Source: an optimization exercise on an open RTL-to-GDS flow (aim: small area). Production flows keep margins and buffers that such runs may drop. Only simulation tests tie the RTL to the original design; equivalence was not proved. Not every run is shown, and edits may drop behaviour that the tests do not exercise. No activity file was given, so power comes from the tool's default toggle rates.

--- flow/config.mk ---
export PLATFORM = sky130hd
export DESIGN_NAME = ethernetController
export DESIGN_NICKNAME = ethernetController
export VERILOG_FILES = /design/flow/design.v
export SDC_FILE = /design/flow/constraint.sdc
export NUM_CORES = 4
export LEC_CHECK = 0
export CAP_MARGIN = 20
export CORE_MARGIN = 2
export CORE_UTILIZATION = 40
export SLEW_MARGIN = 20
--- flow/constraint.sdc ---
create_clock -name core_clock -period 8.0 [get_ports {clk}]
set_input_delay 1.6000 -clock core_clock [delete_from_list [all_inputs] [get_ports {clk}]]
set_output_delay 1.6000 -clock core_clock [all_outputs]
set_load 0.01 [all_outputs]
--- flow/design.v ---
`timescale 1ns / 1ps
`default_nettype none
module blk_mem_gen_inputMem(
	input	wire		clka,
	input	wire [7:0]	dina,
	input	wire [5:0]	addra,
	input	wire		wea,
	input	wire		clkb,
	input	wire [5:0]	addrb,
	output	reg  [7:0]	doutb
);
	reg [7:0] mem [0:63];
	reg [7:0] coreOut;
	always @(posedge clka) begin
		if(wea) mem[addra] <= dina;
		coreOut <= mem[addrb];
		doutb <= coreOut;
	end
endmodule
module blk_mem_gen_outputMem(
	input	wire		clka,
	input	wire [7:0]	dina,
	input	wire [5:0]	addra,
	input	wire [0:0]	wea,
	input	wire		clkb,
	input	wire [5:0]	addrb,
	output	reg  [7:0]	doutb
);
	reg [7:0] mem [0:63];
	always @(posedge clka) begin
		if(wea[0]) mem[addra] <= dina;
		doutb <= mem[addrb];
	end
endmodule
module blk_mem_gen_paramReg(
	input	wire		clka,
	input	wire [31:0]	dina,
	input	wire [7:0]	addra,
	input	wire		wea,
	output	reg  [31:0]	douta,
	input	wire		clkb,
	input	wire [31:0]	dinb,
	input	wire [7:0]	addrb,
	input	wire		web,
	output	reg  [31:0]	doutb
);
	reg [31:0] mem [0:15];
	always @(posedge clka) begin
		if(wea) mem[addra[3:0]] <= dina;
		if(web) mem[addrb[3:0]] <= dinb;
		douta <= wea ? dina : mem[addra[3:0]];
		doutb <= web ? dinb : mem[addrb[3:0]];
	end
endmodule
module fifo36Wrapper(
	input 	wire 			writeClk,
	input 	wire [35:0] writeData,
	input 	wire 			writeEnable,
	output 	wire 			full,
	input 	wire 			readClk,
	output 	wire [35:0] readData,
	input 	wire 			readEnable,
	output 	wire 			empty,
	input 	wire 			reset
);
	reg [35:0] mem [0:3];
	reg [1:0] wrPtr;
	reg [1:0] rdPtr;
	reg [2:0] count;
	wire doWrite = writeEnable && (count != 3'd4);
	wire doRead = readEnable && (count != 3'd0);
	assign full = (count == 3'd4);
	assign empty = (count == 3'd0);
	assign readData = mem[rdPtr];
	always @(posedge writeClk) begin
		if(reset) begin
			wrPtr <= 0;
			rdPtr <= 0;
			count <= 0;
		end
		else begin
			if(doWrite) begin
				mem[wrPtr] <= writeData;
				wrPtr <= wrPtr + 1'b1;
			end
			if(doRead) rdPtr <= rdPtr + 1'b1;
			count <= count + {2'b0, doWrite} - {2'b0, doRead};
		end
	end
endmodule
`timescale 1ns / 1ps
`default_nettype none
module ethernetController #(
	parameter INMEM_USER_BYTE_WIDTH = 1,
	parameter OUTMEM_USER_BYTE_WIDTH = 1,
	parameter INMEM_USER_ADDRESS_WIDTH = 6,
	parameter OUTMEM_USER_ADDRESS_WIDTH = 6,
	parameter INMEM_USER_REGISTER = 1,
	parameter MAC_ADDRESS = 48'hAAAAAAAAAAAA
)(
   input		wire clk,																	 
   input  	wire reset,																					 
   input		wire 		[7:0] 	rx_ll_data_in,														 
   input		wire 					rx_ll_sof_in,														 
   input		wire 					rx_ll_eof_in,														 
   input		wire 					rx_ll_src_rdy_in,													 
	output	reg 					rx_ll_dst_rdy_out,												 
   output 	wire 		[7:0] 	tx_ll_data_out,													 
   output 	reg					tx_ll_sof_out,														 
   output 	reg					tx_ll_eof_out,														 
	output 	reg					tx_ll_src_rdy_out,												 
   input  	wire 					tx_ll_dst_rdy_in,													 
	output	reg	[6:0]			sysACE_MPADD,														 
	input		wire 	[15:0]		sysACE_MPDATA_in,													 
	output	wire 	[15:0]		sysACE_MPDATA_out,													 
	output	wire 					sysACE_MPDATA_t,													 
	output	wire 					sysACE_MPCE,														 
	output	reg					sysACE_MPWE,														 
	output	reg					sysACE_MPOE,														 
	output	reg					userLogicReset,													 
	output 	wire 					userRunValue,														 
	input 	wire 					userRunClear,														 
	input 	wire 														register32CmdReq,				 
	output	wire 														register32CmdAck,				 
	input		wire 		[31:0] 										register32WriteData,			 
	input 	wire 		[7:0] 										register32Address,			 
	input 	wire 														register32WriteEn,			 
	output 	reg														register32ReadDataValid,	 
	output 	wire 		[31:0] 										register32ReadData,			 
	input 	wire 														inputMemoryReadReq,			 
	output	wire 														inputMemoryReadAck,			 
	input		wire [(INMEM_USER_ADDRESS_WIDTH - 1):0] 		inputMemoryReadAdd,			 
	output 	wire 														inputMemoryReadDataValid,	 
	output	wire [((INMEM_USER_BYTE_WIDTH * 8) - 1):0] 	inputMemoryReadData,			 
	input 	wire 														outputMemoryWriteReq,		 
	output 	wire 														outputMemoryWriteAck,		 
	input		wire [(OUTMEM_USER_ADDRESS_WIDTH - 1):0] 		outputMemoryWriteAdd,		 
	input		wire [((OUTMEM_USER_BYTE_WIDTH * 8) - 1):0] 	outputMemoryWriteData,		 
	input 	wire [(OUTMEM_USER_BYTE_WIDTH - 1):0]			outputMemoryWriteByteMask	 
);
	function integer logb2;
		input integer val;
		begin
			val = val >> 1;
			for(logb2 = 0; val > 0; logb2 = logb2+1)	begin
				val = val >> 1;
			end
		end
	endfunction
	localparam OUTMEM_LOG_USER_BYTE_WIDTH = logb2(OUTMEM_USER_BYTE_WIDTH);
	localparam INMEM_CONTROLLER_ADDR_WIDTH = INMEM_USER_ADDRESS_WIDTH + logb2(INMEM_USER_BYTE_WIDTH);
	localparam OUTMEM_CONTROLLER_ADDR_WIDTH = OUTMEM_USER_ADDRESS_WIDTH + logb2(OUTMEM_USER_BYTE_WIDTH);
	localparam	IDLE = 0;								 
	localparam	RECEIVING_REQ = 1;					 
	localparam	PROCESS_REQ = 2;						 
	localparam	RECEIVE_OUTPUT_MEM_READ = 3;		 
	localparam	PROCESS_OUTPUT_MEM_READ = 4;		 
	localparam	RECEIVE_INPUT_MEM_WRITE = 5;		 
	localparam	PROCESS_INPUT_MEM_WRITE = 6;		 
	localparam	SEND_INPUT_MEM_WRITE_ACK = 7;	 
	localparam	RECEIVE_REG32_READ = 8;			 
	localparam	RECEIVE_REG32_WRITE = 9;			 
	localparam	REG32_TRANSACTION = 10;			 
	localparam	SEND_REG32_ACK = 11;				 
	localparam	RECEIVE_CONFIG_CF = 12;			 
	localparam	SEND_CONFIG_CF_ACK = 13;			 
	localparam	SEND_SA_COMMAND = 14;				 
	localparam	RECEIVE_SA_REG_WRITE = 15;		 
	localparam	SEND_SA_REG_WRITE_ACK = 16;		 
	localparam	RECEIVE_SA_REG_READ = 17;			 
	localparam	SEND_SA_REG_READ = 18;				 
	localparam	SEND_SA_REG_READ_DATA = 19;		 
	localparam	SEND_RESET_ACK = 20;				 
	localparam	RECEIVE_ERROR = 21;					 
	localparam	RECEIVE_EMPTY_PACKET = 22;		 
	localparam	RECEIVE_ERROR_PACKET_LENGTH = 0;				 
	localparam	RECEIVE_ERROR_COMMAND = 1;						 
	localparam	RECEIVE_ERROR_READ_LENGTH = 2;					 
	localparam	RECEIVE_ERROR_READ_RUNNING = 3;					 
	localparam	RECEIVE_ERROR_WRITE_LENGTH = 4;					 
	localparam	RECEIVE_ERROR_WRITE_RUNNING = 5;				 
	localparam	RECEIVE_ERROR_WRITE_AND_EXECUTE_RUNNING = 6; 
	localparam	RECEIVE_ERROR_WRITE_AND_EXECUTE_LENGTH = 7;	 
	localparam	RECEIVE_ERROR_REG32_READ_LENGTH = 8;			 
	localparam	RECEIVE_ERROR_REG32_READ_RUNNING = 9;			 
	localparam	RECEIVE_ERROR_REG32_WRITE_LENGTH = 10;		 
	localparam	RECEIVE_ERROR_REG32_WRITE_RUNNING = 11;		 
	localparam	RECEIVE_ERROR_SYSACE_CONFIG_LENGTH = 12;		 
	localparam	RECEIVE_ERROR_SYSACE_CONFIG_RUNNING = 13;	 
	localparam	RECEIVE_ERROR_SYSACE_CONFIG_ADDRESS = 14;	 
	localparam	RECEIVE_ERROR_SA_REG_WRITE_LENGTH = 15;		 
	localparam	RECEIVE_ERROR_SA_REG_WRITE_RUNNING = 16;		 
	localparam	RECEIVE_ERROR_SA_REG_WRITE_ADDRESS = 17;		 
	localparam	RECEIVE_ERROR_SA_REG_READ_LENGTH = 18;		 
	localparam	RECEIVE_ERROR_SA_REG_READ_RUNNING = 19;		 
	localparam	RECEIVE_ERROR_SA_REG_READ_ADDRESS = 20;		 
	localparam	RECEIVE_ERROR_RESET_LENGTH = 21;				 
	localparam	PROCESS_READ_SEND_HEADER = 1;		 
	localparam	PROCESS_READ_SEND_DATA = 2;			 
	localparam	PROCESS_SEND_TERM_HEADER = 3;		 
	localparam	INIT_WAIT_FOR_DONE = 4;				 
	localparam	WAIT_FOR_DONE = 5;						 
	localparam CONFIGFROMCF = 0;
	localparam WRITE_SA_REG = 2;
	localparam READ_SA_REG = 3;
	localparam	MAX_PACKET_LENGTH = 1486;				 
	reg [4:0] rx_state;
	reg [3:0] rx_header_counter;
	reg [2:0] rx_command_counter;
	reg [6:0] rx_error_status;							 
	reg [39:0] rx_header_buffer_dest_add;			 
	reg [47:0] rx_header_buffer_src_add;
	reg [15:0] rx_header_buffer_len;
	reg [31:0] rx_mem_address;
	reg [31:0] rx_mem_length;
	reg [7:0] rx_reg_address;
	reg [31:0] rx_reg_value;
	reg [15:0] rx_SA_reg_value;
	reg [31:0] rx_mem_start_address;
	reg [31:0] rx_mem_start_length;
	reg [2:0] tx_state;
	reg [4:0] tx_header_counter;
	reg [31:0] tx_curr_mem_address;	 
	reg [31:0] tx_curr_bytes_left;		 
	reg [15:0] tx_read_len;				 
	reg [(OUTMEM_USER_ADDRESS_WIDTH - 1):0] tx_max_output_address;	
	reg resetMaxOutputAddress;
	reg tx_readback_after_execute;
	reg [47:0] tx_header_buffer_dest_add;
	reg [47:0] tx_header_buffer_src_add;
	reg [15:0] tx_header_buffer_len;
	reg [71:0] tx_packet_payload;
	reg [47:0] tx_save_dest_add;
	reg [(OUTMEM_CONTROLLER_ADDR_WIDTH - 1):0] oldReadAddress;
	wire [(OUTMEM_CONTROLLER_ADDR_WIDTH - 1):0] outputMemReadAddressIn;
	wire [7:0] outputMemReadDataOut;
	reg executeAfterReceive;
	reg userRunRegisterControllerSide;
	reg userRunRegisterUserSide;
	assign userRunValue = userRunRegisterUserSide;
	wire userRunRegisterSet;
	reg softReset;
	reg resetUserClockDomain;
	reg resetControllerClockDomain;
	wire [((INMEM_USER_BYTE_WIDTH * 8) - 1):0] inputMemoryExternalReadData;
	wire [7:0] outputMemoryInternalReadData;
	wire [31:0] register32ExternalReadData;
	reg register32InternalWriteEnable;
	wire [31:0] register32InternalReadData;
	reg [1:0] ethToFifoCommand;
	reg [6:0] ethToFifoAddress;
	reg [15:0] ethToFifoData;
	reg ethToFifoWrite;
	wire toSysACEFifoFull;
	wire [6:0] fifoToEthAddress;
	wire [15:0] fifoToEthData;
	reg fifoToEthRead;
	wire fromSysACEFifoEmpty;		
	always @(posedge clk) begin
		if(resetControllerClockDomain == 1) begin
			rx_state <= IDLE;
			rx_ll_dst_rdy_out <= 0;
			tx_state <= IDLE;
			tx_ll_sof_out <= 1;
			tx_ll_eof_out <= 1;
			tx_ll_src_rdy_out <= 1;
			register32InternalWriteEnable <= 0;
			executeAfterReceive <= 0;
			tx_readback_after_execute <= 0;
			ethToFifoWrite <= 0;
			fifoToEthRead <= 0;
			softReset <= 0;
			resetMaxOutputAddress <= 0;
		end
		else begin
			case(rx_state)
				IDLE: begin
					ethToFifoWrite <= 0;
					fifoToEthRead <= 0;
					softReset <= 0;
					register32InternalWriteEnable <= 0;
					resetMaxOutputAddress <= 0;
					if(rx_ll_src_rdy_in == 0 && rx_ll_sof_in == 0) begin
						rx_state <= RECEIVING_REQ;
						rx_header_buffer_len[7:0] <= rx_ll_data_in;
						rx_header_counter <= 12;
					end
				end
				RECEIVING_REQ: begin
					if(rx_ll_src_rdy_in == 0) begin
						rx_header_buffer_dest_add <= {rx_header_buffer_dest_add[31:0], rx_header_buffer_src_add[47:40]};	 
						rx_header_buffer_src_add <= {rx_header_buffer_src_add[39:0], rx_header_buffer_len[15:8]};
						rx_header_buffer_len <= {rx_header_buffer_len[7:0], rx_ll_data_in};
						rx_header_counter <= rx_header_counter - 1;
						if(rx_header_counter == 0) begin
							if({rx_header_buffer_dest_add[39:0], rx_header_buffer_src_add[47:40]} == MAC_ADDRESS) begin
								if({rx_header_buffer_len[7:0], rx_ll_data_in} >= 1) begin
									rx_state <= PROCESS_REQ;
								end
								else begin
									rx_state <= RECEIVE_ERROR;
									rx_error_status <= RECEIVE_ERROR_PACKET_LENGTH;
									rx_ll_dst_rdy_out <= 1;
								end
							end
							else begin
								rx_state <= RECEIVE_EMPTY_PACKET;
							end
						end
					end
				end
				PROCESS_REQ: begin
					if(rx_ll_src_rdy_in == 0) begin
						if(rx_ll_data_in == 8'h72) begin  
							if(rx_header_buffer_len != 9) begin
								rx_state <= RECEIVE_ERROR;
								rx_error_status <= RECEIVE_ERROR_READ_LENGTH;
								rx_ll_dst_rdy_out <= 1;
							end
							else if(userRunRegisterControllerSide == 1) begin
								rx_state <= RECEIVE_ERROR;
								rx_error_status <= RECEIVE_ERROR_READ_RUNNING;
								rx_ll_dst_rdy_out <= 1;			
							end
							else begin
								rx_state <= RECEIVE_OUTPUT_MEM_READ;
								rx_command_counter <= 7;
							end
						end
						else if(rx_ll_data_in == 8'h77) begin  
							if(userRunRegisterControllerSide == 1) begin
								rx_state <= RECEIVE_ERROR;
								rx_error_status <= RECEIVE_ERROR_WRITE_RUNNING;
								rx_ll_dst_rdy_out <= 1;			
							end
							else begin
								rx_state <= RECEIVE_INPUT_MEM_WRITE;
								rx_command_counter <= 7;
								executeAfterReceive <= 0;
							end
						end
						else if(rx_ll_data_in == 8'h79) begin  
							if(rx_header_buffer_len != 2) begin
								rx_state <= RECEIVE_ERROR;
								rx_error_status <= RECEIVE_ERROR_REG32_READ_LENGTH;
								rx_ll_dst_rdy_out <= 1;
							end
							else begin
								rx_state <= RECEIVE_REG32_READ;
								rx_error_status <= 7'h79;				 
							end
						end
						else if(rx_ll_data_in == 8'h6B) begin  
							if(rx_header_buffer_len != 6) begin
								rx_state <= RECEIVE_ERROR;
								rx_error_status <= RECEIVE_ERROR_REG32_WRITE_LENGTH;
								rx_ll_dst_rdy_out <= 1;
							end
							else if(userRunRegisterControllerSide == 1) begin
								rx_state <= RECEIVE_ERROR;
								rx_error_status <= RECEIVE_ERROR_REG32_WRITE_RUNNING;
								rx_ll_dst_rdy_out <= 1;			
							end
							else begin
								rx_state <= RECEIVE_REG32_WRITE;
								rx_command_counter <= 4;
								rx_error_status <= 7'h6B;				 
							end
						end
						else if(rx_ll_data_in == 8'h67) begin  
							if(userRunRegisterControllerSide == 1) begin
								rx_state <= RECEIVE_ERROR;
								rx_error_status <= RECEIVE_ERROR_WRITE_AND_EXECUTE_RUNNING;
								rx_ll_dst_rdy_out <= 1;
							end
							else begin
								rx_state <= RECEIVE_INPUT_MEM_WRITE;
								rx_command_counter <= 7;
								executeAfterReceive <= 1;
							end
						end
						else if(rx_ll_data_in == 8'h63) begin  
							if(rx_header_buffer_len != 2) begin
								rx_state <= RECEIVE_ERROR;
								rx_error_status <= RECEIVE_ERROR_SYSACE_CONFIG_LENGTH;
								rx_ll_dst_rdy_out <= 1;
							end
							else if(userRunRegisterControllerSide == 1) begin
								rx_state <= RECEIVE_ERROR;
								rx_error_status <= RECEIVE_ERROR_SYSACE_CONFIG_RUNNING;
								rx_ll_dst_rdy_out <= 1;			
							end
							else begin
								rx_state <= RECEIVE_CONFIG_CF;
							end
						end
						else if(rx_ll_data_in == 8'h73) begin  
							if(rx_header_buffer_len != 4) begin
								rx_state <= RECEIVE_ERROR;
								rx_error_status <= RECEIVE_ERROR_SA_REG_WRITE_LENGTH;
								rx_ll_dst_rdy_out <= 1;
							end
							else if(userRunRegisterControllerSide == 1) begin
								rx_state <= RECEIVE_ERROR;
								rx_error_status <= RECEIVE_ERROR_SA_REG_WRITE_RUNNING;
								rx_ll_dst_rdy_out <= 1;			
							end
							else begin
								rx_state <= RECEIVE_SA_REG_WRITE;
								rx_command_counter <= 2;
							end
						end
						else if(rx_ll_data_in == 8'h61) begin  
							if(rx_header_buffer_len != 2) begin
								rx_state <= RECEIVE_ERROR;
								rx_error_status <= RECEIVE_ERROR_SA_REG_READ_LENGTH;
								rx_ll_dst_rdy_out <= 1;
							end
							else if(userRunRegisterControllerSide == 1) begin
								rx_state <= RECEIVE_ERROR;
								rx_error_status <= RECEIVE_ERROR_SA_REG_READ_RUNNING;
								rx_ll_dst_rdy_out <= 1;			
							end
							else begin
								rx_state <= RECEIVE_SA_REG_READ;
							end
						end
						else if(rx_ll_data_in == 8'h6d) begin  
							if(rx_header_buffer_len != 1) begin
								rx_state <= RECEIVE_ERROR;
								rx_error_status <= RECEIVE_ERROR_RESET_LENGTH;
								rx_ll_dst_rdy_out <= 1;
							end
							else begin
								softReset <= 1;
								if(tx_state == IDLE) begin
									tx_ll_sof_out <= 0;
									tx_ll_src_rdy_out <= 0;
									tx_state <= PROCESS_SEND_TERM_HEADER;
									tx_header_counter <= 14;
									tx_header_buffer_dest_add <= rx_header_buffer_src_add;
									tx_header_buffer_src_add <= MAC_ADDRESS;
									tx_header_buffer_len <= 1;
									tx_packet_payload[71:64] <= 8'h6d;
									rx_state <= IDLE;	
								end
								else begin
									rx_ll_dst_rdy_out <= 1;
									rx_state <= SEND_RESET_ACK;
								end
							end
						end
						else begin
							rx_state <= RECEIVE_ERROR;
							rx_error_status <= RECEIVE_ERROR_COMMAND;
							rx_ll_dst_rdy_out <= 1;
						end
					end
				end
				RECEIVE_OUTPUT_MEM_READ: begin	
					if(rx_ll_src_rdy_in == 0) begin
						rx_command_counter <= rx_command_counter - 1;
						rx_mem_address <= {rx_mem_address[23:0], rx_mem_length[31:24]};
						rx_mem_length <= {rx_mem_length[23:0], rx_ll_data_in}; 
						if(rx_command_counter == 0) begin
							if(tx_state == IDLE) begin
								tx_ll_sof_out <= 0;
								tx_ll_src_rdy_out <= 0;
								tx_curr_mem_address <= {rx_mem_address[23:0], rx_mem_length[31:24]};
								tx_curr_bytes_left <= {rx_mem_length[23:0], rx_ll_data_in};
								tx_state <= PROCESS_READ_SEND_HEADER;
								tx_header_counter <= 18;
								tx_header_buffer_dest_add <= rx_header_buffer_src_add;
								tx_header_buffer_src_add <= MAC_ADDRESS;
								tx_readback_after_execute <= 0;
								if({rx_mem_length[23:0], rx_ll_data_in} > (MAX_PACKET_LENGTH - 5)) begin
									tx_header_buffer_len <= MAX_PACKET_LENGTH;
									tx_read_len <= (MAX_PACKET_LENGTH - 5);
									tx_save_dest_add <= rx_header_buffer_src_add;
								end
								else begin
									tx_header_buffer_len <= {rx_mem_length[7:0], rx_ll_data_in} + 5;
									tx_read_len <= {rx_mem_length[7:0], rx_ll_data_in};
								end
								tx_packet_payload[71:64] <= 8'h72;
								tx_packet_payload[63:32] <= {rx_mem_address[23:0], rx_mem_length[31:24]};
								rx_state <= IDLE;
							end
							else begin
								rx_ll_dst_rdy_out <= 1;
								rx_state <= PROCESS_OUTPUT_MEM_READ;
							end
						end
					end
				end
				PROCESS_OUTPUT_MEM_READ: begin
					if(tx_state == IDLE) begin
						tx_ll_sof_out <= 0;
						tx_ll_src_rdy_out <= 0;
						tx_curr_mem_address <= rx_mem_address;
						tx_curr_bytes_left <= rx_mem_length;
						tx_state <= PROCESS_READ_SEND_HEADER;
						tx_header_counter <= 18;
						tx_header_buffer_dest_add <= rx_header_buffer_src_add;
						tx_header_buffer_src_add <= MAC_ADDRESS;
						tx_readback_after_execute <= 0;
						if(rx_mem_length > MAX_PACKET_LENGTH) begin
							tx_header_buffer_len <= MAX_PACKET_LENGTH;
							tx_read_len <= (MAX_PACKET_LENGTH - 5);
							tx_save_dest_add <= rx_header_buffer_src_add;
						end
						else begin
							tx_header_buffer_len <= rx_mem_length[15:0] + 5;
							tx_read_len <= rx_mem_length[15:0];							
						end
						tx_packet_payload[71:64] <= 8'h72;
						tx_packet_payload[63:32] <= rx_mem_address;
						rx_state <= IDLE;
						rx_ll_dst_rdy_out <= 0;
					end
				end
				RECEIVE_INPUT_MEM_WRITE: begin
					if(rx_ll_src_rdy_in == 0) begin
						rx_command_counter <= rx_command_counter - 1;
						rx_mem_address <= {rx_mem_address[23:0], rx_mem_length[31:24]};
						rx_mem_length <= {rx_mem_length[23:0], rx_ll_data_in}; 
						rx_mem_start_address <= {rx_mem_address[23:0], rx_mem_length[31:24]};
						rx_mem_start_length <= {rx_mem_length[23:0], rx_ll_data_in}; 
						if(rx_command_counter == 0) begin
							if({rx_mem_length[7:0], rx_ll_data_in} != rx_header_buffer_len - 9) begin
								rx_state <= RECEIVE_ERROR;
								if(executeAfterReceive == 1) begin
									rx_error_status <= RECEIVE_ERROR_WRITE_AND_EXECUTE_LENGTH;
								end
								else begin
									rx_error_status <= RECEIVE_ERROR_WRITE_LENGTH;
								end
								rx_ll_dst_rdy_out <= 1;
							end
							else begin
								rx_state <= PROCESS_INPUT_MEM_WRITE;
							end
						end
					end				
				end
				PROCESS_INPUT_MEM_WRITE: begin
					if(rx_ll_src_rdy_in == 0) begin
						rx_mem_length <= rx_mem_length - 1;
						rx_mem_address  <= rx_mem_address + 1;
						if(rx_mem_length == 1) begin
							if(tx_state == IDLE) begin
								if(executeAfterReceive == 0)begin
									tx_ll_sof_out <= 0;
									tx_ll_src_rdy_out <= 0;
									tx_state <= PROCESS_SEND_TERM_HEADER;
									tx_header_counter <= 22;
									tx_header_buffer_dest_add <= rx_header_buffer_src_add;
									tx_header_buffer_src_add <= MAC_ADDRESS;
									tx_header_buffer_len <= 9;
									tx_packet_payload[71:64] <= 8'h77;
									tx_packet_payload[63:32] <= rx_mem_start_address;
									tx_packet_payload[31:0] <= rx_mem_start_length;
								end
								else begin
									register32InternalWriteEnable <= 1;
									rx_reg_address <= 8'hFF;
									rx_reg_value <= 32'h00000001;
									tx_state <= INIT_WAIT_FOR_DONE;
									tx_curr_mem_address <= 0;
									resetMaxOutputAddress <= 1;
									tx_header_counter <= 22;
									tx_header_buffer_dest_add <= rx_header_buffer_src_add;
									tx_header_buffer_src_add <= MAC_ADDRESS;
									tx_save_dest_add <= rx_header_buffer_src_add;
									tx_packet_payload[71:64] <= 8'h67;
									tx_packet_payload[63:32] <= 0;
								end																							
								rx_state <= IDLE;
							end
							else begin
								rx_ll_dst_rdy_out <= 1;
								rx_state <= SEND_INPUT_MEM_WRITE_ACK;
							end
						end
					end
				end
				SEND_INPUT_MEM_WRITE_ACK: begin
					if(tx_state == IDLE) begin
						if(executeAfterReceive == 0)begin
							tx_ll_sof_out <= 0;
							tx_ll_src_rdy_out <= 0;
							tx_state <= PROCESS_SEND_TERM_HEADER;
							tx_header_counter <= 22;
							tx_header_buffer_dest_add <= rx_header_buffer_src_add;
							tx_header_buffer_src_add <= MAC_ADDRESS;
							tx_header_buffer_len <= 9;
							tx_packet_payload[71:64] <= 8'h77;
							tx_packet_payload[63:32] <= rx_mem_start_address;
							tx_packet_payload[31:0] <= rx_mem_start_length;
						end
						else begin
							register32InternalWriteEnable <= 1;
							rx_reg_address <= 8'hFF;
							rx_reg_value <= 32'h00000001;
							tx_state <= INIT_WAIT_FOR_DONE;
							tx_curr_mem_address <= 0;
							resetMaxOutputAddress <= 1;
							tx_header_counter <= 22;
							tx_header_buffer_dest_add <= rx_header_buffer_src_add;
							tx_header_buffer_src_add <= MAC_ADDRESS;
							tx_save_dest_add <= rx_header_buffer_src_add;
							tx_packet_payload[71:64] <= 8'h67;
							tx_packet_payload[63:32] <= 0;
						end	
						rx_ll_dst_rdy_out <= 0;						
						rx_state <= IDLE;
					end
				end
				RECEIVE_REG32_READ: begin
					if(rx_ll_src_rdy_in == 0) begin						
						rx_reg_address <= rx_ll_data_in;
						if(userRunRegisterControllerSide == 1 && rx_ll_data_in != 8'hFF) begin
							rx_state <= RECEIVE_ERROR;
							rx_error_status <= RECEIVE_ERROR_REG32_READ_RUNNING;
						end
						else begin
							rx_state <= REG32_TRANSACTION;		
							rx_command_counter <= 1;							
						end
						rx_ll_dst_rdy_out <= 1;
					end								
				end
				RECEIVE_REG32_WRITE: begin
					if(rx_ll_src_rdy_in == 0) begin
						rx_command_counter <= rx_command_counter - 1;
						rx_reg_address <= rx_reg_value[31:24];
						rx_reg_value <= {rx_reg_value[23:0], rx_ll_data_in};
						if(rx_command_counter == 0) begin
							rx_state <= REG32_TRANSACTION;		
							register32InternalWriteEnable <= 1;
							rx_command_counter <= 1;
							rx_ll_dst_rdy_out <= 1;
						end
					end
				end
				REG32_TRANSACTION: begin
					rx_command_counter <= rx_command_counter - 1;
					register32InternalWriteEnable <= 0;
					if(rx_command_counter == 0) begin
						if(tx_state == IDLE) begin
							tx_ll_sof_out <= 0;
							tx_ll_src_rdy_out <= 0;
							tx_state <= PROCESS_SEND_TERM_HEADER;
							tx_header_counter <= 19;
							tx_header_buffer_dest_add <= rx_header_buffer_src_add;
							tx_header_buffer_src_add <= MAC_ADDRESS;
							tx_header_buffer_len <= 6;
							tx_packet_payload[71:64] <= {1'b0, rx_error_status};		 
							tx_packet_payload[63:56] <= rx_reg_address;
							if(rx_reg_address == 8'hFF) begin
								tx_packet_payload[55:24] <= {31'd0, userRunRegisterControllerSide};
							end
							else begin
								tx_packet_payload[55:24] <= register32InternalReadData;
							end
							rx_ll_dst_rdy_out <= 0;
							rx_state <= IDLE;	
						end
						else begin
							rx_state <= SEND_REG32_ACK;
						end
					end
				end
				SEND_REG32_ACK: begin
					if(tx_state == IDLE) begin
						tx_ll_sof_out <= 0;
						tx_ll_src_rdy_out <= 0;
						tx_state <= PROCESS_SEND_TERM_HEADER;
						tx_header_counter <= 19;
						tx_header_buffer_dest_add <= rx_header_buffer_src_add;
						tx_header_buffer_src_add <= MAC_ADDRESS;
						tx_header_buffer_len <= 6;
						tx_packet_payload[71:64] <= {1'b0, rx_error_status};		 
						tx_packet_payload[63:56] <= rx_reg_address;						
						if(rx_reg_address == 8'hFF) begin
							tx_packet_payload[55:24] <= {31'd0, userRunRegisterControllerSide};
						end
						else begin
							tx_packet_payload[55:24] <= register32InternalReadData;
						end
						rx_ll_dst_rdy_out <= 0;
						rx_state <= IDLE;	
					end				
				end
				RECEIVE_CONFIG_CF: begin
					if(rx_ll_src_rdy_in == 0) begin
						if(rx_ll_data_in > 8'd7)begin
							rx_state <= RECEIVE_ERROR;
							rx_error_status <= RECEIVE_ERROR_SYSACE_CONFIG_ADDRESS;
							rx_ll_dst_rdy_out <= 1;
						end
						else begin
							ethToFifoCommand <= CONFIGFROMCF;
							ethToFifoData <= {8'd0, rx_ll_data_in};
							if(tx_state == IDLE && toSysACEFifoFull == 0) begin
								ethToFifoWrite <= 1;
								tx_ll_sof_out <= 0;
								tx_ll_src_rdy_out <= 0;
								tx_state <= PROCESS_SEND_TERM_HEADER;
								tx_header_counter <= 15;
								tx_header_buffer_dest_add <= rx_header_buffer_src_add;
								tx_header_buffer_src_add <= MAC_ADDRESS;
								tx_header_buffer_len <= 2;
								tx_packet_payload[71:64] <= 8'h63;
								tx_packet_payload[63:56] <= rx_ll_data_in;
								rx_state <= IDLE;
							end
							else if(tx_state == IDLE) begin
								tx_ll_sof_out <= 0;
								tx_ll_src_rdy_out <= 0;
								tx_state <= PROCESS_SEND_TERM_HEADER;
								tx_header_counter <= 15;
								tx_header_buffer_dest_add <= rx_header_buffer_src_add;
								tx_header_buffer_src_add <= MAC_ADDRESS;
								tx_header_buffer_len <= 2;
								tx_packet_payload[71:64] <= 8'h63;
								tx_packet_payload[63:56] <= rx_ll_data_in;
								rx_ll_dst_rdy_out <= 1;
								rx_state <= SEND_SA_COMMAND;
							end
							else begin
								rx_ll_dst_rdy_out <= 1;
								rx_state <= SEND_CONFIG_CF_ACK;						
							end
						end
					end								
				end
				SEND_CONFIG_CF_ACK: begin
					if(tx_state == IDLE && toSysACEFifoFull == 0) begin
						ethToFifoWrite <= 1;
						tx_ll_sof_out <= 0;
						tx_ll_src_rdy_out <= 0;
						tx_state <= PROCESS_SEND_TERM_HEADER;
						tx_header_counter <= 15;
						tx_header_buffer_dest_add <= rx_header_buffer_src_add;
						tx_header_buffer_src_add <= MAC_ADDRESS;
						tx_header_buffer_len <= 2;
						tx_packet_payload[71:64] <= 8'h63;
						tx_packet_payload[63:56] <= ethToFifoData[7:0];
						rx_ll_dst_rdy_out <= 0;						
						rx_state <= IDLE;
					end
					else if(tx_state == IDLE) begin
						tx_ll_sof_out <= 0;
						tx_ll_src_rdy_out <= 0;
						tx_state <= PROCESS_SEND_TERM_HEADER;
						tx_header_counter <= 15;
						tx_header_buffer_dest_add <= rx_header_buffer_src_add;
						tx_header_buffer_src_add <= MAC_ADDRESS;
						tx_header_buffer_len <= 2;
						tx_packet_payload[71:64] <= 8'h63;
						tx_packet_payload[63:56] <= ethToFifoData[7:0];
						rx_state <= SEND_SA_COMMAND;
					end					
				end
				SEND_SA_COMMAND: begin
					if(toSysACEFifoFull == 0) begin
						ethToFifoWrite <= 1;
						rx_ll_dst_rdy_out <= 0;
						rx_state <= IDLE;
					end
				end		
				RECEIVE_SA_REG_WRITE: begin
					if(rx_ll_src_rdy_in == 0) begin
						rx_command_counter <= rx_command_counter - 1;
						rx_SA_reg_value <= {rx_SA_reg_value[7:0], rx_ll_data_in};
						if(rx_command_counter == 0) begin
							if(rx_SA_reg_value[15:8] > 8'd47) begin
								rx_state <= RECEIVE_ERROR;
								rx_error_status <= RECEIVE_ERROR_SA_REG_WRITE_ADDRESS;
								rx_ll_dst_rdy_out <= 1;
							end		
							else begin
								ethToFifoCommand <= WRITE_SA_REG;
								ethToFifoAddress <= rx_SA_reg_value[15:8];
								ethToFifoData <= {rx_SA_reg_value[7:0], rx_ll_data_in};
								if(tx_state == IDLE && toSysACEFifoFull == 0) begin
									ethToFifoWrite <= 1;
									tx_ll_sof_out <= 0;
									tx_ll_src_rdy_out <= 0;
									tx_state <= PROCESS_SEND_TERM_HEADER;
									tx_header_counter <= 17;
									tx_header_buffer_dest_add <= rx_header_buffer_src_add;
									tx_header_buffer_src_add <= MAC_ADDRESS;
									tx_header_buffer_len <= 4;
									tx_packet_payload[71:64] <= 8'h73;
									tx_packet_payload[63:40] <= {rx_SA_reg_value, rx_ll_data_in};
									rx_state <= IDLE;
								end
								else if(tx_state == IDLE) begin
									tx_ll_sof_out <= 0;
									tx_ll_src_rdy_out <= 0;
									tx_state <= PROCESS_SEND_TERM_HEADER;
									tx_header_counter <= 17;
									tx_header_buffer_dest_add <= rx_header_buffer_src_add;
									tx_header_buffer_src_add <= MAC_ADDRESS;
									tx_header_buffer_len <= 4;
									tx_packet_payload[71:64] <= 8'h73;
									tx_packet_payload[63:40] <= {rx_SA_reg_value, rx_ll_data_in};
									rx_ll_dst_rdy_out <= 1;
									rx_state <= SEND_SA_COMMAND;
								end
								else begin
									rx_ll_dst_rdy_out <= 1;
									rx_state <= SEND_SA_REG_WRITE_ACK;						
								end
							end
						end								
					end
				end
				SEND_SA_REG_WRITE_ACK: begin
					if(tx_state == IDLE && toSysACEFifoFull == 0) begin
						ethToFifoWrite <= 1;
						tx_ll_sof_out <= 0;
						tx_ll_src_rdy_out <= 0;
						tx_state <= PROCESS_SEND_TERM_HEADER;
						tx_header_counter <= 17;
						tx_header_buffer_dest_add <= rx_header_buffer_src_add;
						tx_header_buffer_src_add <= MAC_ADDRESS;
						tx_header_buffer_len <= 4;
						tx_packet_payload[71:64] <= 8'h73;
						tx_packet_payload[63:40] <= {rx_SA_reg_value, rx_ll_data_in};
						rx_ll_dst_rdy_out <= 0;						
						rx_state <= IDLE;
					end
					else if(tx_state == IDLE) begin
						tx_ll_sof_out <= 0;
						tx_ll_src_rdy_out <= 0;
						tx_state <= PROCESS_SEND_TERM_HEADER;
						tx_header_counter <= 17;
						tx_header_buffer_dest_add <= rx_header_buffer_src_add;
						tx_header_buffer_src_add <= MAC_ADDRESS;
						tx_header_buffer_len <= 4;
						tx_packet_payload[71:64] <= 8'h73;
						tx_packet_payload[63:40] <= {rx_SA_reg_value, rx_ll_data_in};
						rx_state <= SEND_SA_COMMAND;
					end					
				end
				RECEIVE_SA_REG_READ: begin
					if(rx_ll_src_rdy_in == 0) begin
						rx_ll_dst_rdy_out <= 1;
						if(rx_ll_data_in > 8'd47)begin
							rx_state <= RECEIVE_ERROR;
							rx_error_status <= RECEIVE_ERROR_SA_REG_READ_ADDRESS;
						end
						else begin
							ethToFifoCommand <= READ_SA_REG;
							ethToFifoAddress <= rx_ll_data_in[6:0];
							if(toSysACEFifoFull == 0) begin
								ethToFifoWrite <= 1;
								rx_state <= SEND_SA_REG_READ_DATA;
							end
							else begin
								rx_state <= SEND_SA_REG_READ;						
							end
						end
					end								
				end
				SEND_SA_REG_READ: begin
					if(toSysACEFifoFull == 0) begin
						ethToFifoWrite <= 1;
						rx_state <= SEND_SA_REG_READ_DATA;
					end
				end
				SEND_SA_REG_READ_DATA: begin
					ethToFifoWrite <= 0;
					if(tx_state == IDLE && fromSysACEFifoEmpty == 0) begin
						fifoToEthRead <= 1;
						tx_ll_sof_out <= 0;
						tx_ll_src_rdy_out <= 0;
						tx_state <= PROCESS_SEND_TERM_HEADER;
						tx_header_counter <= 17;
						tx_header_buffer_dest_add <= rx_header_buffer_src_add;
						tx_header_buffer_src_add <= MAC_ADDRESS;
						tx_header_buffer_len <= 4;
						tx_packet_payload[71:64] <= 8'h61;
						tx_packet_payload[63:40] <= {1'b0, fifoToEthAddress, fifoToEthData};
						rx_ll_dst_rdy_out <= 0;
						rx_state <= IDLE;
					end
				end
				SEND_RESET_ACK: begin
					if(tx_state == IDLE) begin
						tx_ll_sof_out <= 0;
						tx_ll_src_rdy_out <= 0;
						tx_state <= PROCESS_SEND_TERM_HEADER;
						tx_header_counter <= 14;
						tx_header_buffer_dest_add <= rx_header_buffer_src_add;
						tx_header_buffer_src_add <= MAC_ADDRESS;
						tx_header_buffer_len <= 1;
						tx_packet_payload[71:64] <= 8'h6d;
						rx_ll_dst_rdy_out <= 0;
						rx_state <= IDLE;	
					end				
				end
				RECEIVE_ERROR: begin
					if(tx_state == IDLE) begin
						tx_ll_sof_out <= 0;
						tx_ll_src_rdy_out <= 0;
						tx_state <= PROCESS_SEND_TERM_HEADER;
						tx_header_counter <= 15;
						tx_header_buffer_dest_add <= rx_header_buffer_src_add;
						tx_header_buffer_src_add <= MAC_ADDRESS;
						tx_header_buffer_len <= 2;
						tx_packet_payload[71:64] <= 8'h65;
						tx_packet_payload[63:56] <= {1'b0, rx_error_status};		 
						rx_state <= RECEIVE_EMPTY_PACKET;
						rx_ll_dst_rdy_out <= 0;
					end
				end
				RECEIVE_EMPTY_PACKET: begin
					if(rx_ll_src_rdy_in == 0) begin
						if(rx_ll_eof_in == 0) begin
							rx_state <= IDLE;
						end
					end
				end
				default: begin
					rx_state <= IDLE;
					rx_ll_dst_rdy_out <= 0;
					rx_header_counter <= 12;
				end
			endcase
			case(tx_state)
				IDLE: begin
				end
				PROCESS_READ_SEND_HEADER: begin
					if(tx_ll_dst_rdy_in == 0) begin
						tx_header_counter <= tx_header_counter - 1;
						tx_header_buffer_dest_add <= {tx_header_buffer_dest_add[39:0], tx_header_buffer_src_add[47:40]};
						tx_header_buffer_src_add <= {tx_header_buffer_src_add[39:0], tx_header_buffer_len[15:8]};
						tx_header_buffer_len <= {tx_header_buffer_len[7:0], tx_packet_payload[71:64]};
						tx_packet_payload[71:8] <= tx_packet_payload[63:0];
						if(tx_ll_sof_out == 0) begin
							tx_ll_sof_out <= 1;
						end					
						if(tx_header_counter == 0) begin
							tx_state <= PROCESS_READ_SEND_DATA;
							tx_curr_mem_address <= tx_curr_mem_address + 1;
							oldReadAddress <= tx_curr_mem_address[(OUTMEM_CONTROLLER_ADDR_WIDTH - 1):0];
							if(tx_curr_bytes_left == 1) begin
								tx_ll_eof_out <= 0;
							end
						end
					end
				end
				PROCESS_SEND_TERM_HEADER: begin
					if(tx_ll_dst_rdy_in == 0) begin
						tx_header_counter <= tx_header_counter - 1;
						tx_header_buffer_dest_add <= {tx_header_buffer_dest_add[39:0], tx_header_buffer_src_add[47:40]};
						tx_header_buffer_src_add <= {tx_header_buffer_src_add[39:0], tx_header_buffer_len[15:8]};
						tx_header_buffer_len <= {tx_header_buffer_len[7:0], tx_packet_payload[71:64]};
						tx_packet_payload[71:8] <= tx_packet_payload[63:0];
						if(tx_ll_sof_out == 0) begin
							tx_ll_sof_out <= 1;
						end					
						else if(tx_header_counter == 1) begin
							tx_ll_eof_out <= 0;
						end
						else if(tx_header_counter == 0) begin
							tx_ll_eof_out <= 1;
							tx_ll_src_rdy_out <= 1;
							tx_state <= IDLE;
						end
					end
				end
				PROCESS_READ_SEND_DATA: begin
					if(tx_ll_dst_rdy_in == 0) begin
						tx_read_len <= tx_read_len - 1;
						tx_curr_bytes_left <= tx_curr_bytes_left - 1;
						if(tx_read_len != 1) begin
							tx_curr_mem_address <= tx_curr_mem_address + 1;
							oldReadAddress <= tx_curr_mem_address;
						end
						if(tx_read_len == 2) begin
							tx_ll_eof_out <= 0;
						end
						else if(tx_read_len == 1) begin
							tx_ll_eof_out <= 1;
							if(tx_curr_bytes_left == 1) begin
								tx_ll_src_rdy_out <= 1;
								tx_state <= IDLE;
							end
							else begin
								if(tx_readback_after_execute == 0) begin
									tx_state <= PROCESS_READ_SEND_HEADER;
									tx_header_counter <= 18;
									tx_header_buffer_dest_add <= tx_save_dest_add;
									tx_header_buffer_src_add <= MAC_ADDRESS;
									if(tx_curr_bytes_left - 1 > (MAX_PACKET_LENGTH - 5)) begin
										tx_header_buffer_len <= MAX_PACKET_LENGTH;
										tx_read_len <= (MAX_PACKET_LENGTH - 5);
									end
									else begin
										tx_header_buffer_len <= tx_curr_bytes_left + 4;
										tx_read_len <= tx_curr_bytes_left - 1;
									end
									tx_packet_payload[71:64] <= 8'h72;
									tx_packet_payload[63:32] <= tx_curr_mem_address;
									tx_ll_sof_out <= 0;
								end
								else begin
									tx_state <= PROCESS_READ_SEND_HEADER;
									tx_header_counter <= 22;
									tx_header_buffer_dest_add <= tx_save_dest_add;
									tx_header_buffer_src_add <= MAC_ADDRESS;
									if(tx_curr_bytes_left - 1 > (MAX_PACKET_LENGTH - 9)) begin
										tx_header_buffer_len <= MAX_PACKET_LENGTH;
										tx_read_len <= (MAX_PACKET_LENGTH - 9);
									end
									else begin
										tx_header_buffer_len <= tx_curr_bytes_left + 8;
										tx_read_len <= tx_curr_bytes_left - 1;
									end
									tx_packet_payload[71:64] <= 8'h67;
									tx_packet_payload[63:32] <= tx_curr_mem_address;
									tx_packet_payload[31:0] <= tx_curr_bytes_left - 1;
									tx_ll_sof_out <= 0;
								end
							end
						end
					end
				end
				INIT_WAIT_FOR_DONE: begin
					tx_state <= WAIT_FOR_DONE;
				end
				WAIT_FOR_DONE: begin
					if(softReset == 1)begin
						tx_state <= IDLE;
					end
					if(userRunRegisterControllerSide == 0)begin
						tx_state <= PROCESS_READ_SEND_HEADER;
						tx_readback_after_execute <= 1;
						tx_ll_sof_out <= 0;
						tx_ll_src_rdy_out <= 0;
						tx_curr_bytes_left <= (tx_max_output_address + 1) << OUTMEM_LOG_USER_BYTE_WIDTH;
						if(((tx_max_output_address + 1) << OUTMEM_LOG_USER_BYTE_WIDTH) > (MAX_PACKET_LENGTH - 9)) begin
							tx_header_buffer_len <= MAX_PACKET_LENGTH;
							tx_read_len <= (MAX_PACKET_LENGTH - 9);
						end
						else begin
							tx_header_buffer_len <= ((tx_max_output_address + 1) << OUTMEM_LOG_USER_BYTE_WIDTH) + 9;
							tx_read_len <= (tx_max_output_address + 1) << OUTMEM_LOG_USER_BYTE_WIDTH;
						end		
						tx_packet_payload[31:0] <= (tx_max_output_address + 1) << OUTMEM_LOG_USER_BYTE_WIDTH;
					end
				end
				default: begin
					tx_state <= IDLE;
					tx_ll_sof_out <= 1;
					tx_ll_eof_out <= 1;
					tx_ll_src_rdy_out <= 1;
				end
			endcase
		end
	end
	always @(posedge clk)begin
		if(resetMaxOutputAddress == 1 || reset == 1) begin
			tx_max_output_address <= {OUTMEM_USER_ADDRESS_WIDTH{1'b0}};
		end
		else if(outputMemoryWriteReq == 1 && userRunRegisterUserSide == 1 && (outputMemoryWriteAdd > tx_max_output_address))begin
				tx_max_output_address <= outputMemoryWriteAdd;
		end
	end
	always @(posedge clk) begin
		if(reset) begin
			resetUserClockDomain <= 1;
		end
		else begin
			resetUserClockDomain <= 0;
		end
	end
	always @(posedge clk) begin
		if(reset) begin
			resetControllerClockDomain <= 1;
		end
		else begin
			resetControllerClockDomain <= 0;
		end
	end
	reg userRunClearHistory;
	reg userRunClearToggle;
	reg [1:0] userRunClearToggleControllerSide;
	always @(posedge clk)begin
		if(reset) begin
			userRunClearHistory <= 0;
			userRunClearToggle <= 0;
		end
		else begin
			userRunClearHistory <= userRunClear;
			if(userRunClear == 1 && userRunClearHistory == 0)begin
				userRunClearToggle <= ~userRunClearToggle;
			end
		end
	end
	always @(posedge clk) begin
		if(reset) userRunClearToggleControllerSide <= 2'd0;
		else userRunClearToggleControllerSide <= {userRunClearToggleControllerSide[0], userRunClearToggle};
	end
	always @(posedge clk) begin
		if(softReset == 1 || resetControllerClockDomain == 1) begin
			userRunRegisterControllerSide <= 0;
		end
		else if(userRunClearToggleControllerSide[1] ^ userRunClearToggleControllerSide[0]) begin
			userRunRegisterControllerSide <= 0;
		end
		else if(userRunRegisterSet == 1) begin
			userRunRegisterControllerSide <= 1;
		end
	end
	assign userRunRegisterSet = (register32InternalWriteEnable == 1 && rx_reg_address == 8'hFF) ? rx_reg_value[0] : 0;
	reg userRunRegisterSetHistory;
	reg userRunRegisterSetToggle;
	reg [1:0] userRunRegisterSetToggleUserSide;
	reg softResetHistory;
	reg softResetToggle;
	reg [1:0] softResetToggleUserSide;
	always @(posedge clk)begin
		if(reset) begin
			userRunRegisterSetHistory <= 0;
			userRunRegisterSetToggle <= 0;
			softResetHistory <= 0;
			softResetToggle <= 0;
		end
		else begin
			userRunRegisterSetHistory <= userRunRegisterSet;
			if(userRunRegisterSet == 1 && userRunRegisterSetHistory == 0)begin
				userRunRegisterSetToggle <= ~userRunRegisterSetToggle;
			end
			softResetHistory <= softReset;
			if(softReset == 1 && softResetHistory == 0)begin
				softResetToggle <= ~softResetToggle;
			end
		end
	end
	always @(posedge clk) begin
		if(reset) userRunRegisterSetToggleUserSide <= 2'd0;
		else userRunRegisterSetToggleUserSide <= {userRunRegisterSetToggleUserSide[0], userRunRegisterSetToggle};
		if(reset) softResetToggleUserSide <= 2'd0;
		else softResetToggleUserSide <= {softResetToggleUserSide[0], softResetToggle};
	end
	always @(posedge clk) begin
		if(resetUserClockDomain == 1 || (softResetToggleUserSide[1] ^ softResetToggleUserSide[0])) begin
			userRunRegisterUserSide <= 0;
			userLogicReset <= 1;
		end
		else if(userRunClear) begin
			userRunRegisterUserSide <= 0;
		end
		else if(userRunRegisterSetToggleUserSide[1] ^ userRunRegisterSetToggleUserSide[0]) begin
			userRunRegisterUserSide <= 1;
		end
		else begin
			userLogicReset <= 0;
		end
	end	
	blk_mem_gen_inputMem memInputData(
		.clka(clk),
		.dina(rx_ll_data_in),
		.addra(rx_mem_address[(INMEM_CONTROLLER_ADDR_WIDTH - 1):0]),
		.wea((rx_state == PROCESS_INPUT_MEM_WRITE && rx_ll_src_rdy_in == 0 && userRunRegisterControllerSide == 0) ? 1'b1 : 1'b0),
		.clkb(clk),
		.addrb(inputMemoryReadAdd),
		.doutb(inputMemoryExternalReadData)
	);
	assign inputMemoryReadData = (userRunRegisterUserSide == 1 && inputMemoryReadDataValid == 1) ? 
											inputMemoryExternalReadData : {(INMEM_USER_BYTE_WIDTH * 8){1'b0}};
	assign inputMemoryReadAck = userRunRegisterUserSide;
	reg	[INMEM_USER_REGISTER:0] inputMemoryReadDataValidPipeline;
	always @(posedge clk) begin
		if(reset) inputMemoryReadDataValidPipeline = {(INMEM_USER_REGISTER + 1){1'b0}};
		else begin
			inputMemoryReadDataValidPipeline = inputMemoryReadDataValidPipeline << 1;
			inputMemoryReadDataValidPipeline[0] = (inputMemoryReadReq == 1) && (userRunRegisterUserSide == 1);
		end
	end
	assign inputMemoryReadDataValid = inputMemoryReadDataValidPipeline[INMEM_USER_REGISTER];
	blk_mem_gen_outputMem memOutputData(
		.clka(clk),
		.dina(outputMemoryWriteData),
		.addra(outputMemoryWriteAdd),
		.wea((userRunRegisterUserSide == 1 && outputMemoryWriteReq == 1) ? outputMemoryWriteByteMask : {OUTMEM_USER_BYTE_WIDTH{1'b0}}),
		.clkb(clk),
		.addrb(outputMemReadAddressIn),
		.doutb(outputMemoryInternalReadData)
	);
	assign outputMemReadDataOut = (userRunRegisterControllerSide == 0) ? outputMemoryInternalReadData : 8'd0;
	assign outputMemReadAddressIn = (tx_ll_dst_rdy_in == 0) ? tx_curr_mem_address[(OUTMEM_CONTROLLER_ADDR_WIDTH - 1):0] : oldReadAddress;
	assign outputMemoryWriteAck = userRunRegisterUserSide;
	assign tx_ll_data_out = (tx_state == PROCESS_READ_SEND_DATA)? outputMemReadDataOut: tx_header_buffer_dest_add[47:40];
	blk_mem_gen_paramReg register32File(
		.clka(clk),
		.dina(rx_reg_value),
		.addra(rx_reg_address),
		.wea((userRunRegisterControllerSide == 0) ? register32InternalWriteEnable : 1'b0),
		.douta(register32InternalReadData),
		.clkb(clk),
		.dinb(register32WriteData),
		.addrb(register32Address),
		.web((userRunRegisterUserSide == 1 && register32CmdReq == 1) ? register32WriteEn : 1'b0),
		.doutb(register32ExternalReadData)
	);
	assign register32ReadData = (userRunRegisterUserSide == 1 && register32ReadDataValid ==1) ? register32ExternalReadData : 32'd0;
	assign register32CmdAck = userRunRegisterUserSide;
	always @(posedge clk) begin
		if(reset) register32ReadDataValid <= 0;
		else register32ReadDataValid <= (userRunRegisterUserSide == 1) && (register32CmdReq == 1) && (register32WriteEn == 0);
	end
	reg [15:0] sysACE_MPDATA_In;
	wire [15:0] sysACE_MPDATA_Out;
	assign sysACE_MPDATA_out = sysACE_MPDATA_In;
	assign sysACE_MPDATA_Out = sysACE_MPDATA_in;
	assign sysACE_MPDATA_t = (~sysACE_MPOE && ~sysACE_MPCE);	 
	wire sysACE_clk_o;
	wire sysACEreset;
	assign sysACE_clk_o = clk;
	assign sysACEreset = reset;
	wire toSysACEFifoEmpty;
	wire [1:0] fifoToSysACECommand;
	wire [6:0] fifoToSysACEAddress;
	wire [15:0] fifoToSysACEData;
	reg fifoToSysACERead;
	wire fromSysACEFifoFull;
	reg sysACEToFifoWrite;
	fifo36Wrapper EthToSysACEFifo(
		.writeClk(clk),
		.writeData({ethToFifoCommand, ethToFifoAddress, ethToFifoData}),
		.writeEnable(ethToFifoWrite),
		.full(toSysACEFifoFull),
		.readClk(sysACE_clk_o),
		.readData({fifoToSysACECommand, fifoToSysACEAddress, fifoToSysACEData}),
		.readEnable(fifoToSysACERead),
		.empty(toSysACEFifoEmpty),
		.reset(sysACEreset)
	);
	fifo36Wrapper SysACEToEthFifo(
		.writeClk(sysACE_clk_o),
		.writeData({sysACE_MPADD ,sysACE_MPDATA_Out}),
		.writeEnable(sysACEToFifoWrite),
		.full(fromSysACEFifoFull),
		.readClk(clk),
		.readData({fifoToEthAddress, fifoToEthData}),
		.readEnable(fifoToEthRead),
		.empty(fromSysACEFifoEmpty),
		.reset(sysACEreset)
	);
	localparam	PROCESS_CONFIGFROMCF = 1;		 
	localparam	PROCESS_SA_WRITE = 2;			 
	localparam	PROCESS_SA_READ = 3;				 
	localparam FORCECFRESET = 13'b0000010111111;
	localparam FORCECFUNRESET = 13'b0000000111100;
	reg [2:0] sysACE_state;
	reg [2:0] sysACECounter;
	assign sysACE_MPCE = 0;		 
	always @(posedge sysACE_clk_o) begin
		if(sysACEreset == 1) begin
			sysACE_MPADD <= 0;
			sysACE_MPWE <= 0;		 
			sysACE_MPDATA_In <= 16'd1;
			sysACE_MPOE <= 1;
			sysACE_state <= IDLE;
			fifoToSysACERead <= 0;
			sysACEToFifoWrite <= 0;
		end
		else begin
			case(sysACE_state)
				IDLE: begin
					sysACE_MPWE <= 1;
					sysACE_MPOE <= 1;
					sysACEToFifoWrite	<= 0;
					if(toSysACEFifoEmpty == 0) begin
						fifoToSysACERead <= 1;
						if(fifoToSysACECommand == CONFIGFROMCF) begin
							sysACE_MPADD <= 6'h18;
							sysACE_MPDATA_In <= {fifoToSysACEData[2:0], 13'h00BF};
							sysACE_MPWE <= 0;
							sysACECounter <= 2;
							sysACE_state <= PROCESS_CONFIGFROMCF;
						end
						else if(fifoToSysACECommand == WRITE_SA_REG) begin
							sysACE_MPADD <= fifoToSysACEAddress;
							sysACE_MPDATA_In <= fifoToSysACEData;
							sysACE_MPWE <= 0;
							sysACE_state <= PROCESS_SA_WRITE;
						end
						else if(fifoToSysACECommand == READ_SA_REG) begin
							sysACE_MPADD <= fifoToSysACEAddress;
							sysACE_MPOE <= 0;
							sysACE_state <= PROCESS_SA_READ;
						end
					end
				end
				PROCESS_CONFIGFROMCF: begin
					fifoToSysACERead <= 0;
					sysACECounter <= sysACECounter - 1;
					sysACE_MPWE <= ~sysACE_MPWE;
					if(sysACECounter == 2) begin
						sysACE_MPDATA_In <= {fifoToSysACEData[2:0], 13'h003C};
					end
					if(sysACECounter == 0) begin
						sysACE_state <= IDLE;
					end
				end
				PROCESS_SA_WRITE: begin
					fifoToSysACERead <= 0;
					sysACE_state <= IDLE;
					sysACE_MPWE <= 1;
				end
				PROCESS_SA_READ: begin
					fifoToSysACERead <= 0;
					if(fromSysACEFifoFull == 0) begin
						sysACEToFifoWrite	<= 1;
						sysACE_state <= IDLE;
					end
				end
			endcase
		end
	end
endmodule
--- flow/run.sh ---
#!/bin/bash
# synth_recipe.tcl (not shown) runs the flow's synth.tcl, then flattens the netlist and writes it again
# the make line also repeats each setting of config.mk as NAME=value (left out here)
make -C /OpenROAD-flow-scripts/flow DESIGN_CONFIG=/design/flow/config.mk WORK_HOME=/design/flow/orfs CLKGATE_MAP_FILE= SYNTH_SCRIPT=/design/flow/synth_recipe.tcl finish
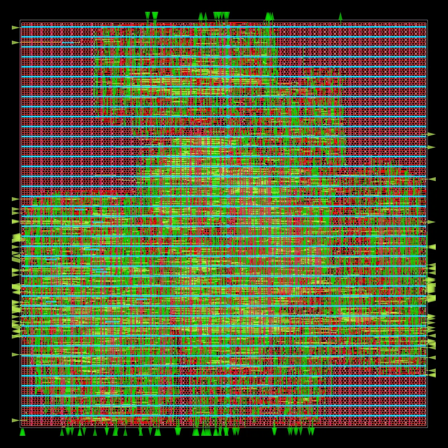
Figure 1: run 1, the whole layout, all layers.
io pins: 182
Die ar.: 309000 um^2
Die H: 556 um
Horiz. Die Dim: 556 um
Design Area, Final: 138000 um^2

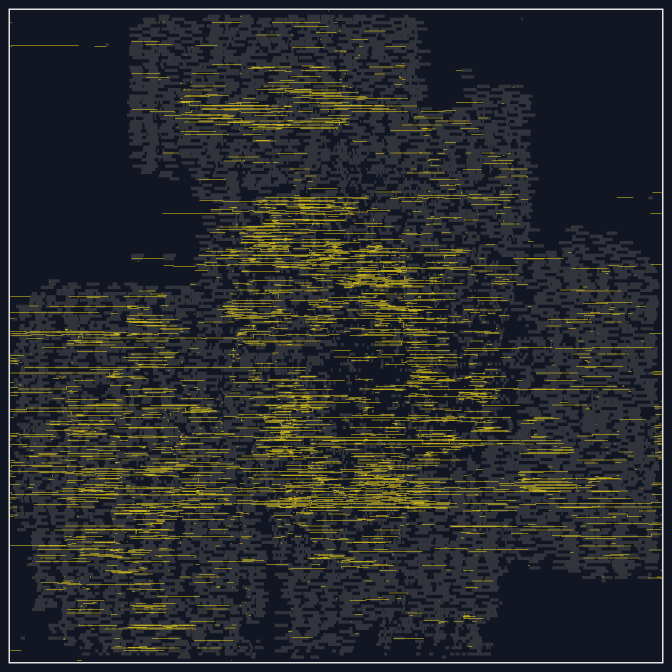
Figure 2: run 1, signal wires on met3.
Cells faint in the background.
The layer carries 36.5 mm of wire. 1117 nets have wire on it. The wires run mostly horizontal. The layer holds 9.2% of the routed length.

==> results.cfg, run 1 <==
[yosys]
synth_ff_type = edfxtp_1
syn_area_um2 = 122000
synth_xor_area_share_pct = 1.19
synth_seq_cells = 2559
syn_avg_cell_area_um2 = 14.5
synthTopCellsByCount = edfxtp_1, nand2_1, mux4_2
seq_area_frac_synth_pct = 61.5
synth_top_area_share_pct = 58.6
yosysWarnings = 9
synth-edff-count = 2380
ys_async_sr_fraction_pct = 0
synth_nets = 8579
syn_inst = 8422
synth-compound-area-share_pct = 7.94
synth-adder-area-share_pct = 0.638
synth_area_leader_cell = edfxtp_1
synth_top_family_by_area = multiplexers
synth_most_common_cell = edfxtp_1

[grt]
grt_pass1_vias = 78739
use_met2_pct = 39.5
grt_overflow_total = 0
grtUsageMet3_pct = 4.81
antenna_found_initial = 33
grt_max_degree = 157
grtUsageMet1_pct = 33.6

[finish]
n_clock_buffer = 376
layout_commonest_cell = edfxtp_1
inverters_excl_clock = 94
seqAreaFraction_pct = 54.6
num-nets-final = 8566
clk_share_pct = 6.87
final_cell_mix = edfxtp_1, nand2_1, mux4_2
post-route-util_pct = 45.4
syn_to_final_growth_pct = 12.8
multi_input_area_um2 = 44300
insertedDiodeCount = 9
top_regs = memInputData.mem x512, memOutputData.mem x512, register32File.mem x512
drive_gt1_share_pct = 23.3
multi_input_gates = 5075
multi_input_area_share_pct = 32.2
seq_cell_count = 2559
bufAreaShareNonClock_pct = 2.47
largest_class = registers
fillers = 26468
regArea_um2 = 75100

[critical_path]
crit_chain = buf_4, nor2b_1, nand2_1, nor2_1, o21ai_2, buf_4, nor2b_1, o21ai_0, o21ai_0, a221o_1
arrival_ns = 5.91
start_kind = flop
crit_path_end = tx_curr_bytes_left[21]
crit_cells = 10
cp_max_fo = 23
slowest_stage = nor2_1
cp_num_buf_inv = 2
rr_endpoint = tx_curr_bytes_left[21]
crit_family = simple AND/OR/NAND/NOR gates
cp-startpoint = rx_state[0]
critPathKind = flop to flop
reg2reg_slack_ns = 2.70
critPathRequiredTime_ns = 8.61

[sta]
slew_viol_final = 0
worst_pin_slew_ns = 1.24
fin_ws_ns = 2.70
setup_violations = 0
clock.fmax_mhz = 189
fin_crit_sh_pct = 66.3
maxSlewHeadroom_pct = 16.8
tns_ns = 0
rsz0062_at_grt = false
hold_ws_ns = 0.326
skew_ns = 0.0717

[die]
initial_core_util_pct = 40.2
n_tap_cell = 3978

[route]
first_pass_iters = 10
drt-total-wl_um = 398000
dr_total_vias = 80133
wl_per_cell_um = 31.5
ant_nets = 0
drc = 0
via_per_inst = 6.35
highest_layer = met5
wl_met3_um = 36500

[clocking]
cts_hold_buf = 0
clkSlewWorstSetupHoldPaths_ns = 0.07
cts_tree = done
postCtsSetupRepairBufs = 0
cts_buffers = 288
clockBufferDepth = 4
clock_latency_ns = 0.92

[power_and_ir_drop]
maxPowerGroup = registers
seq_power_w = 0.0170
clockPowerShare_pct = 34.7
pwr-share-comb_pct = 20.8
irDropWorstVdd_mv = 0.180
seqPwrFrac_pct = 44.4
cellPowerDensity_nw_per_um2 = 277
p_clk_w = 0.0133
intPower_w = 0.0263
p_sw_share_pct = 31.1
leakagePower_nw = 43.9
finalPower_w = 0.0382
pg_comb_w = 0.00794

[hold_path]
min_path_cells = 0
hp-class = flop to flop
worstHoldStart = memInputData.coreOut[4]
hold_end = memInputData.doutb[4]

[placed_design]
place_ws_ns = 2.25
gp_routability_congestion = 0.985
place_area_um2 = 128000

[run]
maxCapViolations = 0

[run_status]
status = no timing/DRC/antenna violations
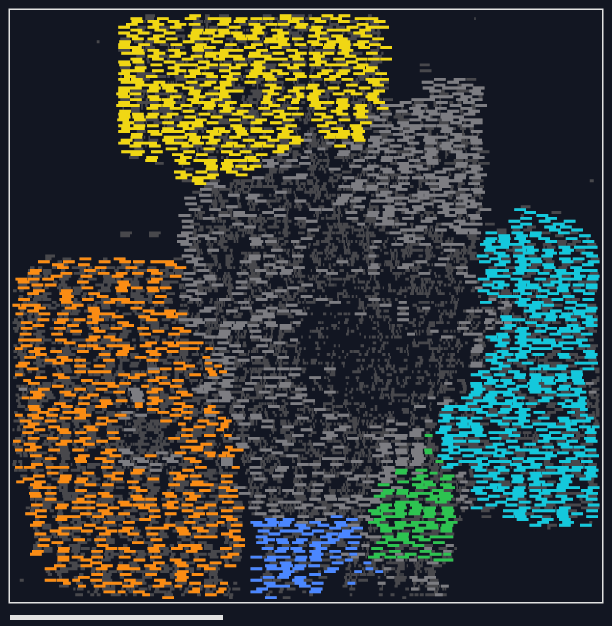
Figure 3: run 1, sequential cells colored by instance or generate block.
Bar = 200 um.
SysACEToEthFifo: shown in blue, placed flops 99, where bottom center. EthToSysACEFifo: shown in green, placed flops 107. memOutputData: shown in yellow, placed flops 520. register32File: shown in orange, placed flops 576. memInputData: shown in cyan, placed flops 528.

--- run 2 (changed files replaced; the others as in run 1) ---
==> flow/design.v <==
`timescale 1ns / 1ps
`default_nettype none
module blk_mem_gen_inputMem(
	input	wire		clka,
	input	wire [7:0]	dina,
	input	wire [5:0]	addra,
	input	wire		wea,
	input	wire		clkb,
	input	wire [5:0]	addrb,
	output	reg  [7:0]	doutb
);
	reg [7:0] mem [0:63];
	reg [7:0] coreOut;
	always @(posedge clka) begin
		if(wea) mem[addra] <= dina;
		coreOut <= mem[addrb];
		doutb <= coreOut;
	end
endmodule
module blk_mem_gen_outputMem(
	input	wire		clka,
	input	wire [7:0]	dina,
	input	wire [5:0]	addra,
	input	wire [0:0]	wea,
	input	wire		clkb,
	input	wire [5:0]	addrb,
	output	reg  [7:0]	doutb
);
	reg [7:0] mem [0:63];
	always @(posedge clka) begin
		if(wea[0]) mem[addra] <= dina;
		doutb <= mem[addrb];
	end
endmodule
module blk_mem_gen_paramReg(
	input	wire		clka,
	input	wire [31:0]	dina,
	input	wire [7:0]	addra,
	input	wire		wea,
	output	reg  [31:0]	douta,
	input	wire		clkb,
	input	wire [31:0]	dinb,
	input	wire [7:0]	addrb,
	input	wire		web,
	output	reg  [31:0]	doutb
);
	reg [31:0] mem [0:15];
	always @(posedge clka) begin
		if(wea) mem[addra[3:0]] <= dina;
		if(web) mem[addrb[3:0]] <= dinb;
		douta <= wea ? dina : mem[addra[3:0]];
		doutb <= web ? dinb : mem[addrb[3:0]];
	end
endmodule
module fifo36Wrapper(
	input 	wire 			writeClk,
	input 	wire [35:0] writeData,
	input 	wire 			writeEnable,
	output 	wire 			full,
	input 	wire 			readClk,
	output 	wire [35:0] readData,
	input 	wire 			readEnable,
	output 	wire 			empty,
	input 	wire 			reset
);
	reg [35:0] mem [0:3];
	reg [1:0] wrPtr;
	reg [1:0] rdPtr;
	reg [2:0] count;
	wire doWrite = writeEnable && (count != 3'd4);
	wire doRead = readEnable && (count != 3'd0);
	assign full = (count == 3'd4);
	assign empty = (count == 3'd0);
	assign readData = mem[rdPtr];
	always @(posedge writeClk) begin
		if(reset) begin
			wrPtr <= 0;
			rdPtr <= 0;
			count <= 0;
		end
		else begin
			if(doWrite) begin
				mem[wrPtr] <= writeData;
				wrPtr <= wrPtr + 1'b1;
			end
			if(doRead) rdPtr <= rdPtr + 1'b1;
			count <= count + {2'b0, doWrite} - {2'b0, doRead};
		end
	end
endmodule
`timescale 1ns / 1ps
`default_nettype none
module ethernetController #(
	parameter INMEM_USER_BYTE_WIDTH = 1,
	parameter OUTMEM_USER_BYTE_WIDTH = 1,
	parameter INMEM_USER_ADDRESS_WIDTH = 6,
	parameter OUTMEM_USER_ADDRESS_WIDTH = 6,
	parameter INMEM_USER_REGISTER = 1,
	parameter MAC_ADDRESS = 48'hAAAAAAAAAAAA
)(
	input	wire clk,
	input	wire reset,
	input	wire	[7:0]	rx_ll_data_in,
	input	wire			rx_ll_sof_in,
	input	wire			rx_ll_eof_in,
	input	wire			rx_ll_src_rdy_in,
	output	reg				rx_ll_dst_rdy_out,
	output	wire	[7:0]	tx_ll_data_out,
	output	reg				tx_ll_sof_out,
	output	reg				tx_ll_eof_out,
	output	reg				tx_ll_src_rdy_out,
	input	wire			tx_ll_dst_rdy_in,
	output	reg		[6:0]	sysACE_MPADD,
	input	wire	[15:0]	sysACE_MPDATA_in,
	output	wire	[15:0]	sysACE_MPDATA_out,
	output	wire			sysACE_MPDATA_t,
	output	wire			sysACE_MPCE,
	output	reg				sysACE_MPWE,
	output	reg				sysACE_MPOE,
	output	reg				userLogicReset,
	output	wire			userRunValue,
	input	wire			userRunClear,
	input	wire			register32CmdReq,
	output	wire			register32CmdAck,
	input	wire	[31:0]	register32WriteData,
	input	wire	[7:0]	register32Address,
	input	wire			register32WriteEn,
	output	reg				register32ReadDataValid,
	output	wire	[31:0]	register32ReadData,
	input	wire			inputMemoryReadReq,
	output	wire			inputMemoryReadAck,
	input	wire	[(INMEM_USER_ADDRESS_WIDTH - 1):0]		inputMemoryReadAdd,
	output	wire			inputMemoryReadDataValid,
	output	wire	[((INMEM_USER_BYTE_WIDTH * 8) - 1):0]	inputMemoryReadData,
	input	wire			outputMemoryWriteReq,
	output	wire			outputMemoryWriteAck,
	input	wire	[(OUTMEM_USER_ADDRESS_WIDTH - 1):0]		outputMemoryWriteAdd,
	input	wire	[((OUTMEM_USER_BYTE_WIDTH * 8) - 1):0]	outputMemoryWriteData,
	input	wire	[(OUTMEM_USER_BYTE_WIDTH - 1):0]		outputMemoryWriteByteMask
);
	localparam [15:0] MAX_PACKET_LENGTH = 16'd1486;
	localparam [4:0]
		R_IDLE = 5'd0, R_HDR = 5'd1, R_CMD = 5'd2,
		R_RD_ARGS = 5'd3, R_RD_WAIT = 5'd4,
		R_WR_ARGS = 5'd5, R_WR_DATA = 5'd6, R_WR_WAIT = 5'd7,
		R_Y_ARG = 5'd8, R_K_ARGS = 5'd9, R_REG_TX = 5'd10, R_REG_WAIT = 5'd11,
		R_C_ARG = 5'd12, R_C_WAIT = 5'd13,
		R_S_ARGS = 5'd14, R_S_WAIT = 5'd15,
		R_A_ARG = 5'd16, R_A_WAIT = 5'd17,
		R_M_WAIT = 5'd18, R_ERR = 5'd19, R_EMPTY = 5'd20;
	localparam [2:0]
		T_IDLE = 3'd0, T_RSH = 3'd1, T_RSD = 3'd2, T_TERM = 3'd3, T_INIT = 3'd4, T_WAIT = 3'd5;
	localparam [3:0]
		TY_R = 4'd0, TY_G = 4'd1, TY_W = 4'd2, TY_Y = 4'd3, TY_K = 4'd4,
		TY_C = 4'd5, TY_E = 4'd6, TY_S = 4'd7, TY_A = 4'd8, TY_M = 4'd9;
	localparam [1:0] SA_CONFIG = 2'd0, SA_WRITE = 2'd2, SA_READ = 2'd3;
	reg [4:0]	rx_state;
	reg [3:0]	rx_cnt;
	reg			rx_macok;
	reg [63:0]	rx_sl;			 
	wire [47:0]	rx_src = rx_sl[63:16];
	wire [15:0]	rx_len = rx_sl[15:0];
	reg [63:0]	rx_arg;			 
	reg [15:0]	rx_wr_hi;		 
	reg [5:0]	rx_wp;			 
	reg [4:0]	rx_err;
	reg			executeAfterReceive;
	reg			register32InternalWriteEnable;
	reg			softReset;
	reg [1:0]	ethToFifoCommand;
	reg			ethToFifoWrite;
	reg [2:0]	tx_state;
	reg [4:0]	tx_i;
	reg [3:0]	tx_type;
	reg [47:0]	tx_dest;
	reg [47:0]	tx_save_dest;
	reg [31:0]	tx_a;			 
	reg [31:0]	tx_b;			 
	reg [15:0]	tx_read_len;
	reg [5:0]	tx_max_output_address;
	reg			resetControllerClockDomain;
	reg			userRunRegisterControllerSide;
	reg			userRunRegisterUserSide;
	assign userRunValue = userRunRegisterUserSide;
	wire ctrlRun = userRunRegisterControllerSide;
	wire rxv = ~rx_ll_src_rdy_in;
	wire txIdle = (tx_state == T_IDLE);
	wire [15:0] lenMinus9 = rx_len - 16'd9;
	wire [7:0]	regAddrA = rx_arg[39:32];
	wire [31:0]	regDataA = rx_arg[31:0];
	wire [31:0]	register32InternalReadData;
	wire [31:0]	regAckValue = (regAddrA == 8'hFF) ? {31'd0, ctrlRun} : register32InternalReadData;
	wire [6:0]	retAddr;
	wire [15:0]	retData;
	wire		retEmpty;
	wire [31:0] rdDirectLen = {rx_arg[23:0], rx_ll_data_in};
	wire rdDirectSplit = rdDirectLen > (MAX_PACKET_LENGTH - 16'd5);
	wire rdWaitSplit = rx_arg[31:0] > MAX_PACKET_LENGTH;
	wire [31:0] txBytesLeftM1 = tx_b - 32'd1;
	reg txStartTerm, txStartRead, txStartG;
	reg [3:0] txStartType;
	reg [4:0] termLast;
	reg [7:0] cmdChar;
	reg [15:0] lenField;
	wire [7:0] outputMemoryInternalReadData;
	always @(posedge clk) begin
		if(resetControllerClockDomain) begin
			rx_state <= R_IDLE;
			rx_ll_dst_rdy_out <= 0;
			tx_state <= T_IDLE;
			tx_ll_sof_out <= 1;
			tx_ll_eof_out <= 1;
			tx_ll_src_rdy_out <= 1;
			register32InternalWriteEnable <= 0;
			executeAfterReceive <= 0;
			ethToFifoWrite <= 0;
			softReset <= 0;
		end
		else begin
			case(rx_state)
				R_IDLE: begin
					ethToFifoWrite <= 0;
					softReset <= 0;
					register32InternalWriteEnable <= 0;
					if(rxv && !rx_ll_sof_in) begin
						rx_state <= R_HDR;
						rx_macok <= (rx_ll_data_in == MAC_ADDRESS[47:40]);
						rx_cnt <= 12;
					end
				end
				R_HDR: begin
					if(rxv) begin
						rx_sl <= {rx_sl[55:0], rx_ll_data_in};
						rx_cnt <= rx_cnt - 1'b1;
						if(rx_cnt[3] && rx_ll_data_in != MAC_ADDRESS[47:40]) rx_macok <= 0;
						if(rx_cnt == 0) begin
							if(rx_macok) begin
								if({rx_sl[7:0], rx_ll_data_in} != 16'd0) rx_state <= R_CMD;
								else begin
									rx_state <= R_ERR;
									rx_err <= 0;
									rx_ll_dst_rdy_out <= 1;
								end
							end
							else rx_state <= R_EMPTY;
						end
					end
				end
				R_CMD: begin
					if(rxv) begin
						case(rx_ll_data_in)
							8'h72: begin	 
								if(rx_len != 9) begin rx_state <= R_ERR; rx_err <= 2; rx_ll_dst_rdy_out <= 1; end
								else if(ctrlRun) begin rx_state <= R_ERR; rx_err <= 3; rx_ll_dst_rdy_out <= 1; end
								else begin rx_state <= R_RD_ARGS; rx_cnt <= 7; end
							end
							8'h77: begin	 
								if(ctrlRun) begin rx_state <= R_ERR; rx_err <= 5; rx_ll_dst_rdy_out <= 1; end
								else begin rx_state <= R_WR_ARGS; rx_cnt <= 7; executeAfterReceive <= 0; end
							end
							8'h79: begin	 
								if(rx_len != 2) begin rx_state <= R_ERR; rx_err <= 8; rx_ll_dst_rdy_out <= 1; end
								else begin rx_state <= R_Y_ARG; rx_err <= 0; end
							end
							8'h6B: begin	 
								if(rx_len != 6) begin rx_state <= R_ERR; rx_err <= 10; rx_ll_dst_rdy_out <= 1; end
								else if(ctrlRun) begin rx_state <= R_ERR; rx_err <= 11; rx_ll_dst_rdy_out <= 1; end
								else begin rx_state <= R_K_ARGS; rx_cnt <= 4; rx_err <= 1; end
							end
							8'h67: begin	 
								if(ctrlRun) begin rx_state <= R_ERR; rx_err <= 6; rx_ll_dst_rdy_out <= 1; end
								else begin rx_state <= R_WR_ARGS; rx_cnt <= 7; executeAfterReceive <= 1; end
							end
							8'h63: begin	 
								if(rx_len != 2) begin rx_state <= R_ERR; rx_err <= 12; rx_ll_dst_rdy_out <= 1; end
								else if(ctrlRun) begin rx_state <= R_ERR; rx_err <= 13; rx_ll_dst_rdy_out <= 1; end
								else rx_state <= R_C_ARG;
							end
							8'h73: begin	 
								if(rx_len != 4) begin rx_state <= R_ERR; rx_err <= 15; rx_ll_dst_rdy_out <= 1; end
								else if(ctrlRun) begin rx_state <= R_ERR; rx_err <= 16; rx_ll_dst_rdy_out <= 1; end
								else begin rx_state <= R_S_ARGS; rx_cnt <= 2; end
							end
							8'h61: begin	 
								if(rx_len != 2) begin rx_state <= R_ERR; rx_err <= 18; rx_ll_dst_rdy_out <= 1; end
								else if(ctrlRun) begin rx_state <= R_ERR; rx_err <= 19; rx_ll_dst_rdy_out <= 1; end
								else rx_state <= R_A_ARG;
							end
							8'h6D: begin	 
								if(rx_len != 1) begin rx_state <= R_ERR; rx_err <= 21; rx_ll_dst_rdy_out <= 1; end
								else begin
									softReset <= 1;
									if(txIdle) rx_state <= R_IDLE;
									else begin rx_ll_dst_rdy_out <= 1; rx_state <= R_M_WAIT; end
								end
							end
							default: begin rx_state <= R_ERR; rx_err <= 1; rx_ll_dst_rdy_out <= 1; end
						endcase
					end
				end
				R_RD_ARGS: begin
					if(rxv) begin
						rx_cnt <= rx_cnt - 1'b1;
						rx_arg <= {rx_arg[55:0], rx_ll_data_in};
						if(rx_cnt == 0) begin
							if(txIdle) rx_state <= R_IDLE;
							else begin rx_ll_dst_rdy_out <= 1; rx_state <= R_RD_WAIT; end
						end
					end
				end
				R_RD_WAIT: begin
					if(txIdle) begin rx_state <= R_IDLE; rx_ll_dst_rdy_out <= 0; end
				end
				R_WR_ARGS: begin
					if(rxv) begin
						rx_cnt <= rx_cnt - 1'b1;
						rx_arg <= {rx_arg[55:0], rx_ll_data_in};
						rx_wr_hi <= rx_arg[23:8];
						rx_wp <= rx_arg[29:24];
						if(rx_cnt == 0) begin
							if({rx_arg[7:0], rx_ll_data_in} != lenMinus9) begin
								rx_state <= R_ERR;
								rx_err <= executeAfterReceive ? 5'd7 : 5'd4;
								rx_ll_dst_rdy_out <= 1;
							end
							else rx_state <= R_WR_DATA;
						end
					end
				end
				R_WR_DATA: begin
					if(rxv) begin
						rx_arg[31:0] <= rx_arg[31:0] - 1'b1;
						rx_wp <= rx_wp + 1'b1;
						if(rx_arg[31:0] == 32'd1) begin
							if(txIdle) begin
								if(executeAfterReceive) begin
									register32InternalWriteEnable <= 1;
									rx_arg[39:0] <= {8'hFF, 32'd1};
								end
								rx_state <= R_IDLE;
							end
							else begin rx_ll_dst_rdy_out <= 1; rx_state <= R_WR_WAIT; end
						end
					end
				end
				R_WR_WAIT: begin
					if(txIdle) begin
						if(executeAfterReceive) begin
							register32InternalWriteEnable <= 1;
							rx_arg[39:0] <= {8'hFF, 32'd1};
						end
						rx_ll_dst_rdy_out <= 0;
						rx_state <= R_IDLE;
					end
				end
				R_Y_ARG: begin
					if(rxv) begin
						rx_arg[39:32] <= rx_ll_data_in;
						if(ctrlRun && rx_ll_data_in != 8'hFF) begin rx_state <= R_ERR; rx_err <= 9; end
						else begin rx_state <= R_REG_TX; rx_cnt <= 1; end
						rx_ll_dst_rdy_out <= 1;
					end
				end
				R_K_ARGS: begin
					if(rxv) begin
						rx_cnt <= rx_cnt - 1'b1;
						rx_arg <= {rx_arg[55:0], rx_ll_data_in};
						if(rx_cnt == 0) begin
							rx_state <= R_REG_TX;
							register32InternalWriteEnable <= 1;
							rx_cnt <= 1;
							rx_ll_dst_rdy_out <= 1;
						end
					end
				end
				R_REG_TX: begin
					rx_cnt <= rx_cnt - 1'b1;
					register32InternalWriteEnable <= 0;
					if(rx_cnt == 0) begin
						if(txIdle) begin rx_ll_dst_rdy_out <= 0; rx_state <= R_IDLE; end
						else rx_state <= R_REG_WAIT;
					end
				end
				R_REG_WAIT: begin
					if(txIdle) begin rx_ll_dst_rdy_out <= 0; rx_state <= R_IDLE; end
				end
				R_C_ARG: begin
					if(rxv) begin
						if(rx_ll_data_in > 8'd7) begin rx_state <= R_ERR; rx_err <= 14; rx_ll_dst_rdy_out <= 1; end
						else begin
							ethToFifoCommand <= SA_CONFIG;
							rx_arg <= {rx_arg[55:0], rx_ll_data_in};
							if(txIdle) begin ethToFifoWrite <= 1; rx_state <= R_IDLE; end
							else begin rx_ll_dst_rdy_out <= 1; rx_state <= R_C_WAIT; end
						end
					end
				end
				R_C_WAIT: begin
					if(txIdle) begin ethToFifoWrite <= 1; rx_ll_dst_rdy_out <= 0; rx_state <= R_IDLE; end
				end
				R_S_ARGS: begin
					if(rxv) begin
						rx_cnt <= rx_cnt - 1'b1;
						rx_arg <= {rx_arg[55:0], rx_ll_data_in};
						if(rx_cnt == 0) begin
							if(rx_arg[15:8] > 8'd47) begin rx_state <= R_ERR; rx_err <= 17; rx_ll_dst_rdy_out <= 1; end
							else begin
								ethToFifoCommand <= SA_WRITE;
								if(txIdle) begin ethToFifoWrite <= 1; rx_state <= R_IDLE; end
								else begin rx_ll_dst_rdy_out <= 1; rx_state <= R_S_WAIT; end
							end
						end
					end
				end
				R_S_WAIT: begin
					if(txIdle) begin ethToFifoWrite <= 1; rx_ll_dst_rdy_out <= 0; rx_state <= R_IDLE; end
				end
				R_A_ARG: begin
					if(rxv) begin
						rx_ll_dst_rdy_out <= 1;
						if(rx_ll_data_in > 8'd47) begin rx_state <= R_ERR; rx_err <= 20; end
						else begin
							ethToFifoCommand <= SA_READ;
							rx_arg <= {rx_arg[55:0], rx_ll_data_in};
							ethToFifoWrite <= 1;
							rx_state <= R_A_WAIT;
						end
					end
				end
				R_A_WAIT: begin
					ethToFifoWrite <= 0;
					if(txIdle && !retEmpty) begin rx_ll_dst_rdy_out <= 0; rx_state <= R_IDLE; end
				end
				R_M_WAIT: begin
					if(txIdle) begin rx_ll_dst_rdy_out <= 0; rx_state <= R_IDLE; end
				end
				R_ERR: begin
					if(txIdle) begin rx_state <= R_EMPTY; rx_ll_dst_rdy_out <= 0; end
				end
				R_EMPTY: begin
					if(rxv && !rx_ll_eof_in) rx_state <= R_IDLE;
				end
				default: begin
					rx_state <= R_IDLE;
					rx_ll_dst_rdy_out <= 0;
				end
			endcase
			case(tx_state)
				T_RSH: begin
					if(!tx_ll_dst_rdy_in) begin
						tx_i <= tx_i + 1'b1;
						if(!tx_ll_sof_out) tx_ll_sof_out <= 1;
						if(tx_i == ((tx_type == TY_G) ? 5'd22 : 5'd18)) begin
							tx_state <= T_RSD;
							tx_a <= tx_a + 1'b1;
							if(tx_b == 32'd1) tx_ll_eof_out <= 0;
						end
					end
				end
				T_TERM: begin
					if(!tx_ll_dst_rdy_in) begin
						tx_i <= tx_i + 1'b1;
						if(!tx_ll_sof_out) tx_ll_sof_out <= 1;
						else if(tx_i == termLast - 1'b1) tx_ll_eof_out <= 0;
						else if(tx_i == termLast) begin
							tx_ll_eof_out <= 1;
							tx_ll_src_rdy_out <= 1;
							tx_state <= T_IDLE;
						end
					end
				end
				T_RSD: begin
					if(!tx_ll_dst_rdy_in) begin
						tx_read_len <= tx_read_len - 1'b1;
						tx_b <= txBytesLeftM1;
						if(tx_read_len != 16'd1) tx_a <= tx_a + 1'b1;
						if(tx_read_len == 16'd2) tx_ll_eof_out <= 0;
						else if(tx_read_len == 16'd1) begin
							tx_ll_eof_out <= 1;
							if(tx_b == 32'd1) begin
								tx_ll_src_rdy_out <= 1;
								tx_state <= T_IDLE;
							end
							else begin
								tx_state <= T_RSH;
								tx_i <= 0;
								tx_type <= TY_R;
								tx_dest <= tx_save_dest;
								tx_read_len <= (txBytesLeftM1 > (MAX_PACKET_LENGTH - 16'd5)) ? (MAX_PACKET_LENGTH - 16'd5) : txBytesLeftM1[15:0];
								tx_ll_sof_out <= 0;
							end
						end
					end
				end
				T_INIT: tx_state <= T_WAIT;
				T_WAIT: begin
					if(softReset) tx_state <= T_IDLE;
					if(!ctrlRun) begin
						tx_state <= T_RSH;
						tx_ll_sof_out <= 0;
						tx_ll_src_rdy_out <= 0;
						tx_b <= {25'd0, {1'b0, tx_max_output_address} + 7'd1};
						tx_read_len <= {9'd0, {1'b0, tx_max_output_address} + 7'd1};
					end
				end
				T_IDLE: ;
				default: begin
					tx_state <= T_IDLE;
					tx_ll_sof_out <= 1;
					tx_ll_eof_out <= 1;
					tx_ll_src_rdy_out <= 1;
				end
			endcase
			if(txStartTerm || txStartRead) begin
				tx_ll_sof_out <= 0;
				tx_ll_src_rdy_out <= 0;
				tx_i <= 0;
				tx_dest <= rx_src;
				tx_state <= txStartRead ? T_RSH : T_TERM;
				tx_type <= txStartType;
			end
			if(txStartG) begin
				tx_state <= T_INIT;
				tx_i <= 0;
				tx_dest <= rx_src;
				tx_save_dest <= rx_src;
				tx_type <= TY_G;
				tx_a <= 0;
			end
			if(txStartRead) begin
				if(rx_state == R_RD_ARGS) begin
					tx_a <= rx_arg[55:24];
					tx_b <= rdDirectLen;
					tx_read_len <= rdDirectSplit ? (MAX_PACKET_LENGTH - 16'd5) : rdDirectLen[15:0];
					if(rdDirectSplit) tx_save_dest <= rx_src;
				end
				else begin
					tx_a <= rx_arg[63:32];
					tx_b <= rx_arg[31:0];
					tx_read_len <= rdWaitSplit ? (MAX_PACKET_LENGTH - 16'd5) : rx_arg[15:0];
					if(rdWaitSplit) tx_save_dest <= rx_src;
				end
			end
			if(txStartTerm) begin
				case(txStartType)
					TY_W: begin tx_a <= rx_arg[63:32]; tx_b <= {rx_wr_hi, lenMinus9}; end
					TY_Y, TY_K: begin tx_a <= {regAddrA, regAckValue[31:8]}; tx_b[31:24] <= regAckValue[7:0]; end
					TY_C: tx_a[31:24] <= {5'd0, (rx_state == R_C_ARG) ? rx_ll_data_in[2:0] : rx_arg[2:0]};
					TY_S: tx_a[31:8] <= {rx_arg[15:0], rx_ll_data_in};
					TY_A: tx_a[31:8] <= {1'b0, retAddr, retData};
					TY_E: tx_a[31:24] <= {3'd0, rx_err};
					default: ;
				endcase
			end
		end
	end
	always @(*) begin
		txStartTerm = 0;
		txStartRead = 0;
		txStartG = 0;
		txStartType = TY_R;
		if(txIdle) begin
			case(rx_state)
				R_CMD: if(rxv && rx_ll_data_in == 8'h6D && rx_len == 1) begin txStartTerm = 1; txStartType = TY_M; end
				R_M_WAIT: begin txStartTerm = 1; txStartType = TY_M; end
				R_RD_ARGS: if(rxv && rx_cnt == 0) txStartRead = 1;
				R_RD_WAIT: txStartRead = 1;
				R_WR_DATA: if(rxv && rx_arg[31:0] == 32'd1) begin
					if(executeAfterReceive) txStartG = 1;
					else begin txStartTerm = 1; txStartType = TY_W; end
				end
				R_WR_WAIT: begin
					if(executeAfterReceive) txStartG = 1;
					else begin txStartTerm = 1; txStartType = TY_W; end
				end
				R_REG_TX: if(rx_cnt == 0) begin txStartTerm = 1; txStartType = rx_err[0] ? TY_K : TY_Y; end
				R_REG_WAIT: begin txStartTerm = 1; txStartType = rx_err[0] ? TY_K : TY_Y; end
				R_C_ARG: if(rxv && rx_ll_data_in <= 8'd7) begin txStartTerm = 1; txStartType = TY_C; end
				R_C_WAIT: begin txStartTerm = 1; txStartType = TY_C; end
				R_S_ARGS: if(rxv && rx_cnt == 0 && rx_arg[15:8] <= 8'd47) begin txStartTerm = 1; txStartType = TY_S; end
				R_S_WAIT: begin txStartTerm = 1; txStartType = TY_S; end
				R_A_WAIT: if(!retEmpty) begin txStartTerm = 1; txStartType = TY_A; end
				R_ERR: begin txStartTerm = 1; txStartType = TY_E; end
				default: ;
			endcase
		end
	end
	wire [15:0] readLenField = tx_read_len + ((tx_type == TY_G) ? 16'd9 : 16'd5);
	always @(*) begin
		case(tx_type)
			TY_R: begin termLast = 5'd18; cmdChar = 8'h72; lenField = readLenField; end
			TY_G: begin termLast = 5'd22; cmdChar = 8'h67; lenField = readLenField; end
			TY_W: begin termLast = 5'd22; cmdChar = 8'h77; lenField = 16'd9; end
			TY_Y: begin termLast = 5'd19; cmdChar = 8'h79; lenField = 16'd6; end
			TY_K: begin termLast = 5'd19; cmdChar = 8'h6B; lenField = 16'd6; end
			TY_C: begin termLast = 5'd15; cmdChar = 8'h63; lenField = 16'd2; end
			TY_E: begin termLast = 5'd15; cmdChar = 8'h65; lenField = 16'd2; end
			TY_S: begin termLast = 5'd17; cmdChar = 8'h73; lenField = 16'd4; end
			TY_A: begin termLast = 5'd17; cmdChar = 8'h61; lenField = 16'd4; end
			default: begin termLast = 5'd14; cmdChar = 8'h6D; lenField = 16'd1; end
		endcase
	end
	reg [7:0] hdrByte;
	always @(*) begin
		case(tx_i)
			5'd0: hdrByte = tx_dest[47:40];
			5'd1: hdrByte = tx_dest[39:32];
			5'd2: hdrByte = tx_dest[31:24];
			5'd3: hdrByte = tx_dest[23:16];
			5'd4: hdrByte = tx_dest[15:8];
			5'd5: hdrByte = tx_dest[7:0];
			5'd12: hdrByte = lenField[15:8];
			5'd13: hdrByte = lenField[7:0];
			5'd14: hdrByte = cmdChar;
			5'd15: hdrByte = tx_a[31:24];
			5'd16: hdrByte = tx_a[23:16];
			5'd17: hdrByte = tx_a[15:8];
			5'd18: hdrByte = tx_a[7:0];
			5'd19: hdrByte = tx_b[31:24];
			5'd20: hdrByte = tx_b[23:16];
			5'd21: hdrByte = tx_b[15:8];
			5'd22: hdrByte = tx_b[7:0];
			default: hdrByte = MAC_ADDRESS[7:0];
		endcase
	end
	assign tx_ll_data_out = (tx_state == T_RSD) ? (ctrlRun ? 8'd0 : outputMemoryInternalReadData) : hdrByte;
	always @(posedge clk) begin
		if((register32InternalWriteEnable && rx_state == R_IDLE) || reset)
			tx_max_output_address <= 0;
		else if(outputMemoryWriteReq && userRunRegisterUserSide && (outputMemoryWriteAdd > tx_max_output_address))
			tx_max_output_address <= outputMemoryWriteAdd;
	end
	always @(posedge clk) resetControllerClockDomain <= reset;
	reg clrHist, clrP1, clrP2;
	reg setHist, setP1, setP2;
	reg srHist, srP1, srP2;
	wire userRunRegisterSet = register32InternalWriteEnable && (regAddrA == 8'hFF) && regDataA[0];
	always @(posedge clk) begin
		if(reset) begin
			clrHist <= 0; clrP1 <= 0; clrP2 <= 0;
			setHist <= 0; setP1 <= 0; setP2 <= 0;
			srHist <= 0; srP1 <= 0; srP2 <= 0;
		end
		else begin
			clrHist <= userRunClear;
			clrP1 <= userRunClear && !clrHist;
			clrP2 <= clrP1;
			setHist <= userRunRegisterSet;
			setP1 <= userRunRegisterSet && !setHist;
			setP2 <= setP1;
			srHist <= softReset;
			srP1 <= softReset && !srHist;
			srP2 <= srP1;
		end
	end
	always @(posedge clk) begin
		if(softReset || resetControllerClockDomain) userRunRegisterControllerSide <= 0;
		else if(clrP2) userRunRegisterControllerSide <= 0;
		else if(userRunRegisterSet) userRunRegisterControllerSide <= 1;
	end
	always @(posedge clk) begin
		if(resetControllerClockDomain || srP2) begin
			userRunRegisterUserSide <= 0;
			userLogicReset <= 1;
		end
		else if(userRunClear) userRunRegisterUserSide <= 0;
		else if(setP2) userRunRegisterUserSide <= 1;
		else userLogicReset <= 0;
	end
	wire [7:0] inputMemoryExternalReadData;
	blk_mem_gen_inputMem memInputData(
		.clka(clk),
		.dina(rx_ll_data_in),
		.addra(rx_wp),
		.wea(rx_state == R_WR_DATA && rxv && !ctrlRun),
		.clkb(clk),
		.addrb(inputMemoryReadAdd),
		.doutb(inputMemoryExternalReadData)
	);
	reg [1:0] inputMemoryReadDataValidPipeline;
	always @(posedge clk) begin
		if(reset) inputMemoryReadDataValidPipeline <= 2'b00;
		else inputMemoryReadDataValidPipeline <= {inputMemoryReadDataValidPipeline[0], inputMemoryReadReq && userRunRegisterUserSide};
	end
	assign inputMemoryReadDataValid = inputMemoryReadDataValidPipeline[1];
	assign inputMemoryReadData = (userRunRegisterUserSide && inputMemoryReadDataValid) ? inputMemoryExternalReadData : 8'd0;
	assign inputMemoryReadAck = userRunRegisterUserSide;
	wire [5:0] txAddrM1 = tx_a[5:0] - 1'b1;
	blk_mem_gen_outputMem memOutputData(
		.clka(clk),
		.dina(outputMemoryWriteData),
		.addra(outputMemoryWriteAdd),
		.wea(userRunRegisterUserSide && outputMemoryWriteReq && outputMemoryWriteByteMask[0]),
		.clkb(clk),
		.addrb(tx_ll_dst_rdy_in ? txAddrM1 : tx_a[5:0]),
		.doutb(outputMemoryInternalReadData)
	);
	assign outputMemoryWriteAck = userRunRegisterUserSide;
	wire [31:0] register32ExternalReadData;
	blk_mem_gen_paramReg register32File(
		.clka(clk),
		.dina(regDataA),
		.addra(regAddrA),
		.wea(!ctrlRun && register32InternalWriteEnable),
		.douta(register32InternalReadData),
		.clkb(clk),
		.dinb(register32WriteData),
		.addrb(register32Address),
		.web(userRunRegisterUserSide && register32CmdReq && register32WriteEn),
		.doutb(register32ExternalReadData)
	);
	assign register32ReadData = (userRunRegisterUserSide && register32ReadDataValid) ? register32ExternalReadData : 32'd0;
	assign register32CmdAck = userRunRegisterUserSide;
	always @(posedge clk) begin
		if(reset) register32ReadDataValid <= 0;
		else register32ReadDataValid <= userRunRegisterUserSide && register32CmdReq && !register32WriteEn;
	end
	reg [15:0] sysACE_MPDATA_In;
	assign sysACE_MPDATA_out = sysACE_MPDATA_In;
	assign sysACE_MPCE = 0;
	assign sysACE_MPDATA_t = ~sysACE_MPOE;
	reg cmdValid;
	always @(posedge clk) cmdValid <= !reset && ethToFifoWrite;
	wire [1:0] fifoCmd = ethToFifoCommand;
	reg [22:0] ret0, ret1;
	reg [1:0] retCount;
	reg sysACEToFifoWrite;
	wire retPop = (rx_state == R_A_WAIT) && txIdle && !retEmpty;
	assign retEmpty = (retCount == 2'd0);
	assign retAddr = ret0[22:16];
	assign retData = ret0[15:0];
	always @(posedge clk) begin
		if(reset) retCount <= 0;
		else begin
			if(retPop) ret0 <= ret1;
			if(sysACEToFifoWrite) begin
				if(retCount == 2'd0 || (retCount == 2'd1 && retPop)) ret0 <= {sysACE_MPADD, sysACE_MPDATA_in};
				else ret1 <= {sysACE_MPADD, sysACE_MPDATA_in};
			end
			retCount <= retCount + {1'b0, sysACEToFifoWrite} - {1'b0, retPop};
		end
	end
	localparam [1:0] SA_IDLE = 2'd0, SA_PCF = 2'd1, SA_PWR = 2'd2, SA_PRD = 2'd3;
	reg [1:0] sysACE_state;
	reg [1:0] sysACECounter;
	always @(posedge clk) begin
		if(reset) begin
			sysACE_MPADD <= 0;
			sysACE_MPWE <= 0;
			sysACE_MPDATA_In <= 16'd1;
			sysACE_MPOE <= 1;
			sysACE_state <= SA_IDLE;
			sysACEToFifoWrite <= 0;
		end
		else begin
			case(sysACE_state)
				SA_IDLE: begin
					sysACE_MPWE <= 1;
					sysACE_MPOE <= 1;
					sysACEToFifoWrite <= 0;
					if(cmdValid) begin
						if(fifoCmd == SA_CONFIG) begin
							sysACE_MPADD <= 7'h18;
							sysACE_MPDATA_In <= {rx_arg[2:0], 13'h00BF};
							sysACE_MPWE <= 0;
							sysACECounter <= 2;
							sysACE_state <= SA_PCF;
						end
						else if(fifoCmd == SA_WRITE) begin
							sysACE_MPADD <= rx_arg[22:16];
							sysACE_MPDATA_In <= rx_arg[15:0];
							sysACE_MPWE <= 0;
							sysACE_state <= SA_PWR;
						end
						else if(fifoCmd == SA_READ) begin
							sysACE_MPADD <= rx_arg[6:0];
							sysACE_MPOE <= 0;
							sysACE_state <= SA_PRD;
						end
					end
				end
				SA_PCF: begin
					sysACECounter <= sysACECounter - 1'b1;
					sysACE_MPWE <= ~sysACE_MPWE;
					if(sysACECounter == 2) sysACE_MPDATA_In <= {rx_arg[2:0], 13'h003C};
					if(sysACECounter == 0) sysACE_state <= SA_IDLE;
				end
				SA_PWR: begin
					sysACE_state <= SA_IDLE;
					sysACE_MPWE <= 1;
				end
				SA_PRD: begin
					sysACEToFifoWrite <= 1;
					sysACE_state <= SA_IDLE;
				end
			endcase
		end
	end
endmodule
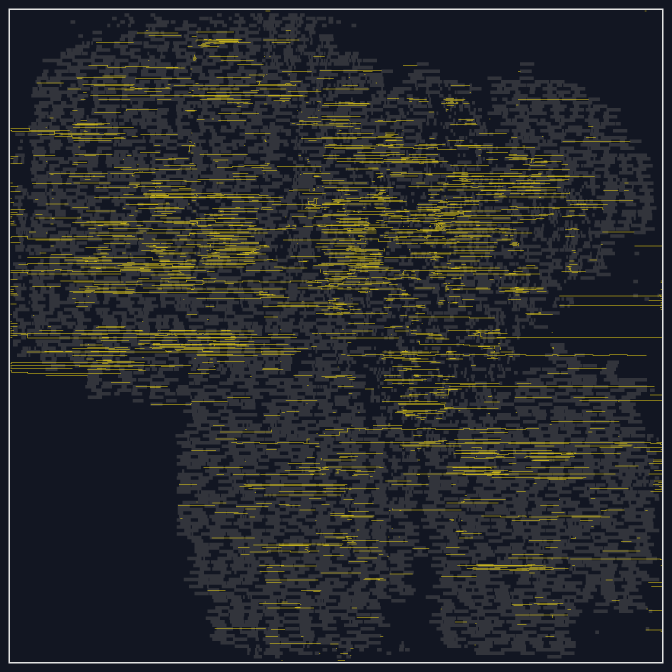
Figure 4: run 2, signal wires on met3.
Cells faint in the background.
The layer carries 27.2 mm of wire. The layer holds 8.5% of the routed length. The longest straight run is 182 um. 799 nets have wire on it.

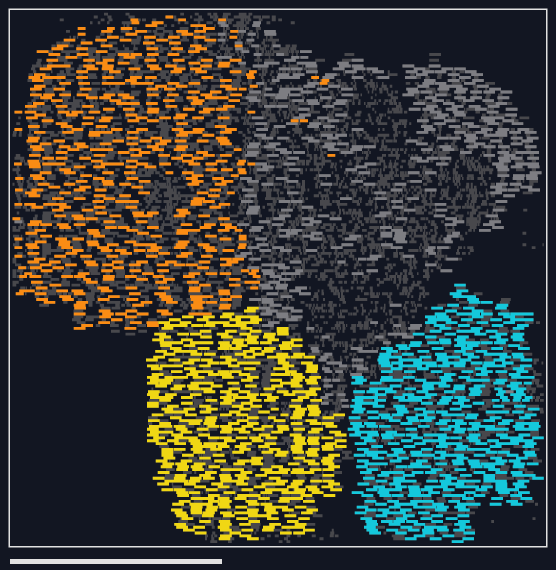
Figure 5: run 2, sequential cells colored by instance or generate block.
Bar = 200 um.
memOutputData: shown in yellow, placed flops 520, where bottom center. register32File: shown in orange, placed flops 576. memInputData: shown in cyan, placed flops 528, where lower right.

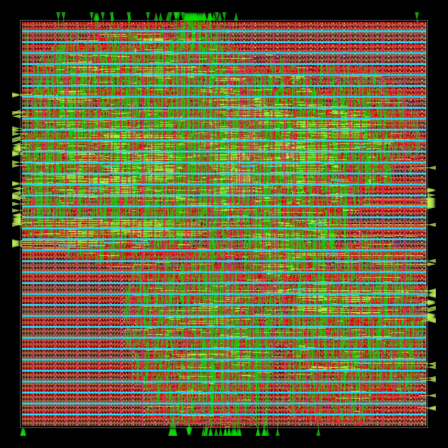
Figure 6: run 2, the whole layout, all layers.
total wire length: 318000 um
Die H: 506 um
row count: 184
Non-Filler Instances: 10178
Die ar.: 256000 um^2

==> run 2 against run 1 <==
Net effect: register-to-register slack gained 0.35 ns; cell count decreased by 19%; clock power is about 20% lower; die area decreased by 17%; critical endpoint is now tx_ll_data_out[6]; clock skew decreased by 0.0073 ns; synthesized area is 17% lower; core utilization is 0.071 points lower; global-route usage is 0.67 points lower; via count decreased by 21%; power fell by 25%; cell area is 17% lower; still clean on timing, DRC and antenna.
==> results.cfg, run 2 <==
[run_status]
status = no timing/DRC/antenna violations

[sta]
rsz0062_at_grt = false
clock.fmax_mhz = 158
tns_ns = 0
slew_viol_final = 0
hold_ws_ns = 0.325
maxSlewHeadroom_pct = 21.2
skew_ns = 0.0644
setup_violations = 0
fin_crit_sh_pct = 79.2

[finish]
multi_input_area_um2 = 37500
clk_share_pct = 6.67
syn_to_final_growth_pct = 13.0
multi_input_gates = 3899
largest_class = registers
fin_area_um2 = 114000
post-route-util_pct = 45.3
num-nets-final = 6756
layout_commonest_cell = edfxtp_1
regArea_um2 = 61100
inverters_excl_clock = 60
fillers = 21990
drive_gt1_share_pct = 28.2
bufAreaShareNonClock_pct = 2.66
multi_input_area_share_pct = 33.0
seq_cell_count = 2088

[placed_design]
place_area_um2 = 106000
gp_routability_congestion = 0.977
place_ws_ns = 1.90

[die]
n_tap_cell = 3348
initial_core_util_pct = 40.1
fp.dieW_um = 506
io_pins = 182

[critical_path]
cp_max_fo = 21
crit_path_end = tx_ll_data_out[6]
crit_cells = 12
cp_num_buf_inv = 1
reg2reg_slack_ns = 3.05
critPathRequiredTime_ns = 6.40
cp-startpoint = tx_type[2]
crit_family = simple AND/OR/NAND/NOR gates
slowest_stage = edfxtp_1

[route]
drc = 0
wl_met3_um = 27200
via_per_inst = 6.19
highest_layer = met5
ant_nets = 0
wl_per_cell_um = 31.3
dr_total_vias = 62997
first_pass_iters = 6

[yosys]
syn_avg_cell_area_um2 = 15.2
seq_area_frac_synth_pct = 60.7
synth_nets = 6751
synth_top_family_by_area = multiplexers
yosysWarnings = 4
synth-simple-area-share_pct = 7.25
synth-adder-area-share_pct = 0.569
synth_area_leader_cell = edfxtp_1
synth-edff-count = 1931
synth-compound-area-share_pct = 5.50
synth_most_common_cell = edfxtp_1
synth_xor_area_share_pct = 1.37
synth_seq_cells = 2088
synth_ff_type = edfxtp_1
synth_top_area_share_pct = 57.6
syn_area_um2 = 101000
synthTopCellsByCount = edfxtp_1, mux4_2, mux2_2
syn_inst = 6610
ys_async_sr_fraction_pct = 0

[power_and_ir_drop]
seq_power_w = 0.0130
pwr-share-comb_pct = 17.2
pg_comb_w = 0.00492
intPower_w = 0.0206
cellPowerDensity_nw_per_um2 = 251
p_clk_w = 0.0106
p_sw_share_pct = 27.8
finalPower_w = 0.0285
seqPwrFrac_pct = 45.7
irDropWorstVdd_mv = 0.237
leakagePower_nw = 36.0
clockPowerShare_pct = 37.1

[grt]
grtUsageMet1_pct = 33.3
grtUsageMet3_pct = 4.92
grt_max_degree = 129
use_met2_pct = 38.8
grt_overflow_total = 0
grt_pass1_vias = 62058
antenna_found_initial = 42

[hold_path]
hp-class = flop to flop
hold_end = memInputData.doutb[5]

[clocking]
clockBufferDepth = 3
postCtsSetupRepairBufs = 0
clkSlewWorstSetupHoldPaths_ns = 0.06
clock_latency_ns = 0.91
cts_hold_buf = 0

[run]
maxCapViolations = 0
==> run 2 -> run 3 <==
--- a/flow/design.v
+++ b/flow/design.v
@@ -1,92 +1,53 @@
 `timescale 1ns / 1ps
 `default_nettype none
-module blk_mem_gen_inputMem(
-	input	wire		clka,
-	input	wire [7:0]	dina,
-	input	wire [5:0]	addra,
-	input	wire		wea,
-	input	wire		clkb,
-	input	wire [5:0]	addrb,
-	output	reg  [7:0]	doutb
-);
-	reg [7:0] mem [0:63];
-	reg [7:0] coreOut;
-	always @(posedge clka) begin
-		if(wea) mem[addra] <= dina;
-		coreOut <= mem[addrb];
-		doutb <= coreOut;
-	end
+module g_aoi222(input wire a0, input wire s0, input wire a1, input wire s1, input wire a2, input wire s2, output wire y);
+	assign y = ~((a0 & s0) | (a1 & s1) | (a2 & s2));
 endmodule
-module blk_mem_gen_outputMem(
-	input	wire		clka,
-	input	wire [7:0]	dina,
-	input	wire [5:0]	addra,
-	input	wire [0:0]	wea,
-	input	wire		clkb,
-	input	wire [5:0]	addrb,
-	output	reg  [7:0]	doutb
-);
-	reg [7:0] mem [0:63];
-	always @(posedge clka) begin
-		if(wea[0]) mem[addra] <= dina;
-		doutb <= mem[addrb];
-	end
+module g_a22o(input wire a1, input wire a2, input wire b1, input wire b2, output wire y);
+	assign y = (a1 & a2) | (b1 & b2);
 endmodule
-module blk_mem_gen_paramReg(
-	input	wire		clka,
-	input	wire [31:0]	dina,
-	input	wire [7:0]	addra,
-	input	wire		wea,
-	output	reg  [31:0]	douta,
-	input	wire		clkb,
-	input	wire [31:0]	dinb,
-	input	wire [7:0]	addrb,
-	input	wire		web,
-	output	reg  [31:0]	doutb
-);
-	reg [31:0] mem [0:15];
-	always @(posedge clka) begin
-		if(wea) mem[addra[3:0]] <= dina;
-		if(web) mem[addrb[3:0]] <= dinb;
-		douta <= wea ? dina : mem[addra[3:0]];
-		doutb <= web ? dinb : mem[addrb[3:0]];
-	end
+module g_nand2(input wire a, input wire b, output wire y);
+	assign y = ~(a & b);
 endmodule
-module fifo36Wrapper(
-	input 	wire 			writeClk,
-	input 	wire [35:0] writeData,
-	input 	wire 			writeEnable,
-	output 	wire 			full,
-	input 	wire 			readClk,
-	output 	wire [35:0] readData,
-	input 	wire 			readEnable,
-	output 	wire 			empty,
-	input 	wire 			reset
-);
-	reg [35:0] mem [0:3];
-	reg [1:0] wrPtr;
-	reg [1:0] rdPtr;
-	reg [2:0] count;
-	wire doWrite = writeEnable && (count != 3'd4);
-	wire doRead = readEnable && (count != 3'd0);
-	assign full = (count == 3'd4);
-	assign empty = (count == 3'd0);
-	assign readData = mem[rdPtr];
-	always @(posedge writeClk) begin
-		if(reset) begin
-			wrPtr <= 0;
-			rdPtr <= 0;
-			count <= 0;
-		end
-		else begin
-			if(doWrite) begin
-				mem[wrPtr] <= writeData;
-				wrPtr <= wrPtr + 1'b1;
-			end
-			if(doRead) rdPtr <= rdPtr + 1'b1;
-			count <= count + {2'b0, doWrite} - {2'b0, doRead};
-		end
-	end
+module g_nand4(input wire a, input wire b, input wire c, input wire d, output wire y);
+	assign y = ~(a & b & c & d);
+endmodule
+module g_nor3(input wire a, input wire b, input wire c, output wire y);
+	assign y = ~(a | b | c);
+endmodule
+module g_or2(input wire a, input wire b, output wire y);
+	assign y = a | b;
+endmodule
+module sel64(input wire [63:0] d, input wire [63:0] s, output wire y);
+	wire [21:0] l;
+	genvar k;
+	generate for(k = 0; k < 21; k = k + 1) begin : g
+		g_aoi222 u(.a0(d[3*k]), .s0(s[3*k]), .a1(d[3*k+1]), .s1(s[3*k+1]), .a2(d[3*k+2]), .s2(s[3*k+2]), .y(l[k]));
+	end endgenerate
+	g_nand2 u63(.a(d[63]), .b(s[63]), .y(l[21]));
+	wire [5:0] p;
+	g_nand4 n0(.a(l[0]), .b(l[1]), .c(l[2]), .d(l[3]), .y(p[0]));
+	g_nand4 n1(.a(l[4]), .b(l[5]), .c(l[6]), .d(l[7]), .y(p[1]));
+	g_nand4 n2(.a(l[8]), .b(l[9]), .c(l[10]), .d(l[11]), .y(p[2]));
+	g_nand4 n3(.a(l[12]), .b(l[13]), .c(l[14]), .d(l[15]), .y(p[3]));
+	g_nand4 n4(.a(l[16]), .b(l[17]), .c(l[18]), .d(l[19]), .y(p[4]));
+	g_nand2 n5(.a(l[20]), .b(l[21]), .y(p[5]));
+	wire q0, q1;
+	g_nor3 m0(.a(p[0]), .b(p[1]), .c(p[2]), .y(q0));
+	g_nor3 m1(.a(p[3]), .b(p[4]), .c(p[5]), .y(q1));
+	g_nand2 f(.a(q0), .b(q1), .y(y));
+endmodule
+module sel16(input wire [15:0] d, input wire [15:0] s, output wire y);
+	wire [5:0] l;
+	genvar k;
+	generate for(k = 0; k < 5; k = k + 1) begin : g
+		g_aoi222 u(.a0(d[3*k]), .s0(s[3*k]), .a1(d[3*k+1]), .s1(s[3*k+1]), .a2(d[3*k+2]), .s2(s[3*k+2]), .y(l[k]));
+	end endgenerate
+	g_nand2 u15(.a(d[15]), .b(s[15]), .y(l[5]));
+	wire p0, p1;
+	g_nand4 n0(.a(l[0]), .b(l[1]), .c(l[2]), .d(l[3]), .y(p0));
+	g_nand2 n1(.a(l[4]), .b(l[5]), .y(p1));
+	g_or2 f(.a(p0), .b(p1), .y(y));
 endmodule
 `timescale 1ns / 1ps
 `default_nettype none
@@ -188,7 +149,7 @@
 	wire [15:0] lenMinus9 = rx_len - 16'd9;
 	wire [7:0]	regAddrA = rx_arg[39:32];
 	wire [31:0]	regDataA = rx_arg[31:0];
-	wire [31:0]	register32InternalReadData;
+	reg [31:0]	register32InternalReadData;
 	wire [31:0]	regAckValue = (regAddrA == 8'hFF) ? {31'd0, ctrlRun} : register32InternalReadData;
 	wire [6:0]	retAddr;
 	wire [15:0]	retData;
@@ -667,16 +628,34 @@
 		else if(setP2) userRunRegisterUserSide <= 1;
 		else userLogicReset <= 0;
 	end
-	wire [7:0] inputMemoryExternalReadData;
-	blk_mem_gen_inputMem memInputData(
-		.clka(clk),
-		.dina(rx_ll_data_in),
-		.addra(rx_wp),
-		.wea(rx_state == R_WR_DATA && rxv && !ctrlRun),
-		.clkb(clk),
-		.addrb(inputMemoryReadAdd),
-		.doutb(inputMemoryExternalReadData)
-	);
+	integer w;
+	genvar gb, gw;
+	reg [511:0] inMem;
+	reg [7:0] inMemCoreOut;
+	reg [7:0] inputMemoryExternalReadData;
+	wire inMemWe = (rx_state == R_WR_DATA) && rxv && !ctrlRun;
+	wire [63:0] inMemSel = 64'd1 << inputMemoryReadAdd;
+	wire [7:0] inMemRd;
+	generate for(gb = 0; gb < 8; gb = gb + 1) begin : inRd
+		wire [63:0] col;
+		for(gw = 0; gw < 64; gw = gw + 1) begin : c
+			assign col[gw] = inMem[gw*8 + gb];
+		end
+		sel64 u(.d(col), .s(inMemSel), .y(inMemRd[gb]));
+	end endgenerate
+	wire [63:0] inMemWr = {64{inMemWe}} & (64'd1 << rx_wp);
+	wire [63:0] inMemHold = ~inMemWr;
+	wire [511:0] inMemNext;
+	generate for(gw = 0; gw < 64; gw = gw + 1) begin : inWr
+		for(gb = 0; gb < 8; gb = gb + 1) begin : b
+			g_a22o u(.a1(inMem[gw*8 + gb]), .a2(inMemHold[gw]), .b1(rx_ll_data_in[gb]), .b2(inMemWr[gw]), .y(inMemNext[gw*8 + gb]));
+		end
+	end endgenerate
+	always @(posedge clk) begin
+		inMem <= inMemNext;
+		inMemCoreOut <= inMemRd;
+		inputMemoryExternalReadData <= inMemCoreOut;
+	end
 	reg [1:0] inputMemoryReadDataValidPipeline;
 	always @(posedge clk) begin
 		if(reset) inputMemoryReadDataValidPipeline <= 2'b00;
@@ -685,30 +664,60 @@
 	assign inputMemoryReadDataValid = inputMemoryReadDataValidPipeline[1];
 	assign inputMemoryReadData = (userRunRegisterUserSide && inputMemoryReadDataValid) ? inputMemoryExternalReadData : 8'd0;
 	assign inputMemoryReadAck = userRunRegisterUserSide;
+	reg [511:0] outMem;
+	reg [7:0] outMemDout;
+	wire outMemWe = userRunRegisterUserSide && outputMemoryWriteReq && outputMemoryWriteByteMask[0];
 	wire [5:0] txAddrM1 = tx_a[5:0] - 1'b1;
-	blk_mem_gen_outputMem memOutputData(
-		.clka(clk),
-		.dina(outputMemoryWriteData),
-		.addra(outputMemoryWriteAdd),
-		.wea(userRunRegisterUserSide && outputMemoryWriteReq && outputMemoryWriteByteMask[0]),
-		.clkb(clk),
-		.addrb(tx_ll_dst_rdy_in ? txAddrM1 : tx_a[5:0]),
-		.doutb(outputMemoryInternalReadData)
-	);
+	wire [63:0] outMemSel = 64'd1 << (tx_ll_dst_rdy_in ? txAddrM1 : tx_a[5:0]);
+	wire [7:0] outMemRd;
+	generate for(gb = 0; gb < 8; gb = gb + 1) begin : outRd
+		wire [63:0] col;
+		for(gw = 0; gw < 64; gw = gw + 1) begin : c
+			assign col[gw] = outMem[gw*8 + gb];
+		end
+		sel64 u(.d(col), .s(outMemSel), .y(outMemRd[gb]));
+	end endgenerate
+	wire [63:0] outMemWr = {64{outMemWe}} & (64'd1 << outputMemoryWriteAdd);
+	wire [63:0] outMemHold = ~outMemWr;
+	wire [511:0] outMemNext;
+	generate for(gw = 0; gw < 64; gw = gw + 1) begin : outWr
+		for(gb = 0; gb < 8; gb = gb + 1) begin : b
+			g_a22o u(.a1(outMem[gw*8 + gb]), .a2(outMemHold[gw]), .b1(outputMemoryWriteData[gb]), .b2(outMemWr[gw]), .y(outMemNext[gw*8 + gb]));
+		end
+	end endgenerate
+	always @(posedge clk) begin
+		outMem <= outMemNext;
+		outMemDout <= outMemRd;
+	end
+	assign outputMemoryInternalReadData = outMemDout;
 	assign outputMemoryWriteAck = userRunRegisterUserSide;
-	wire [31:0] register32ExternalReadData;
-	blk_mem_gen_paramReg register32File(
-		.clka(clk),
-		.dina(regDataA),
-		.addra(regAddrA),
-		.wea(!ctrlRun && register32InternalWriteEnable),
-		.douta(register32InternalReadData),
-		.clkb(clk),
-		.dinb(register32WriteData),
-		.addrb(register32Address),
-		.web(userRunRegisterUserSide && register32CmdReq && register32WriteEn),
-		.doutb(register32ExternalReadData)
-	);
+	reg [511:0] regMemN;
+	wire [511:0] regMem = ~regMemN;
+	wire [511:0] regMemNext;
+	reg [31:0] register32ExternalReadData;
+	wire regWeA = !ctrlRun && register32InternalWriteEnable;
+	wire regWeB = userRunRegisterUserSide && register32CmdReq && register32WriteEn;
+	wire [15:0] regSelA = 16'd1 << regAddrA[3:0];
+	wire [15:0] regSelB = 16'd1 << register32Address[3:0];
+	wire [15:0] regWrB = {16{regWeB}} & regSelB;
+	wire [15:0] regWrA = {16{regWeA}} & regSelA & ~regWrB;
+	wire [15:0] regHold = ~(regWrA | regWrB);
+	wire [31:0] regRdA, regRdB;
+	generate for(gb = 0; gb < 32; gb = gb + 1) begin : regRd
+		wire [15:0] col;
+		for(gw = 0; gw < 16; gw = gw + 1) begin : c
+			assign col[gw] = regMem[gw*32 + gb];
+			g_aoi222 nx(.a0(regMem[gw*32 + gb]), .s0(regHold[gw]), .a1(regDataA[gb]), .s1(regWrA[gw]),
+				.a2(register32WriteData[gb]), .s2(regWrB[gw]), .y(regMemNext[gw*32 + gb]));
+		end
+		sel16 ua(.d(col), .s(regSelA), .y(regRdA[gb]));
+		sel16 ub(.d(col), .s(regSelB), .y(regRdB[gb]));
+	end endgenerate
+	always @(posedge clk) begin
+		regMemN <= regMemNext;
+		register32InternalReadData <= regWeA ? regDataA : regRdA;
+		register32ExternalReadData <= regRdB;
+	end
 	assign register32ReadData = (userRunRegisterUserSide && register32ReadDataValid) ? register32ExternalReadData : 32'd0;
 	assign register32CmdAck = userRunRegisterUserSide;
 	always @(posedge clk) begin
==> flow/flow/run.sh (new file) <==
#!/bin/bash
# Layout flow: the standard flow (standard synthesis unchanged), with
#  - the port buffers made of sky130_fd_sc_hd__buf_1 instead of clkdlybuf4s50_1,
#  - a clock tree of clkbuf_8 leaf clusters of up to 12 sinks, without dummy loads.
# All tool output goes to logs in this folder (standard.log and ORFS's own logs).
export BUFFER_PORTS_ARGS="-buffer_cell sky130_fd_sc_hd__buf_1"
export CTS_ARGS="-sink_clustering_enable -repair_clock_nets -sink_clustering_size 12 -sink_clustering_max_diameter 50 -buf_list sky130_fd_sc_hd__clkbuf_8 -dont_use_dummy_load"
bash standard.sh > standard.log 2>&1
==> flow/standard.sh (new file) <==
#!/bin/bash
# synth_recipe.tcl (not shown) runs the flow's synth.tcl, then flattens the netlist and writes it again
# the make line also repeats each setting of config.mk as NAME=value (left out here)
make -C /OpenROAD-flow-scripts/flow DESIGN_CONFIG=/design/flow/config.mk WORK_HOME=/design/flow/orfs CLKGATE_MAP_FILE= SYNTH_SCRIPT=/design/flow/synth_recipe.tcl "${@:-finish}"
--- a/flow/config.mk
+++ b/flow/config.mk
@@ -6,6 +6,12 @@
 export NUM_CORES = 4
 export LEC_CHECK = 0
 export CAP_MARGIN = 20
+export CELL_PAD_IN_SITES_DETAIL_PLACEMENT = 1
+export CELL_PAD_IN_SITES_GLOBAL_PLACEMENT = 2
 export CORE_MARGIN = 2
 export CORE_UTILIZATION = 40
+export CTS_BUF_LIST = sky130_fd_sc_hd__clkbuf_8
+export CTS_CLUSTER_DIAMETER = 50
+export CTS_CLUSTER_SIZE = 12
 export SLEW_MARGIN = 20
+export SYNTH_HIERARCHICAL = 1
removed: flow/run.sh
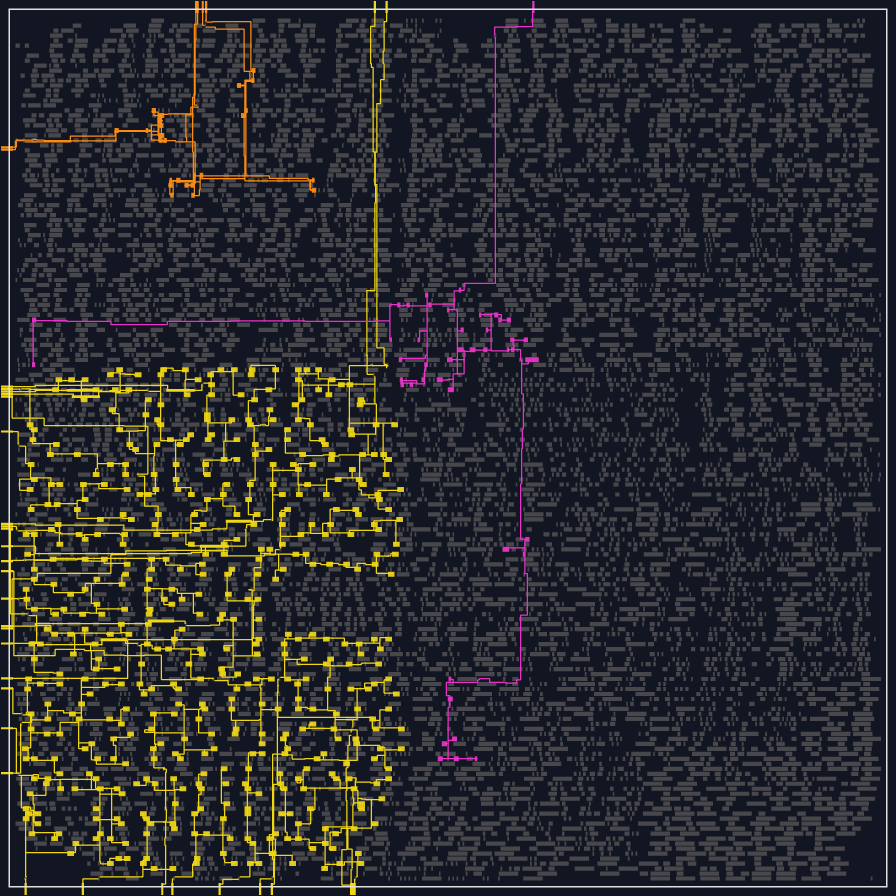
Figure 7: run 3, I/O nets highlighted.
inputMemoryReadAdd: shown in orange, bits 6, direction input, edge 4 top, 2 left, end cells 25, buffers 6, wire 1000 um. register32WriteData: shown in yellow, bits 32, direction input, edge 20 left, 10 bottom, 2 top, end cells 512, buffers 32, wire 8260 um. reset: shown in magenta, bits 1, direction input, edge top, end cells 43, buffers 2, wire 1090 um.

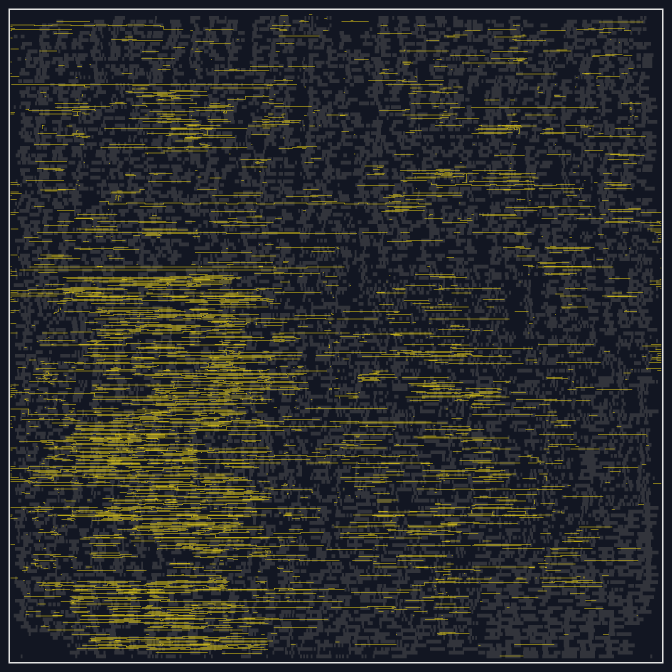
Figure 8: run 3, signal wires on met3.
Cells faint in the background.
The wires run mostly horizontal. The layer holds 9.2% of the routed length. 1115 nets have wire on it. The layer carries 38.0 mm of wire. The longest straight run is 209 um.

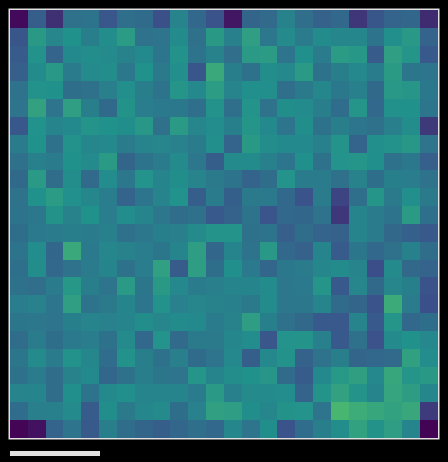
Figure 9: run 3, placement density heat map.
Bar = 100 um. The die is cut into 24 by 24 equal tiles; dark purple is low, yellow is high, 0 to 100% covered.
The mean over all tiles is 42%. The fullest tile reaches 66%. 0.30% of the tiles are nearly empty.

==> run 3 against run 2 <==
Net effect: still clean on timing, DRC and antenna; global-route usage grew 10 points; combinational power down 27%; power down 22%; cell count rose by 17%; core utilization down 0.73 points; hold slack improved by 0.011 ns; die area decreased by 11%; non-clock buffer count increased by 47; critical endpoint unchanged.
==> results.cfg, run 3 <==
[route]
dr_total_vias = 83282
met1_length_um = 173000
drtIter0Drc = 14037
ant_nets = 0
highest_layer = met5
drt-total-wl_um = 416000
first_pass_iters = 13
via_per_inst = 6.99
drc = 0
routed-wl-met2_um = 186000
wl_met3_um = 38000
wl_per_cell_um = 34.9

[critical_path]
crit_path_end = tx_ll_data_out[6]
crit_chain = inv_1, ha_1, a221o_1, a2111oi_0, o2111ai_1, a21oi_1, o21ai_0, buf_1
crit_cells = 8
critPathRequiredTime_ns = 6.40
start_kind = flop
cp_num_buf_inv = 2
end_kind = primary output
r2r-start = rx_arg[18]
crit_family = compound AO/OA/AOI/OAI gates
rr_endpoint = tx_i[2]
arrival_ns = 4.81
critPathKind = flop to primary output
slowest_stage = edfxtp_1
cp-startpoint = tx_i[4]
cp_max_fo = 19
max_stage_delay_ns = 0.88
rr_worst_depth = 9
reg2reg_slack_ns = 2.54

[yosys]
synthDistinctLibCells = 94
synthTopCellsByArea = dfxtp_1, edfxtp_1, a222oi_1
synth-compound-area-share_pct = 28.8
synth-simple-area-share_pct = 11.2
seq_area_frac_synth_pct = 51.0
muxShareOfSynthArea_pct = 2.49
synth_xor_area_share_pct = 1.56
yosysWarnings = 7
ys_async_sr_fraction_pct = 0
synth_nets = 8693
synthTopCellsByCount = dfxtp_1, a222oi_1, a22o_1
syn_area_um2 = 89800
synth_ff_type = dfxtp_1
synth_top_family_by_area = compound AO/OA/AOI/OAI gates
syn_inst = 8547
synth_area_leader_cell = dfxtp_1
syn_avg_cell_area_um2 = 10.5
synth-adder-area-share_pct = 0.719
synth_top_area_share_pct = 37.8
synth-edff-count = 395
synth_most_common_cell = dfxtp_1
synth_seq_cells = 2088

[clocking]
clkSlewWorstSetupHoldPaths_ns = 0.08
postCtsSetupRepairBufs = 0
clockBufferDepth = 4
clock_latency_ns = 1.07
cts-root-buf = clkbuf_8
cts-resized-gates = 0
cts_hold_buf = 0
cts_buffers = 283
cts.sinks = 2088
cts_tree = done
cts_max_level = 5

[sta]
layout_min_cycle_time_ns = 6.41
fin_ws_ns = 1.59
tns_ns = 0
skew_ns = 0.111
clock.fmax_mhz = 156
hold_ws_ns = 0.336
hold_viol = 0
slew_viol_final = 0
setup_violations = 0
worst_pin_slew_ns = 1.20
maxSlewHeadroom_pct = 19.4
rsz0062_at_grt = false
fin_crit_sh_pct = 80.1

[finish]
layout_commonest_cell = dfxtp_1
insertedDiodeCount = 18
regArea_um2 = 45800
largest_class = registers
fillers = 24321
seq_cell_count = 2088
multi_input_area_share_pct = 41.2
fin_area_um2 = 99300
seqAreaFraction_pct = 46.1
bufAreaShareNonClock_pct = 2.34
num-nets-final = 9070
finalNonFillerCells = 11915
final_cell_mix = dfxtp_1, a222oi_1, a22o_1
drive_gt1_share_pct = 9.37
post-route-util_pct = 44.6
clk_share_pct = 3.92
syn_to_final_growth_pct = 10.6
inverters_excl_clock = 705
n_clock_buffer = 283
buffers_excl_clock = 390
top_regs = inMem x512, outMem x512, regMemN x512
multi_input_area_um2 = 40900
multi_input_gates = 5456

[power_and_ir_drop]
power.switching_w = 0.00698
pwr-share-comb_pct = 16.2
p_sw_share_pct = 31.4
irDropWorstVdd_mv = 0.168
seq_power_w = 0.0116
pg_comb_w = 0.00360
maxPowerGroup = registers
cellPowerDensity_nw_per_um2 = 224
leakagePower_nw = 39.7
intPower_w = 0.0153
clockPowerShare_pct = 31.7
seqPwrFrac_pct = 52.1
p_clk_w = 0.00706
finalPower_w = 0.0222

[grt]
grt_use_total_pct = 34.7
grt_busiest_layer = met2
grt_max_degree = 67
grt_pass1_vias = 81564
antenna_found_initial = 28
grtUsageMet1_pct = 46.3
grt_first_pass_wirelength_um = 589000
grt_overflow_total = 0
use_met2_pct = 54.4
grtUsageMet3_pct = 6.61

[run]
maxCapViolations = 0

[placed_design]
dp_cells = 11614
numPortBuffers = 176
gp_routability_congestion = 0.898
place_area_um2 = 95400
place_ws_ns = 2.19
dp_hpwl_um = 264000

[hold_path]
min_path_cells = 0
hold_end = inputMemoryExternalReadData[6]
hp-class = flop to flop
worstHoldStart = inMemCoreOut[6]

[die]
die-area_um2 = 228000
n_tap_cell = 2975
core-area_um2 = 223000
fp-row-count = 173
die_y_um = 478
initial_core_util_pct = 40.3
fp.dieW_um = 478
io_pins = 182

[run_status]
status = no timing/DRC/antenna violations
==> run 3 -> run 4 <==
==> flow/flow/run.sh (replaced) <==
#!/bin/bash
# Layout flow: the standard flow (standard synthesis unchanged), with
#  - the port buffers made of sky130_fd_sc_hd__buf_1 instead of clkdlybuf4s50_1,
#  - a clock tree of clkbuf_8 leaf clusters of up to 12 sinks within 80 um, without dummy loads.
# All tool output goes to logs in this folder (standard.log and ORFS's own logs).
export BUFFER_PORTS_ARGS="-buffer_cell sky130_fd_sc_hd__buf_1"
export CTS_ARGS="-sink_clustering_enable -repair_clock_nets -sink_clustering_size 12 -sink_clustering_max_diameter 80 -buf_list sky130_fd_sc_hd__clkbuf_8 -dont_use_dummy_load"
bash standard.sh > standard.log 2>&1
--- a/flow/config.mk
+++ b/flow/config.mk
@@ -11,7 +11,7 @@
 export CORE_MARGIN = 2
 export CORE_UTILIZATION = 40
 export CTS_BUF_LIST = sky130_fd_sc_hd__clkbuf_8
-export CTS_CLUSTER_DIAMETER = 50
+export CTS_CLUSTER_DIAMETER = 80
 export CTS_CLUSTER_SIZE = 12
 export SLEW_MARGIN = 20
 export SYNTH_HIERARCHICAL = 1
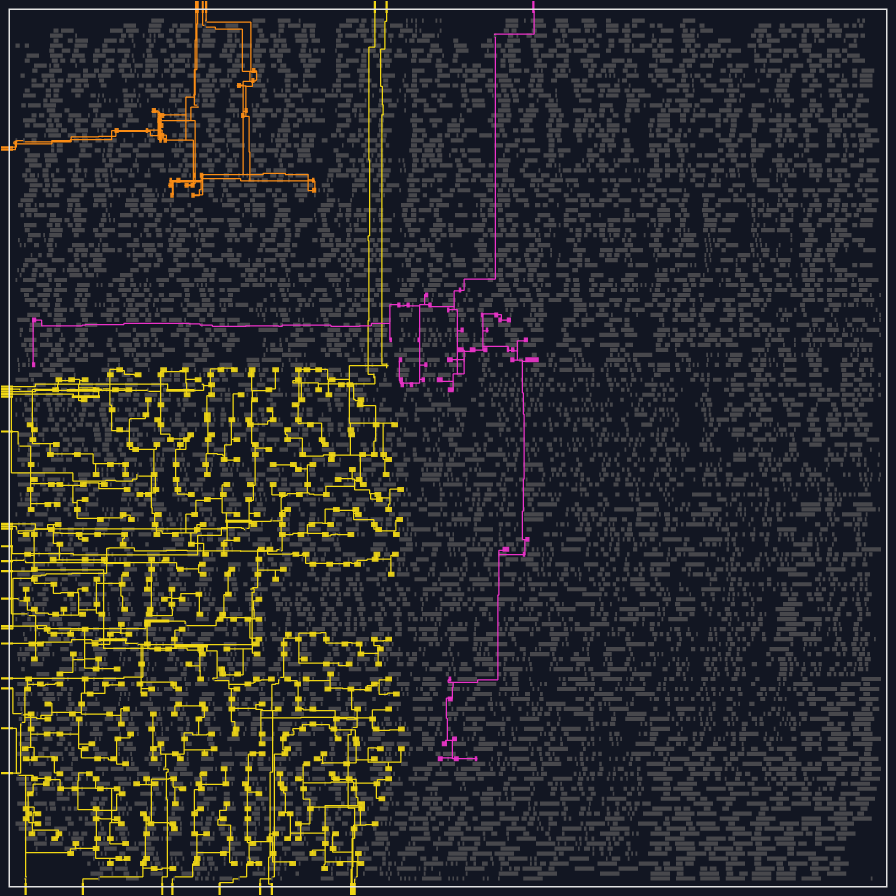
Figure 10: run 4, I/O nets highlighted.
register32WriteData: shown in yellow, bits 32, direction input, edge 20 left, 10 bottom, 2 top, end cells 512, buffers 32, wire 8210 um. reset: shown in magenta, bits 1, direction input, edge top, end cells 43, buffers 2, wire 1060 um. inputMemoryReadAdd: shown in orange, bits 6, direction input, edge 4 top, 2 left, end cells 25, buffers 6, wire 1030 um.

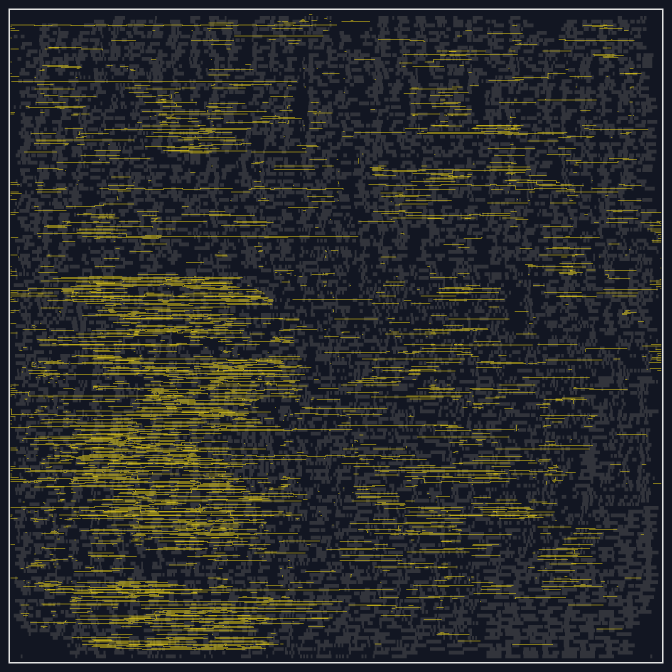
Figure 11: run 4, signal wires on met3.
Cells faint in the background.
The layer carries 36.9 mm of wire. 1048 nets have wire on it. The longest straight run is 209 um. The wires run mostly horizontal.

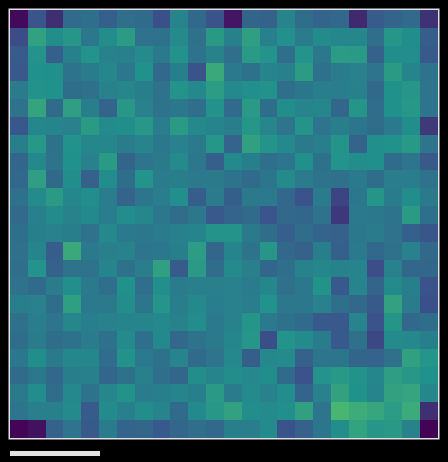
Figure 12: run 4, placement density heat map.
Bar = 100 um. The die is cut into 24 by 24 equal tiles; dark purple is low, yellow is high, 0 to 100% covered.
0.30% of the tiles are nearly empty. The mean over all tiles is 41%. The fullest tile reaches 66%.

==> run 4 against run 3 <==
Net effect: die area is the same; sequential share of layout area grew 0.56 points; synthesized area is the same; count of clock-buffer cells in the layout shrank 88; sequential power is essentially flat; critical path depth is the same; power shrank 5.4%.
==> results.cfg, run 4 <==
[yosys]
synth_top_area_share_pct = 37.8
synth_seq_cells = 2088
synth_area_leader_cell = dfxtp_1
synth_nets = 8693
syn_inst = 8547
syn_area_um2 = 89800
synth_top_family_by_area = compound AO/OA/AOI/OAI gates
ys_async_sr_fraction_pct = 0
synth_most_common_cell = dfxtp_1
synth_ff_type = dfxtp_1

[clocking]
cts.sinks = 2088
cts_tree = done
cts-resized-gates = 0
cts_buffers = 195
postCtsSetupRepairBufs = 0
clock_latency_ns = 1.04
clockBufferDepth = 3

[power_and_ir_drop]
p_sw_share_pct = 32.2
leakagePower_nw = 39.1
clockPowerShare_pct = 27.8
p_clk_w = 0.00586
finalPower_w = 0.0210
intPower_w = 0.0143
cellPowerDensity_nw_per_um2 = 214
pg_comb_w = 0.00360

[finish]
drive_gt1_share_pct = 8.47
largest_class = registers
fillers = 24369
buffers_excl_clock = 390
multi_input_area_um2 = 40900
layout_commonest_cell = dfxtp_1
seq_cell_count = 2088
clk_share_pct = 2.73
finalNonFillerCells = 11831
final_cell_mix = dfxtp_1, a222oi_1, a22o_1
syn_to_final_growth_pct = 9.31

[grt]
grt_max_degree = 67
antenna_found_initial = 31
grt_overflow_total = 0
grt_use_total_pct = 34.6

[sta]
layout_min_cycle_time_ns = 6.36
maxSlewHeadroom_pct = 19.7
clock.fmax_mhz = 157
setup_violations = 0
fin_ws_ns = 1.64

[hold_path]
worstHoldStart = inMemCoreOut[3]
hp-class = flop to flop

[critical_path]
critPathKind = flop to primary output
max_stage_delay_ns = 0.90
reg2reg_slack_ns = 2.51
rr_worst_depth = 9
crit_family = compound AO/OA/AOI/OAI gates
cp_num_buf_inv = 2
critPathRequiredTime_ns = 6.40
arrival_ns = 4.76
rr_endpoint = tx_dest[23]
crit_cells = 8
end_kind = primary output

[route]
routed-wl-met2_um = 186000
via_per_inst = 6.98
dr_total_vias = 82631
wl_met3_um = 36900
met1_length_um = 173000
first_pass_iters = 13

[die]
die_y_um = 478
fp-row-count = 173
n_tap_cell = 2975
die-area_um2 = 228000
io_pins = 182

[placed_design]
dp_cells = 11614
gp_routability_congestion = 0.898
dp_hpwl_um = 264000

[run_status]
status = no timing/DRC/antenna violations

re-timing with driven ports:
No port has a modelled driver above. Below, the same layouts with a new extraction and two added sets of constraints.
Step 1: set_driving_cell puts a clkbuf_16 on clk and a buf_2 on each other input, an assumption about the parent block.
Step 2 also shifts input and output timing later by t, the mid clock arrival at the registers, as if the neighbouring blocks saw the same clock.
Slacks: ideal ports / drivers / drivers and shift; pairs: ideal ports / drivers.
run	t (ns)	slack for setup (ns)	worst setup path at the end	worst register clock-pin slew, ns	worst data-port slew with drivers (ns)
run 1	0.990	2.699 / 2.699 / 2.204	input to register	0.07 / 0.07	0.14
run 2	0.983	1.663 / 1.560 / 1.679	input to register	0.07 / 0.07	0.22
run 3	1.107	1.593 / 1.504 / 2.170	input to register	0.09 / 0.09	0.32
run 4	1.071	1.639 / 1.549 / 2.109	input to register	0.10 / 0.10	0.30
After both steps every run listed still meets setup and hold. For run 1, which loses most, drivers alone change the setup slack by 0.000 ns; drivers and shift together by -0.495 ns.
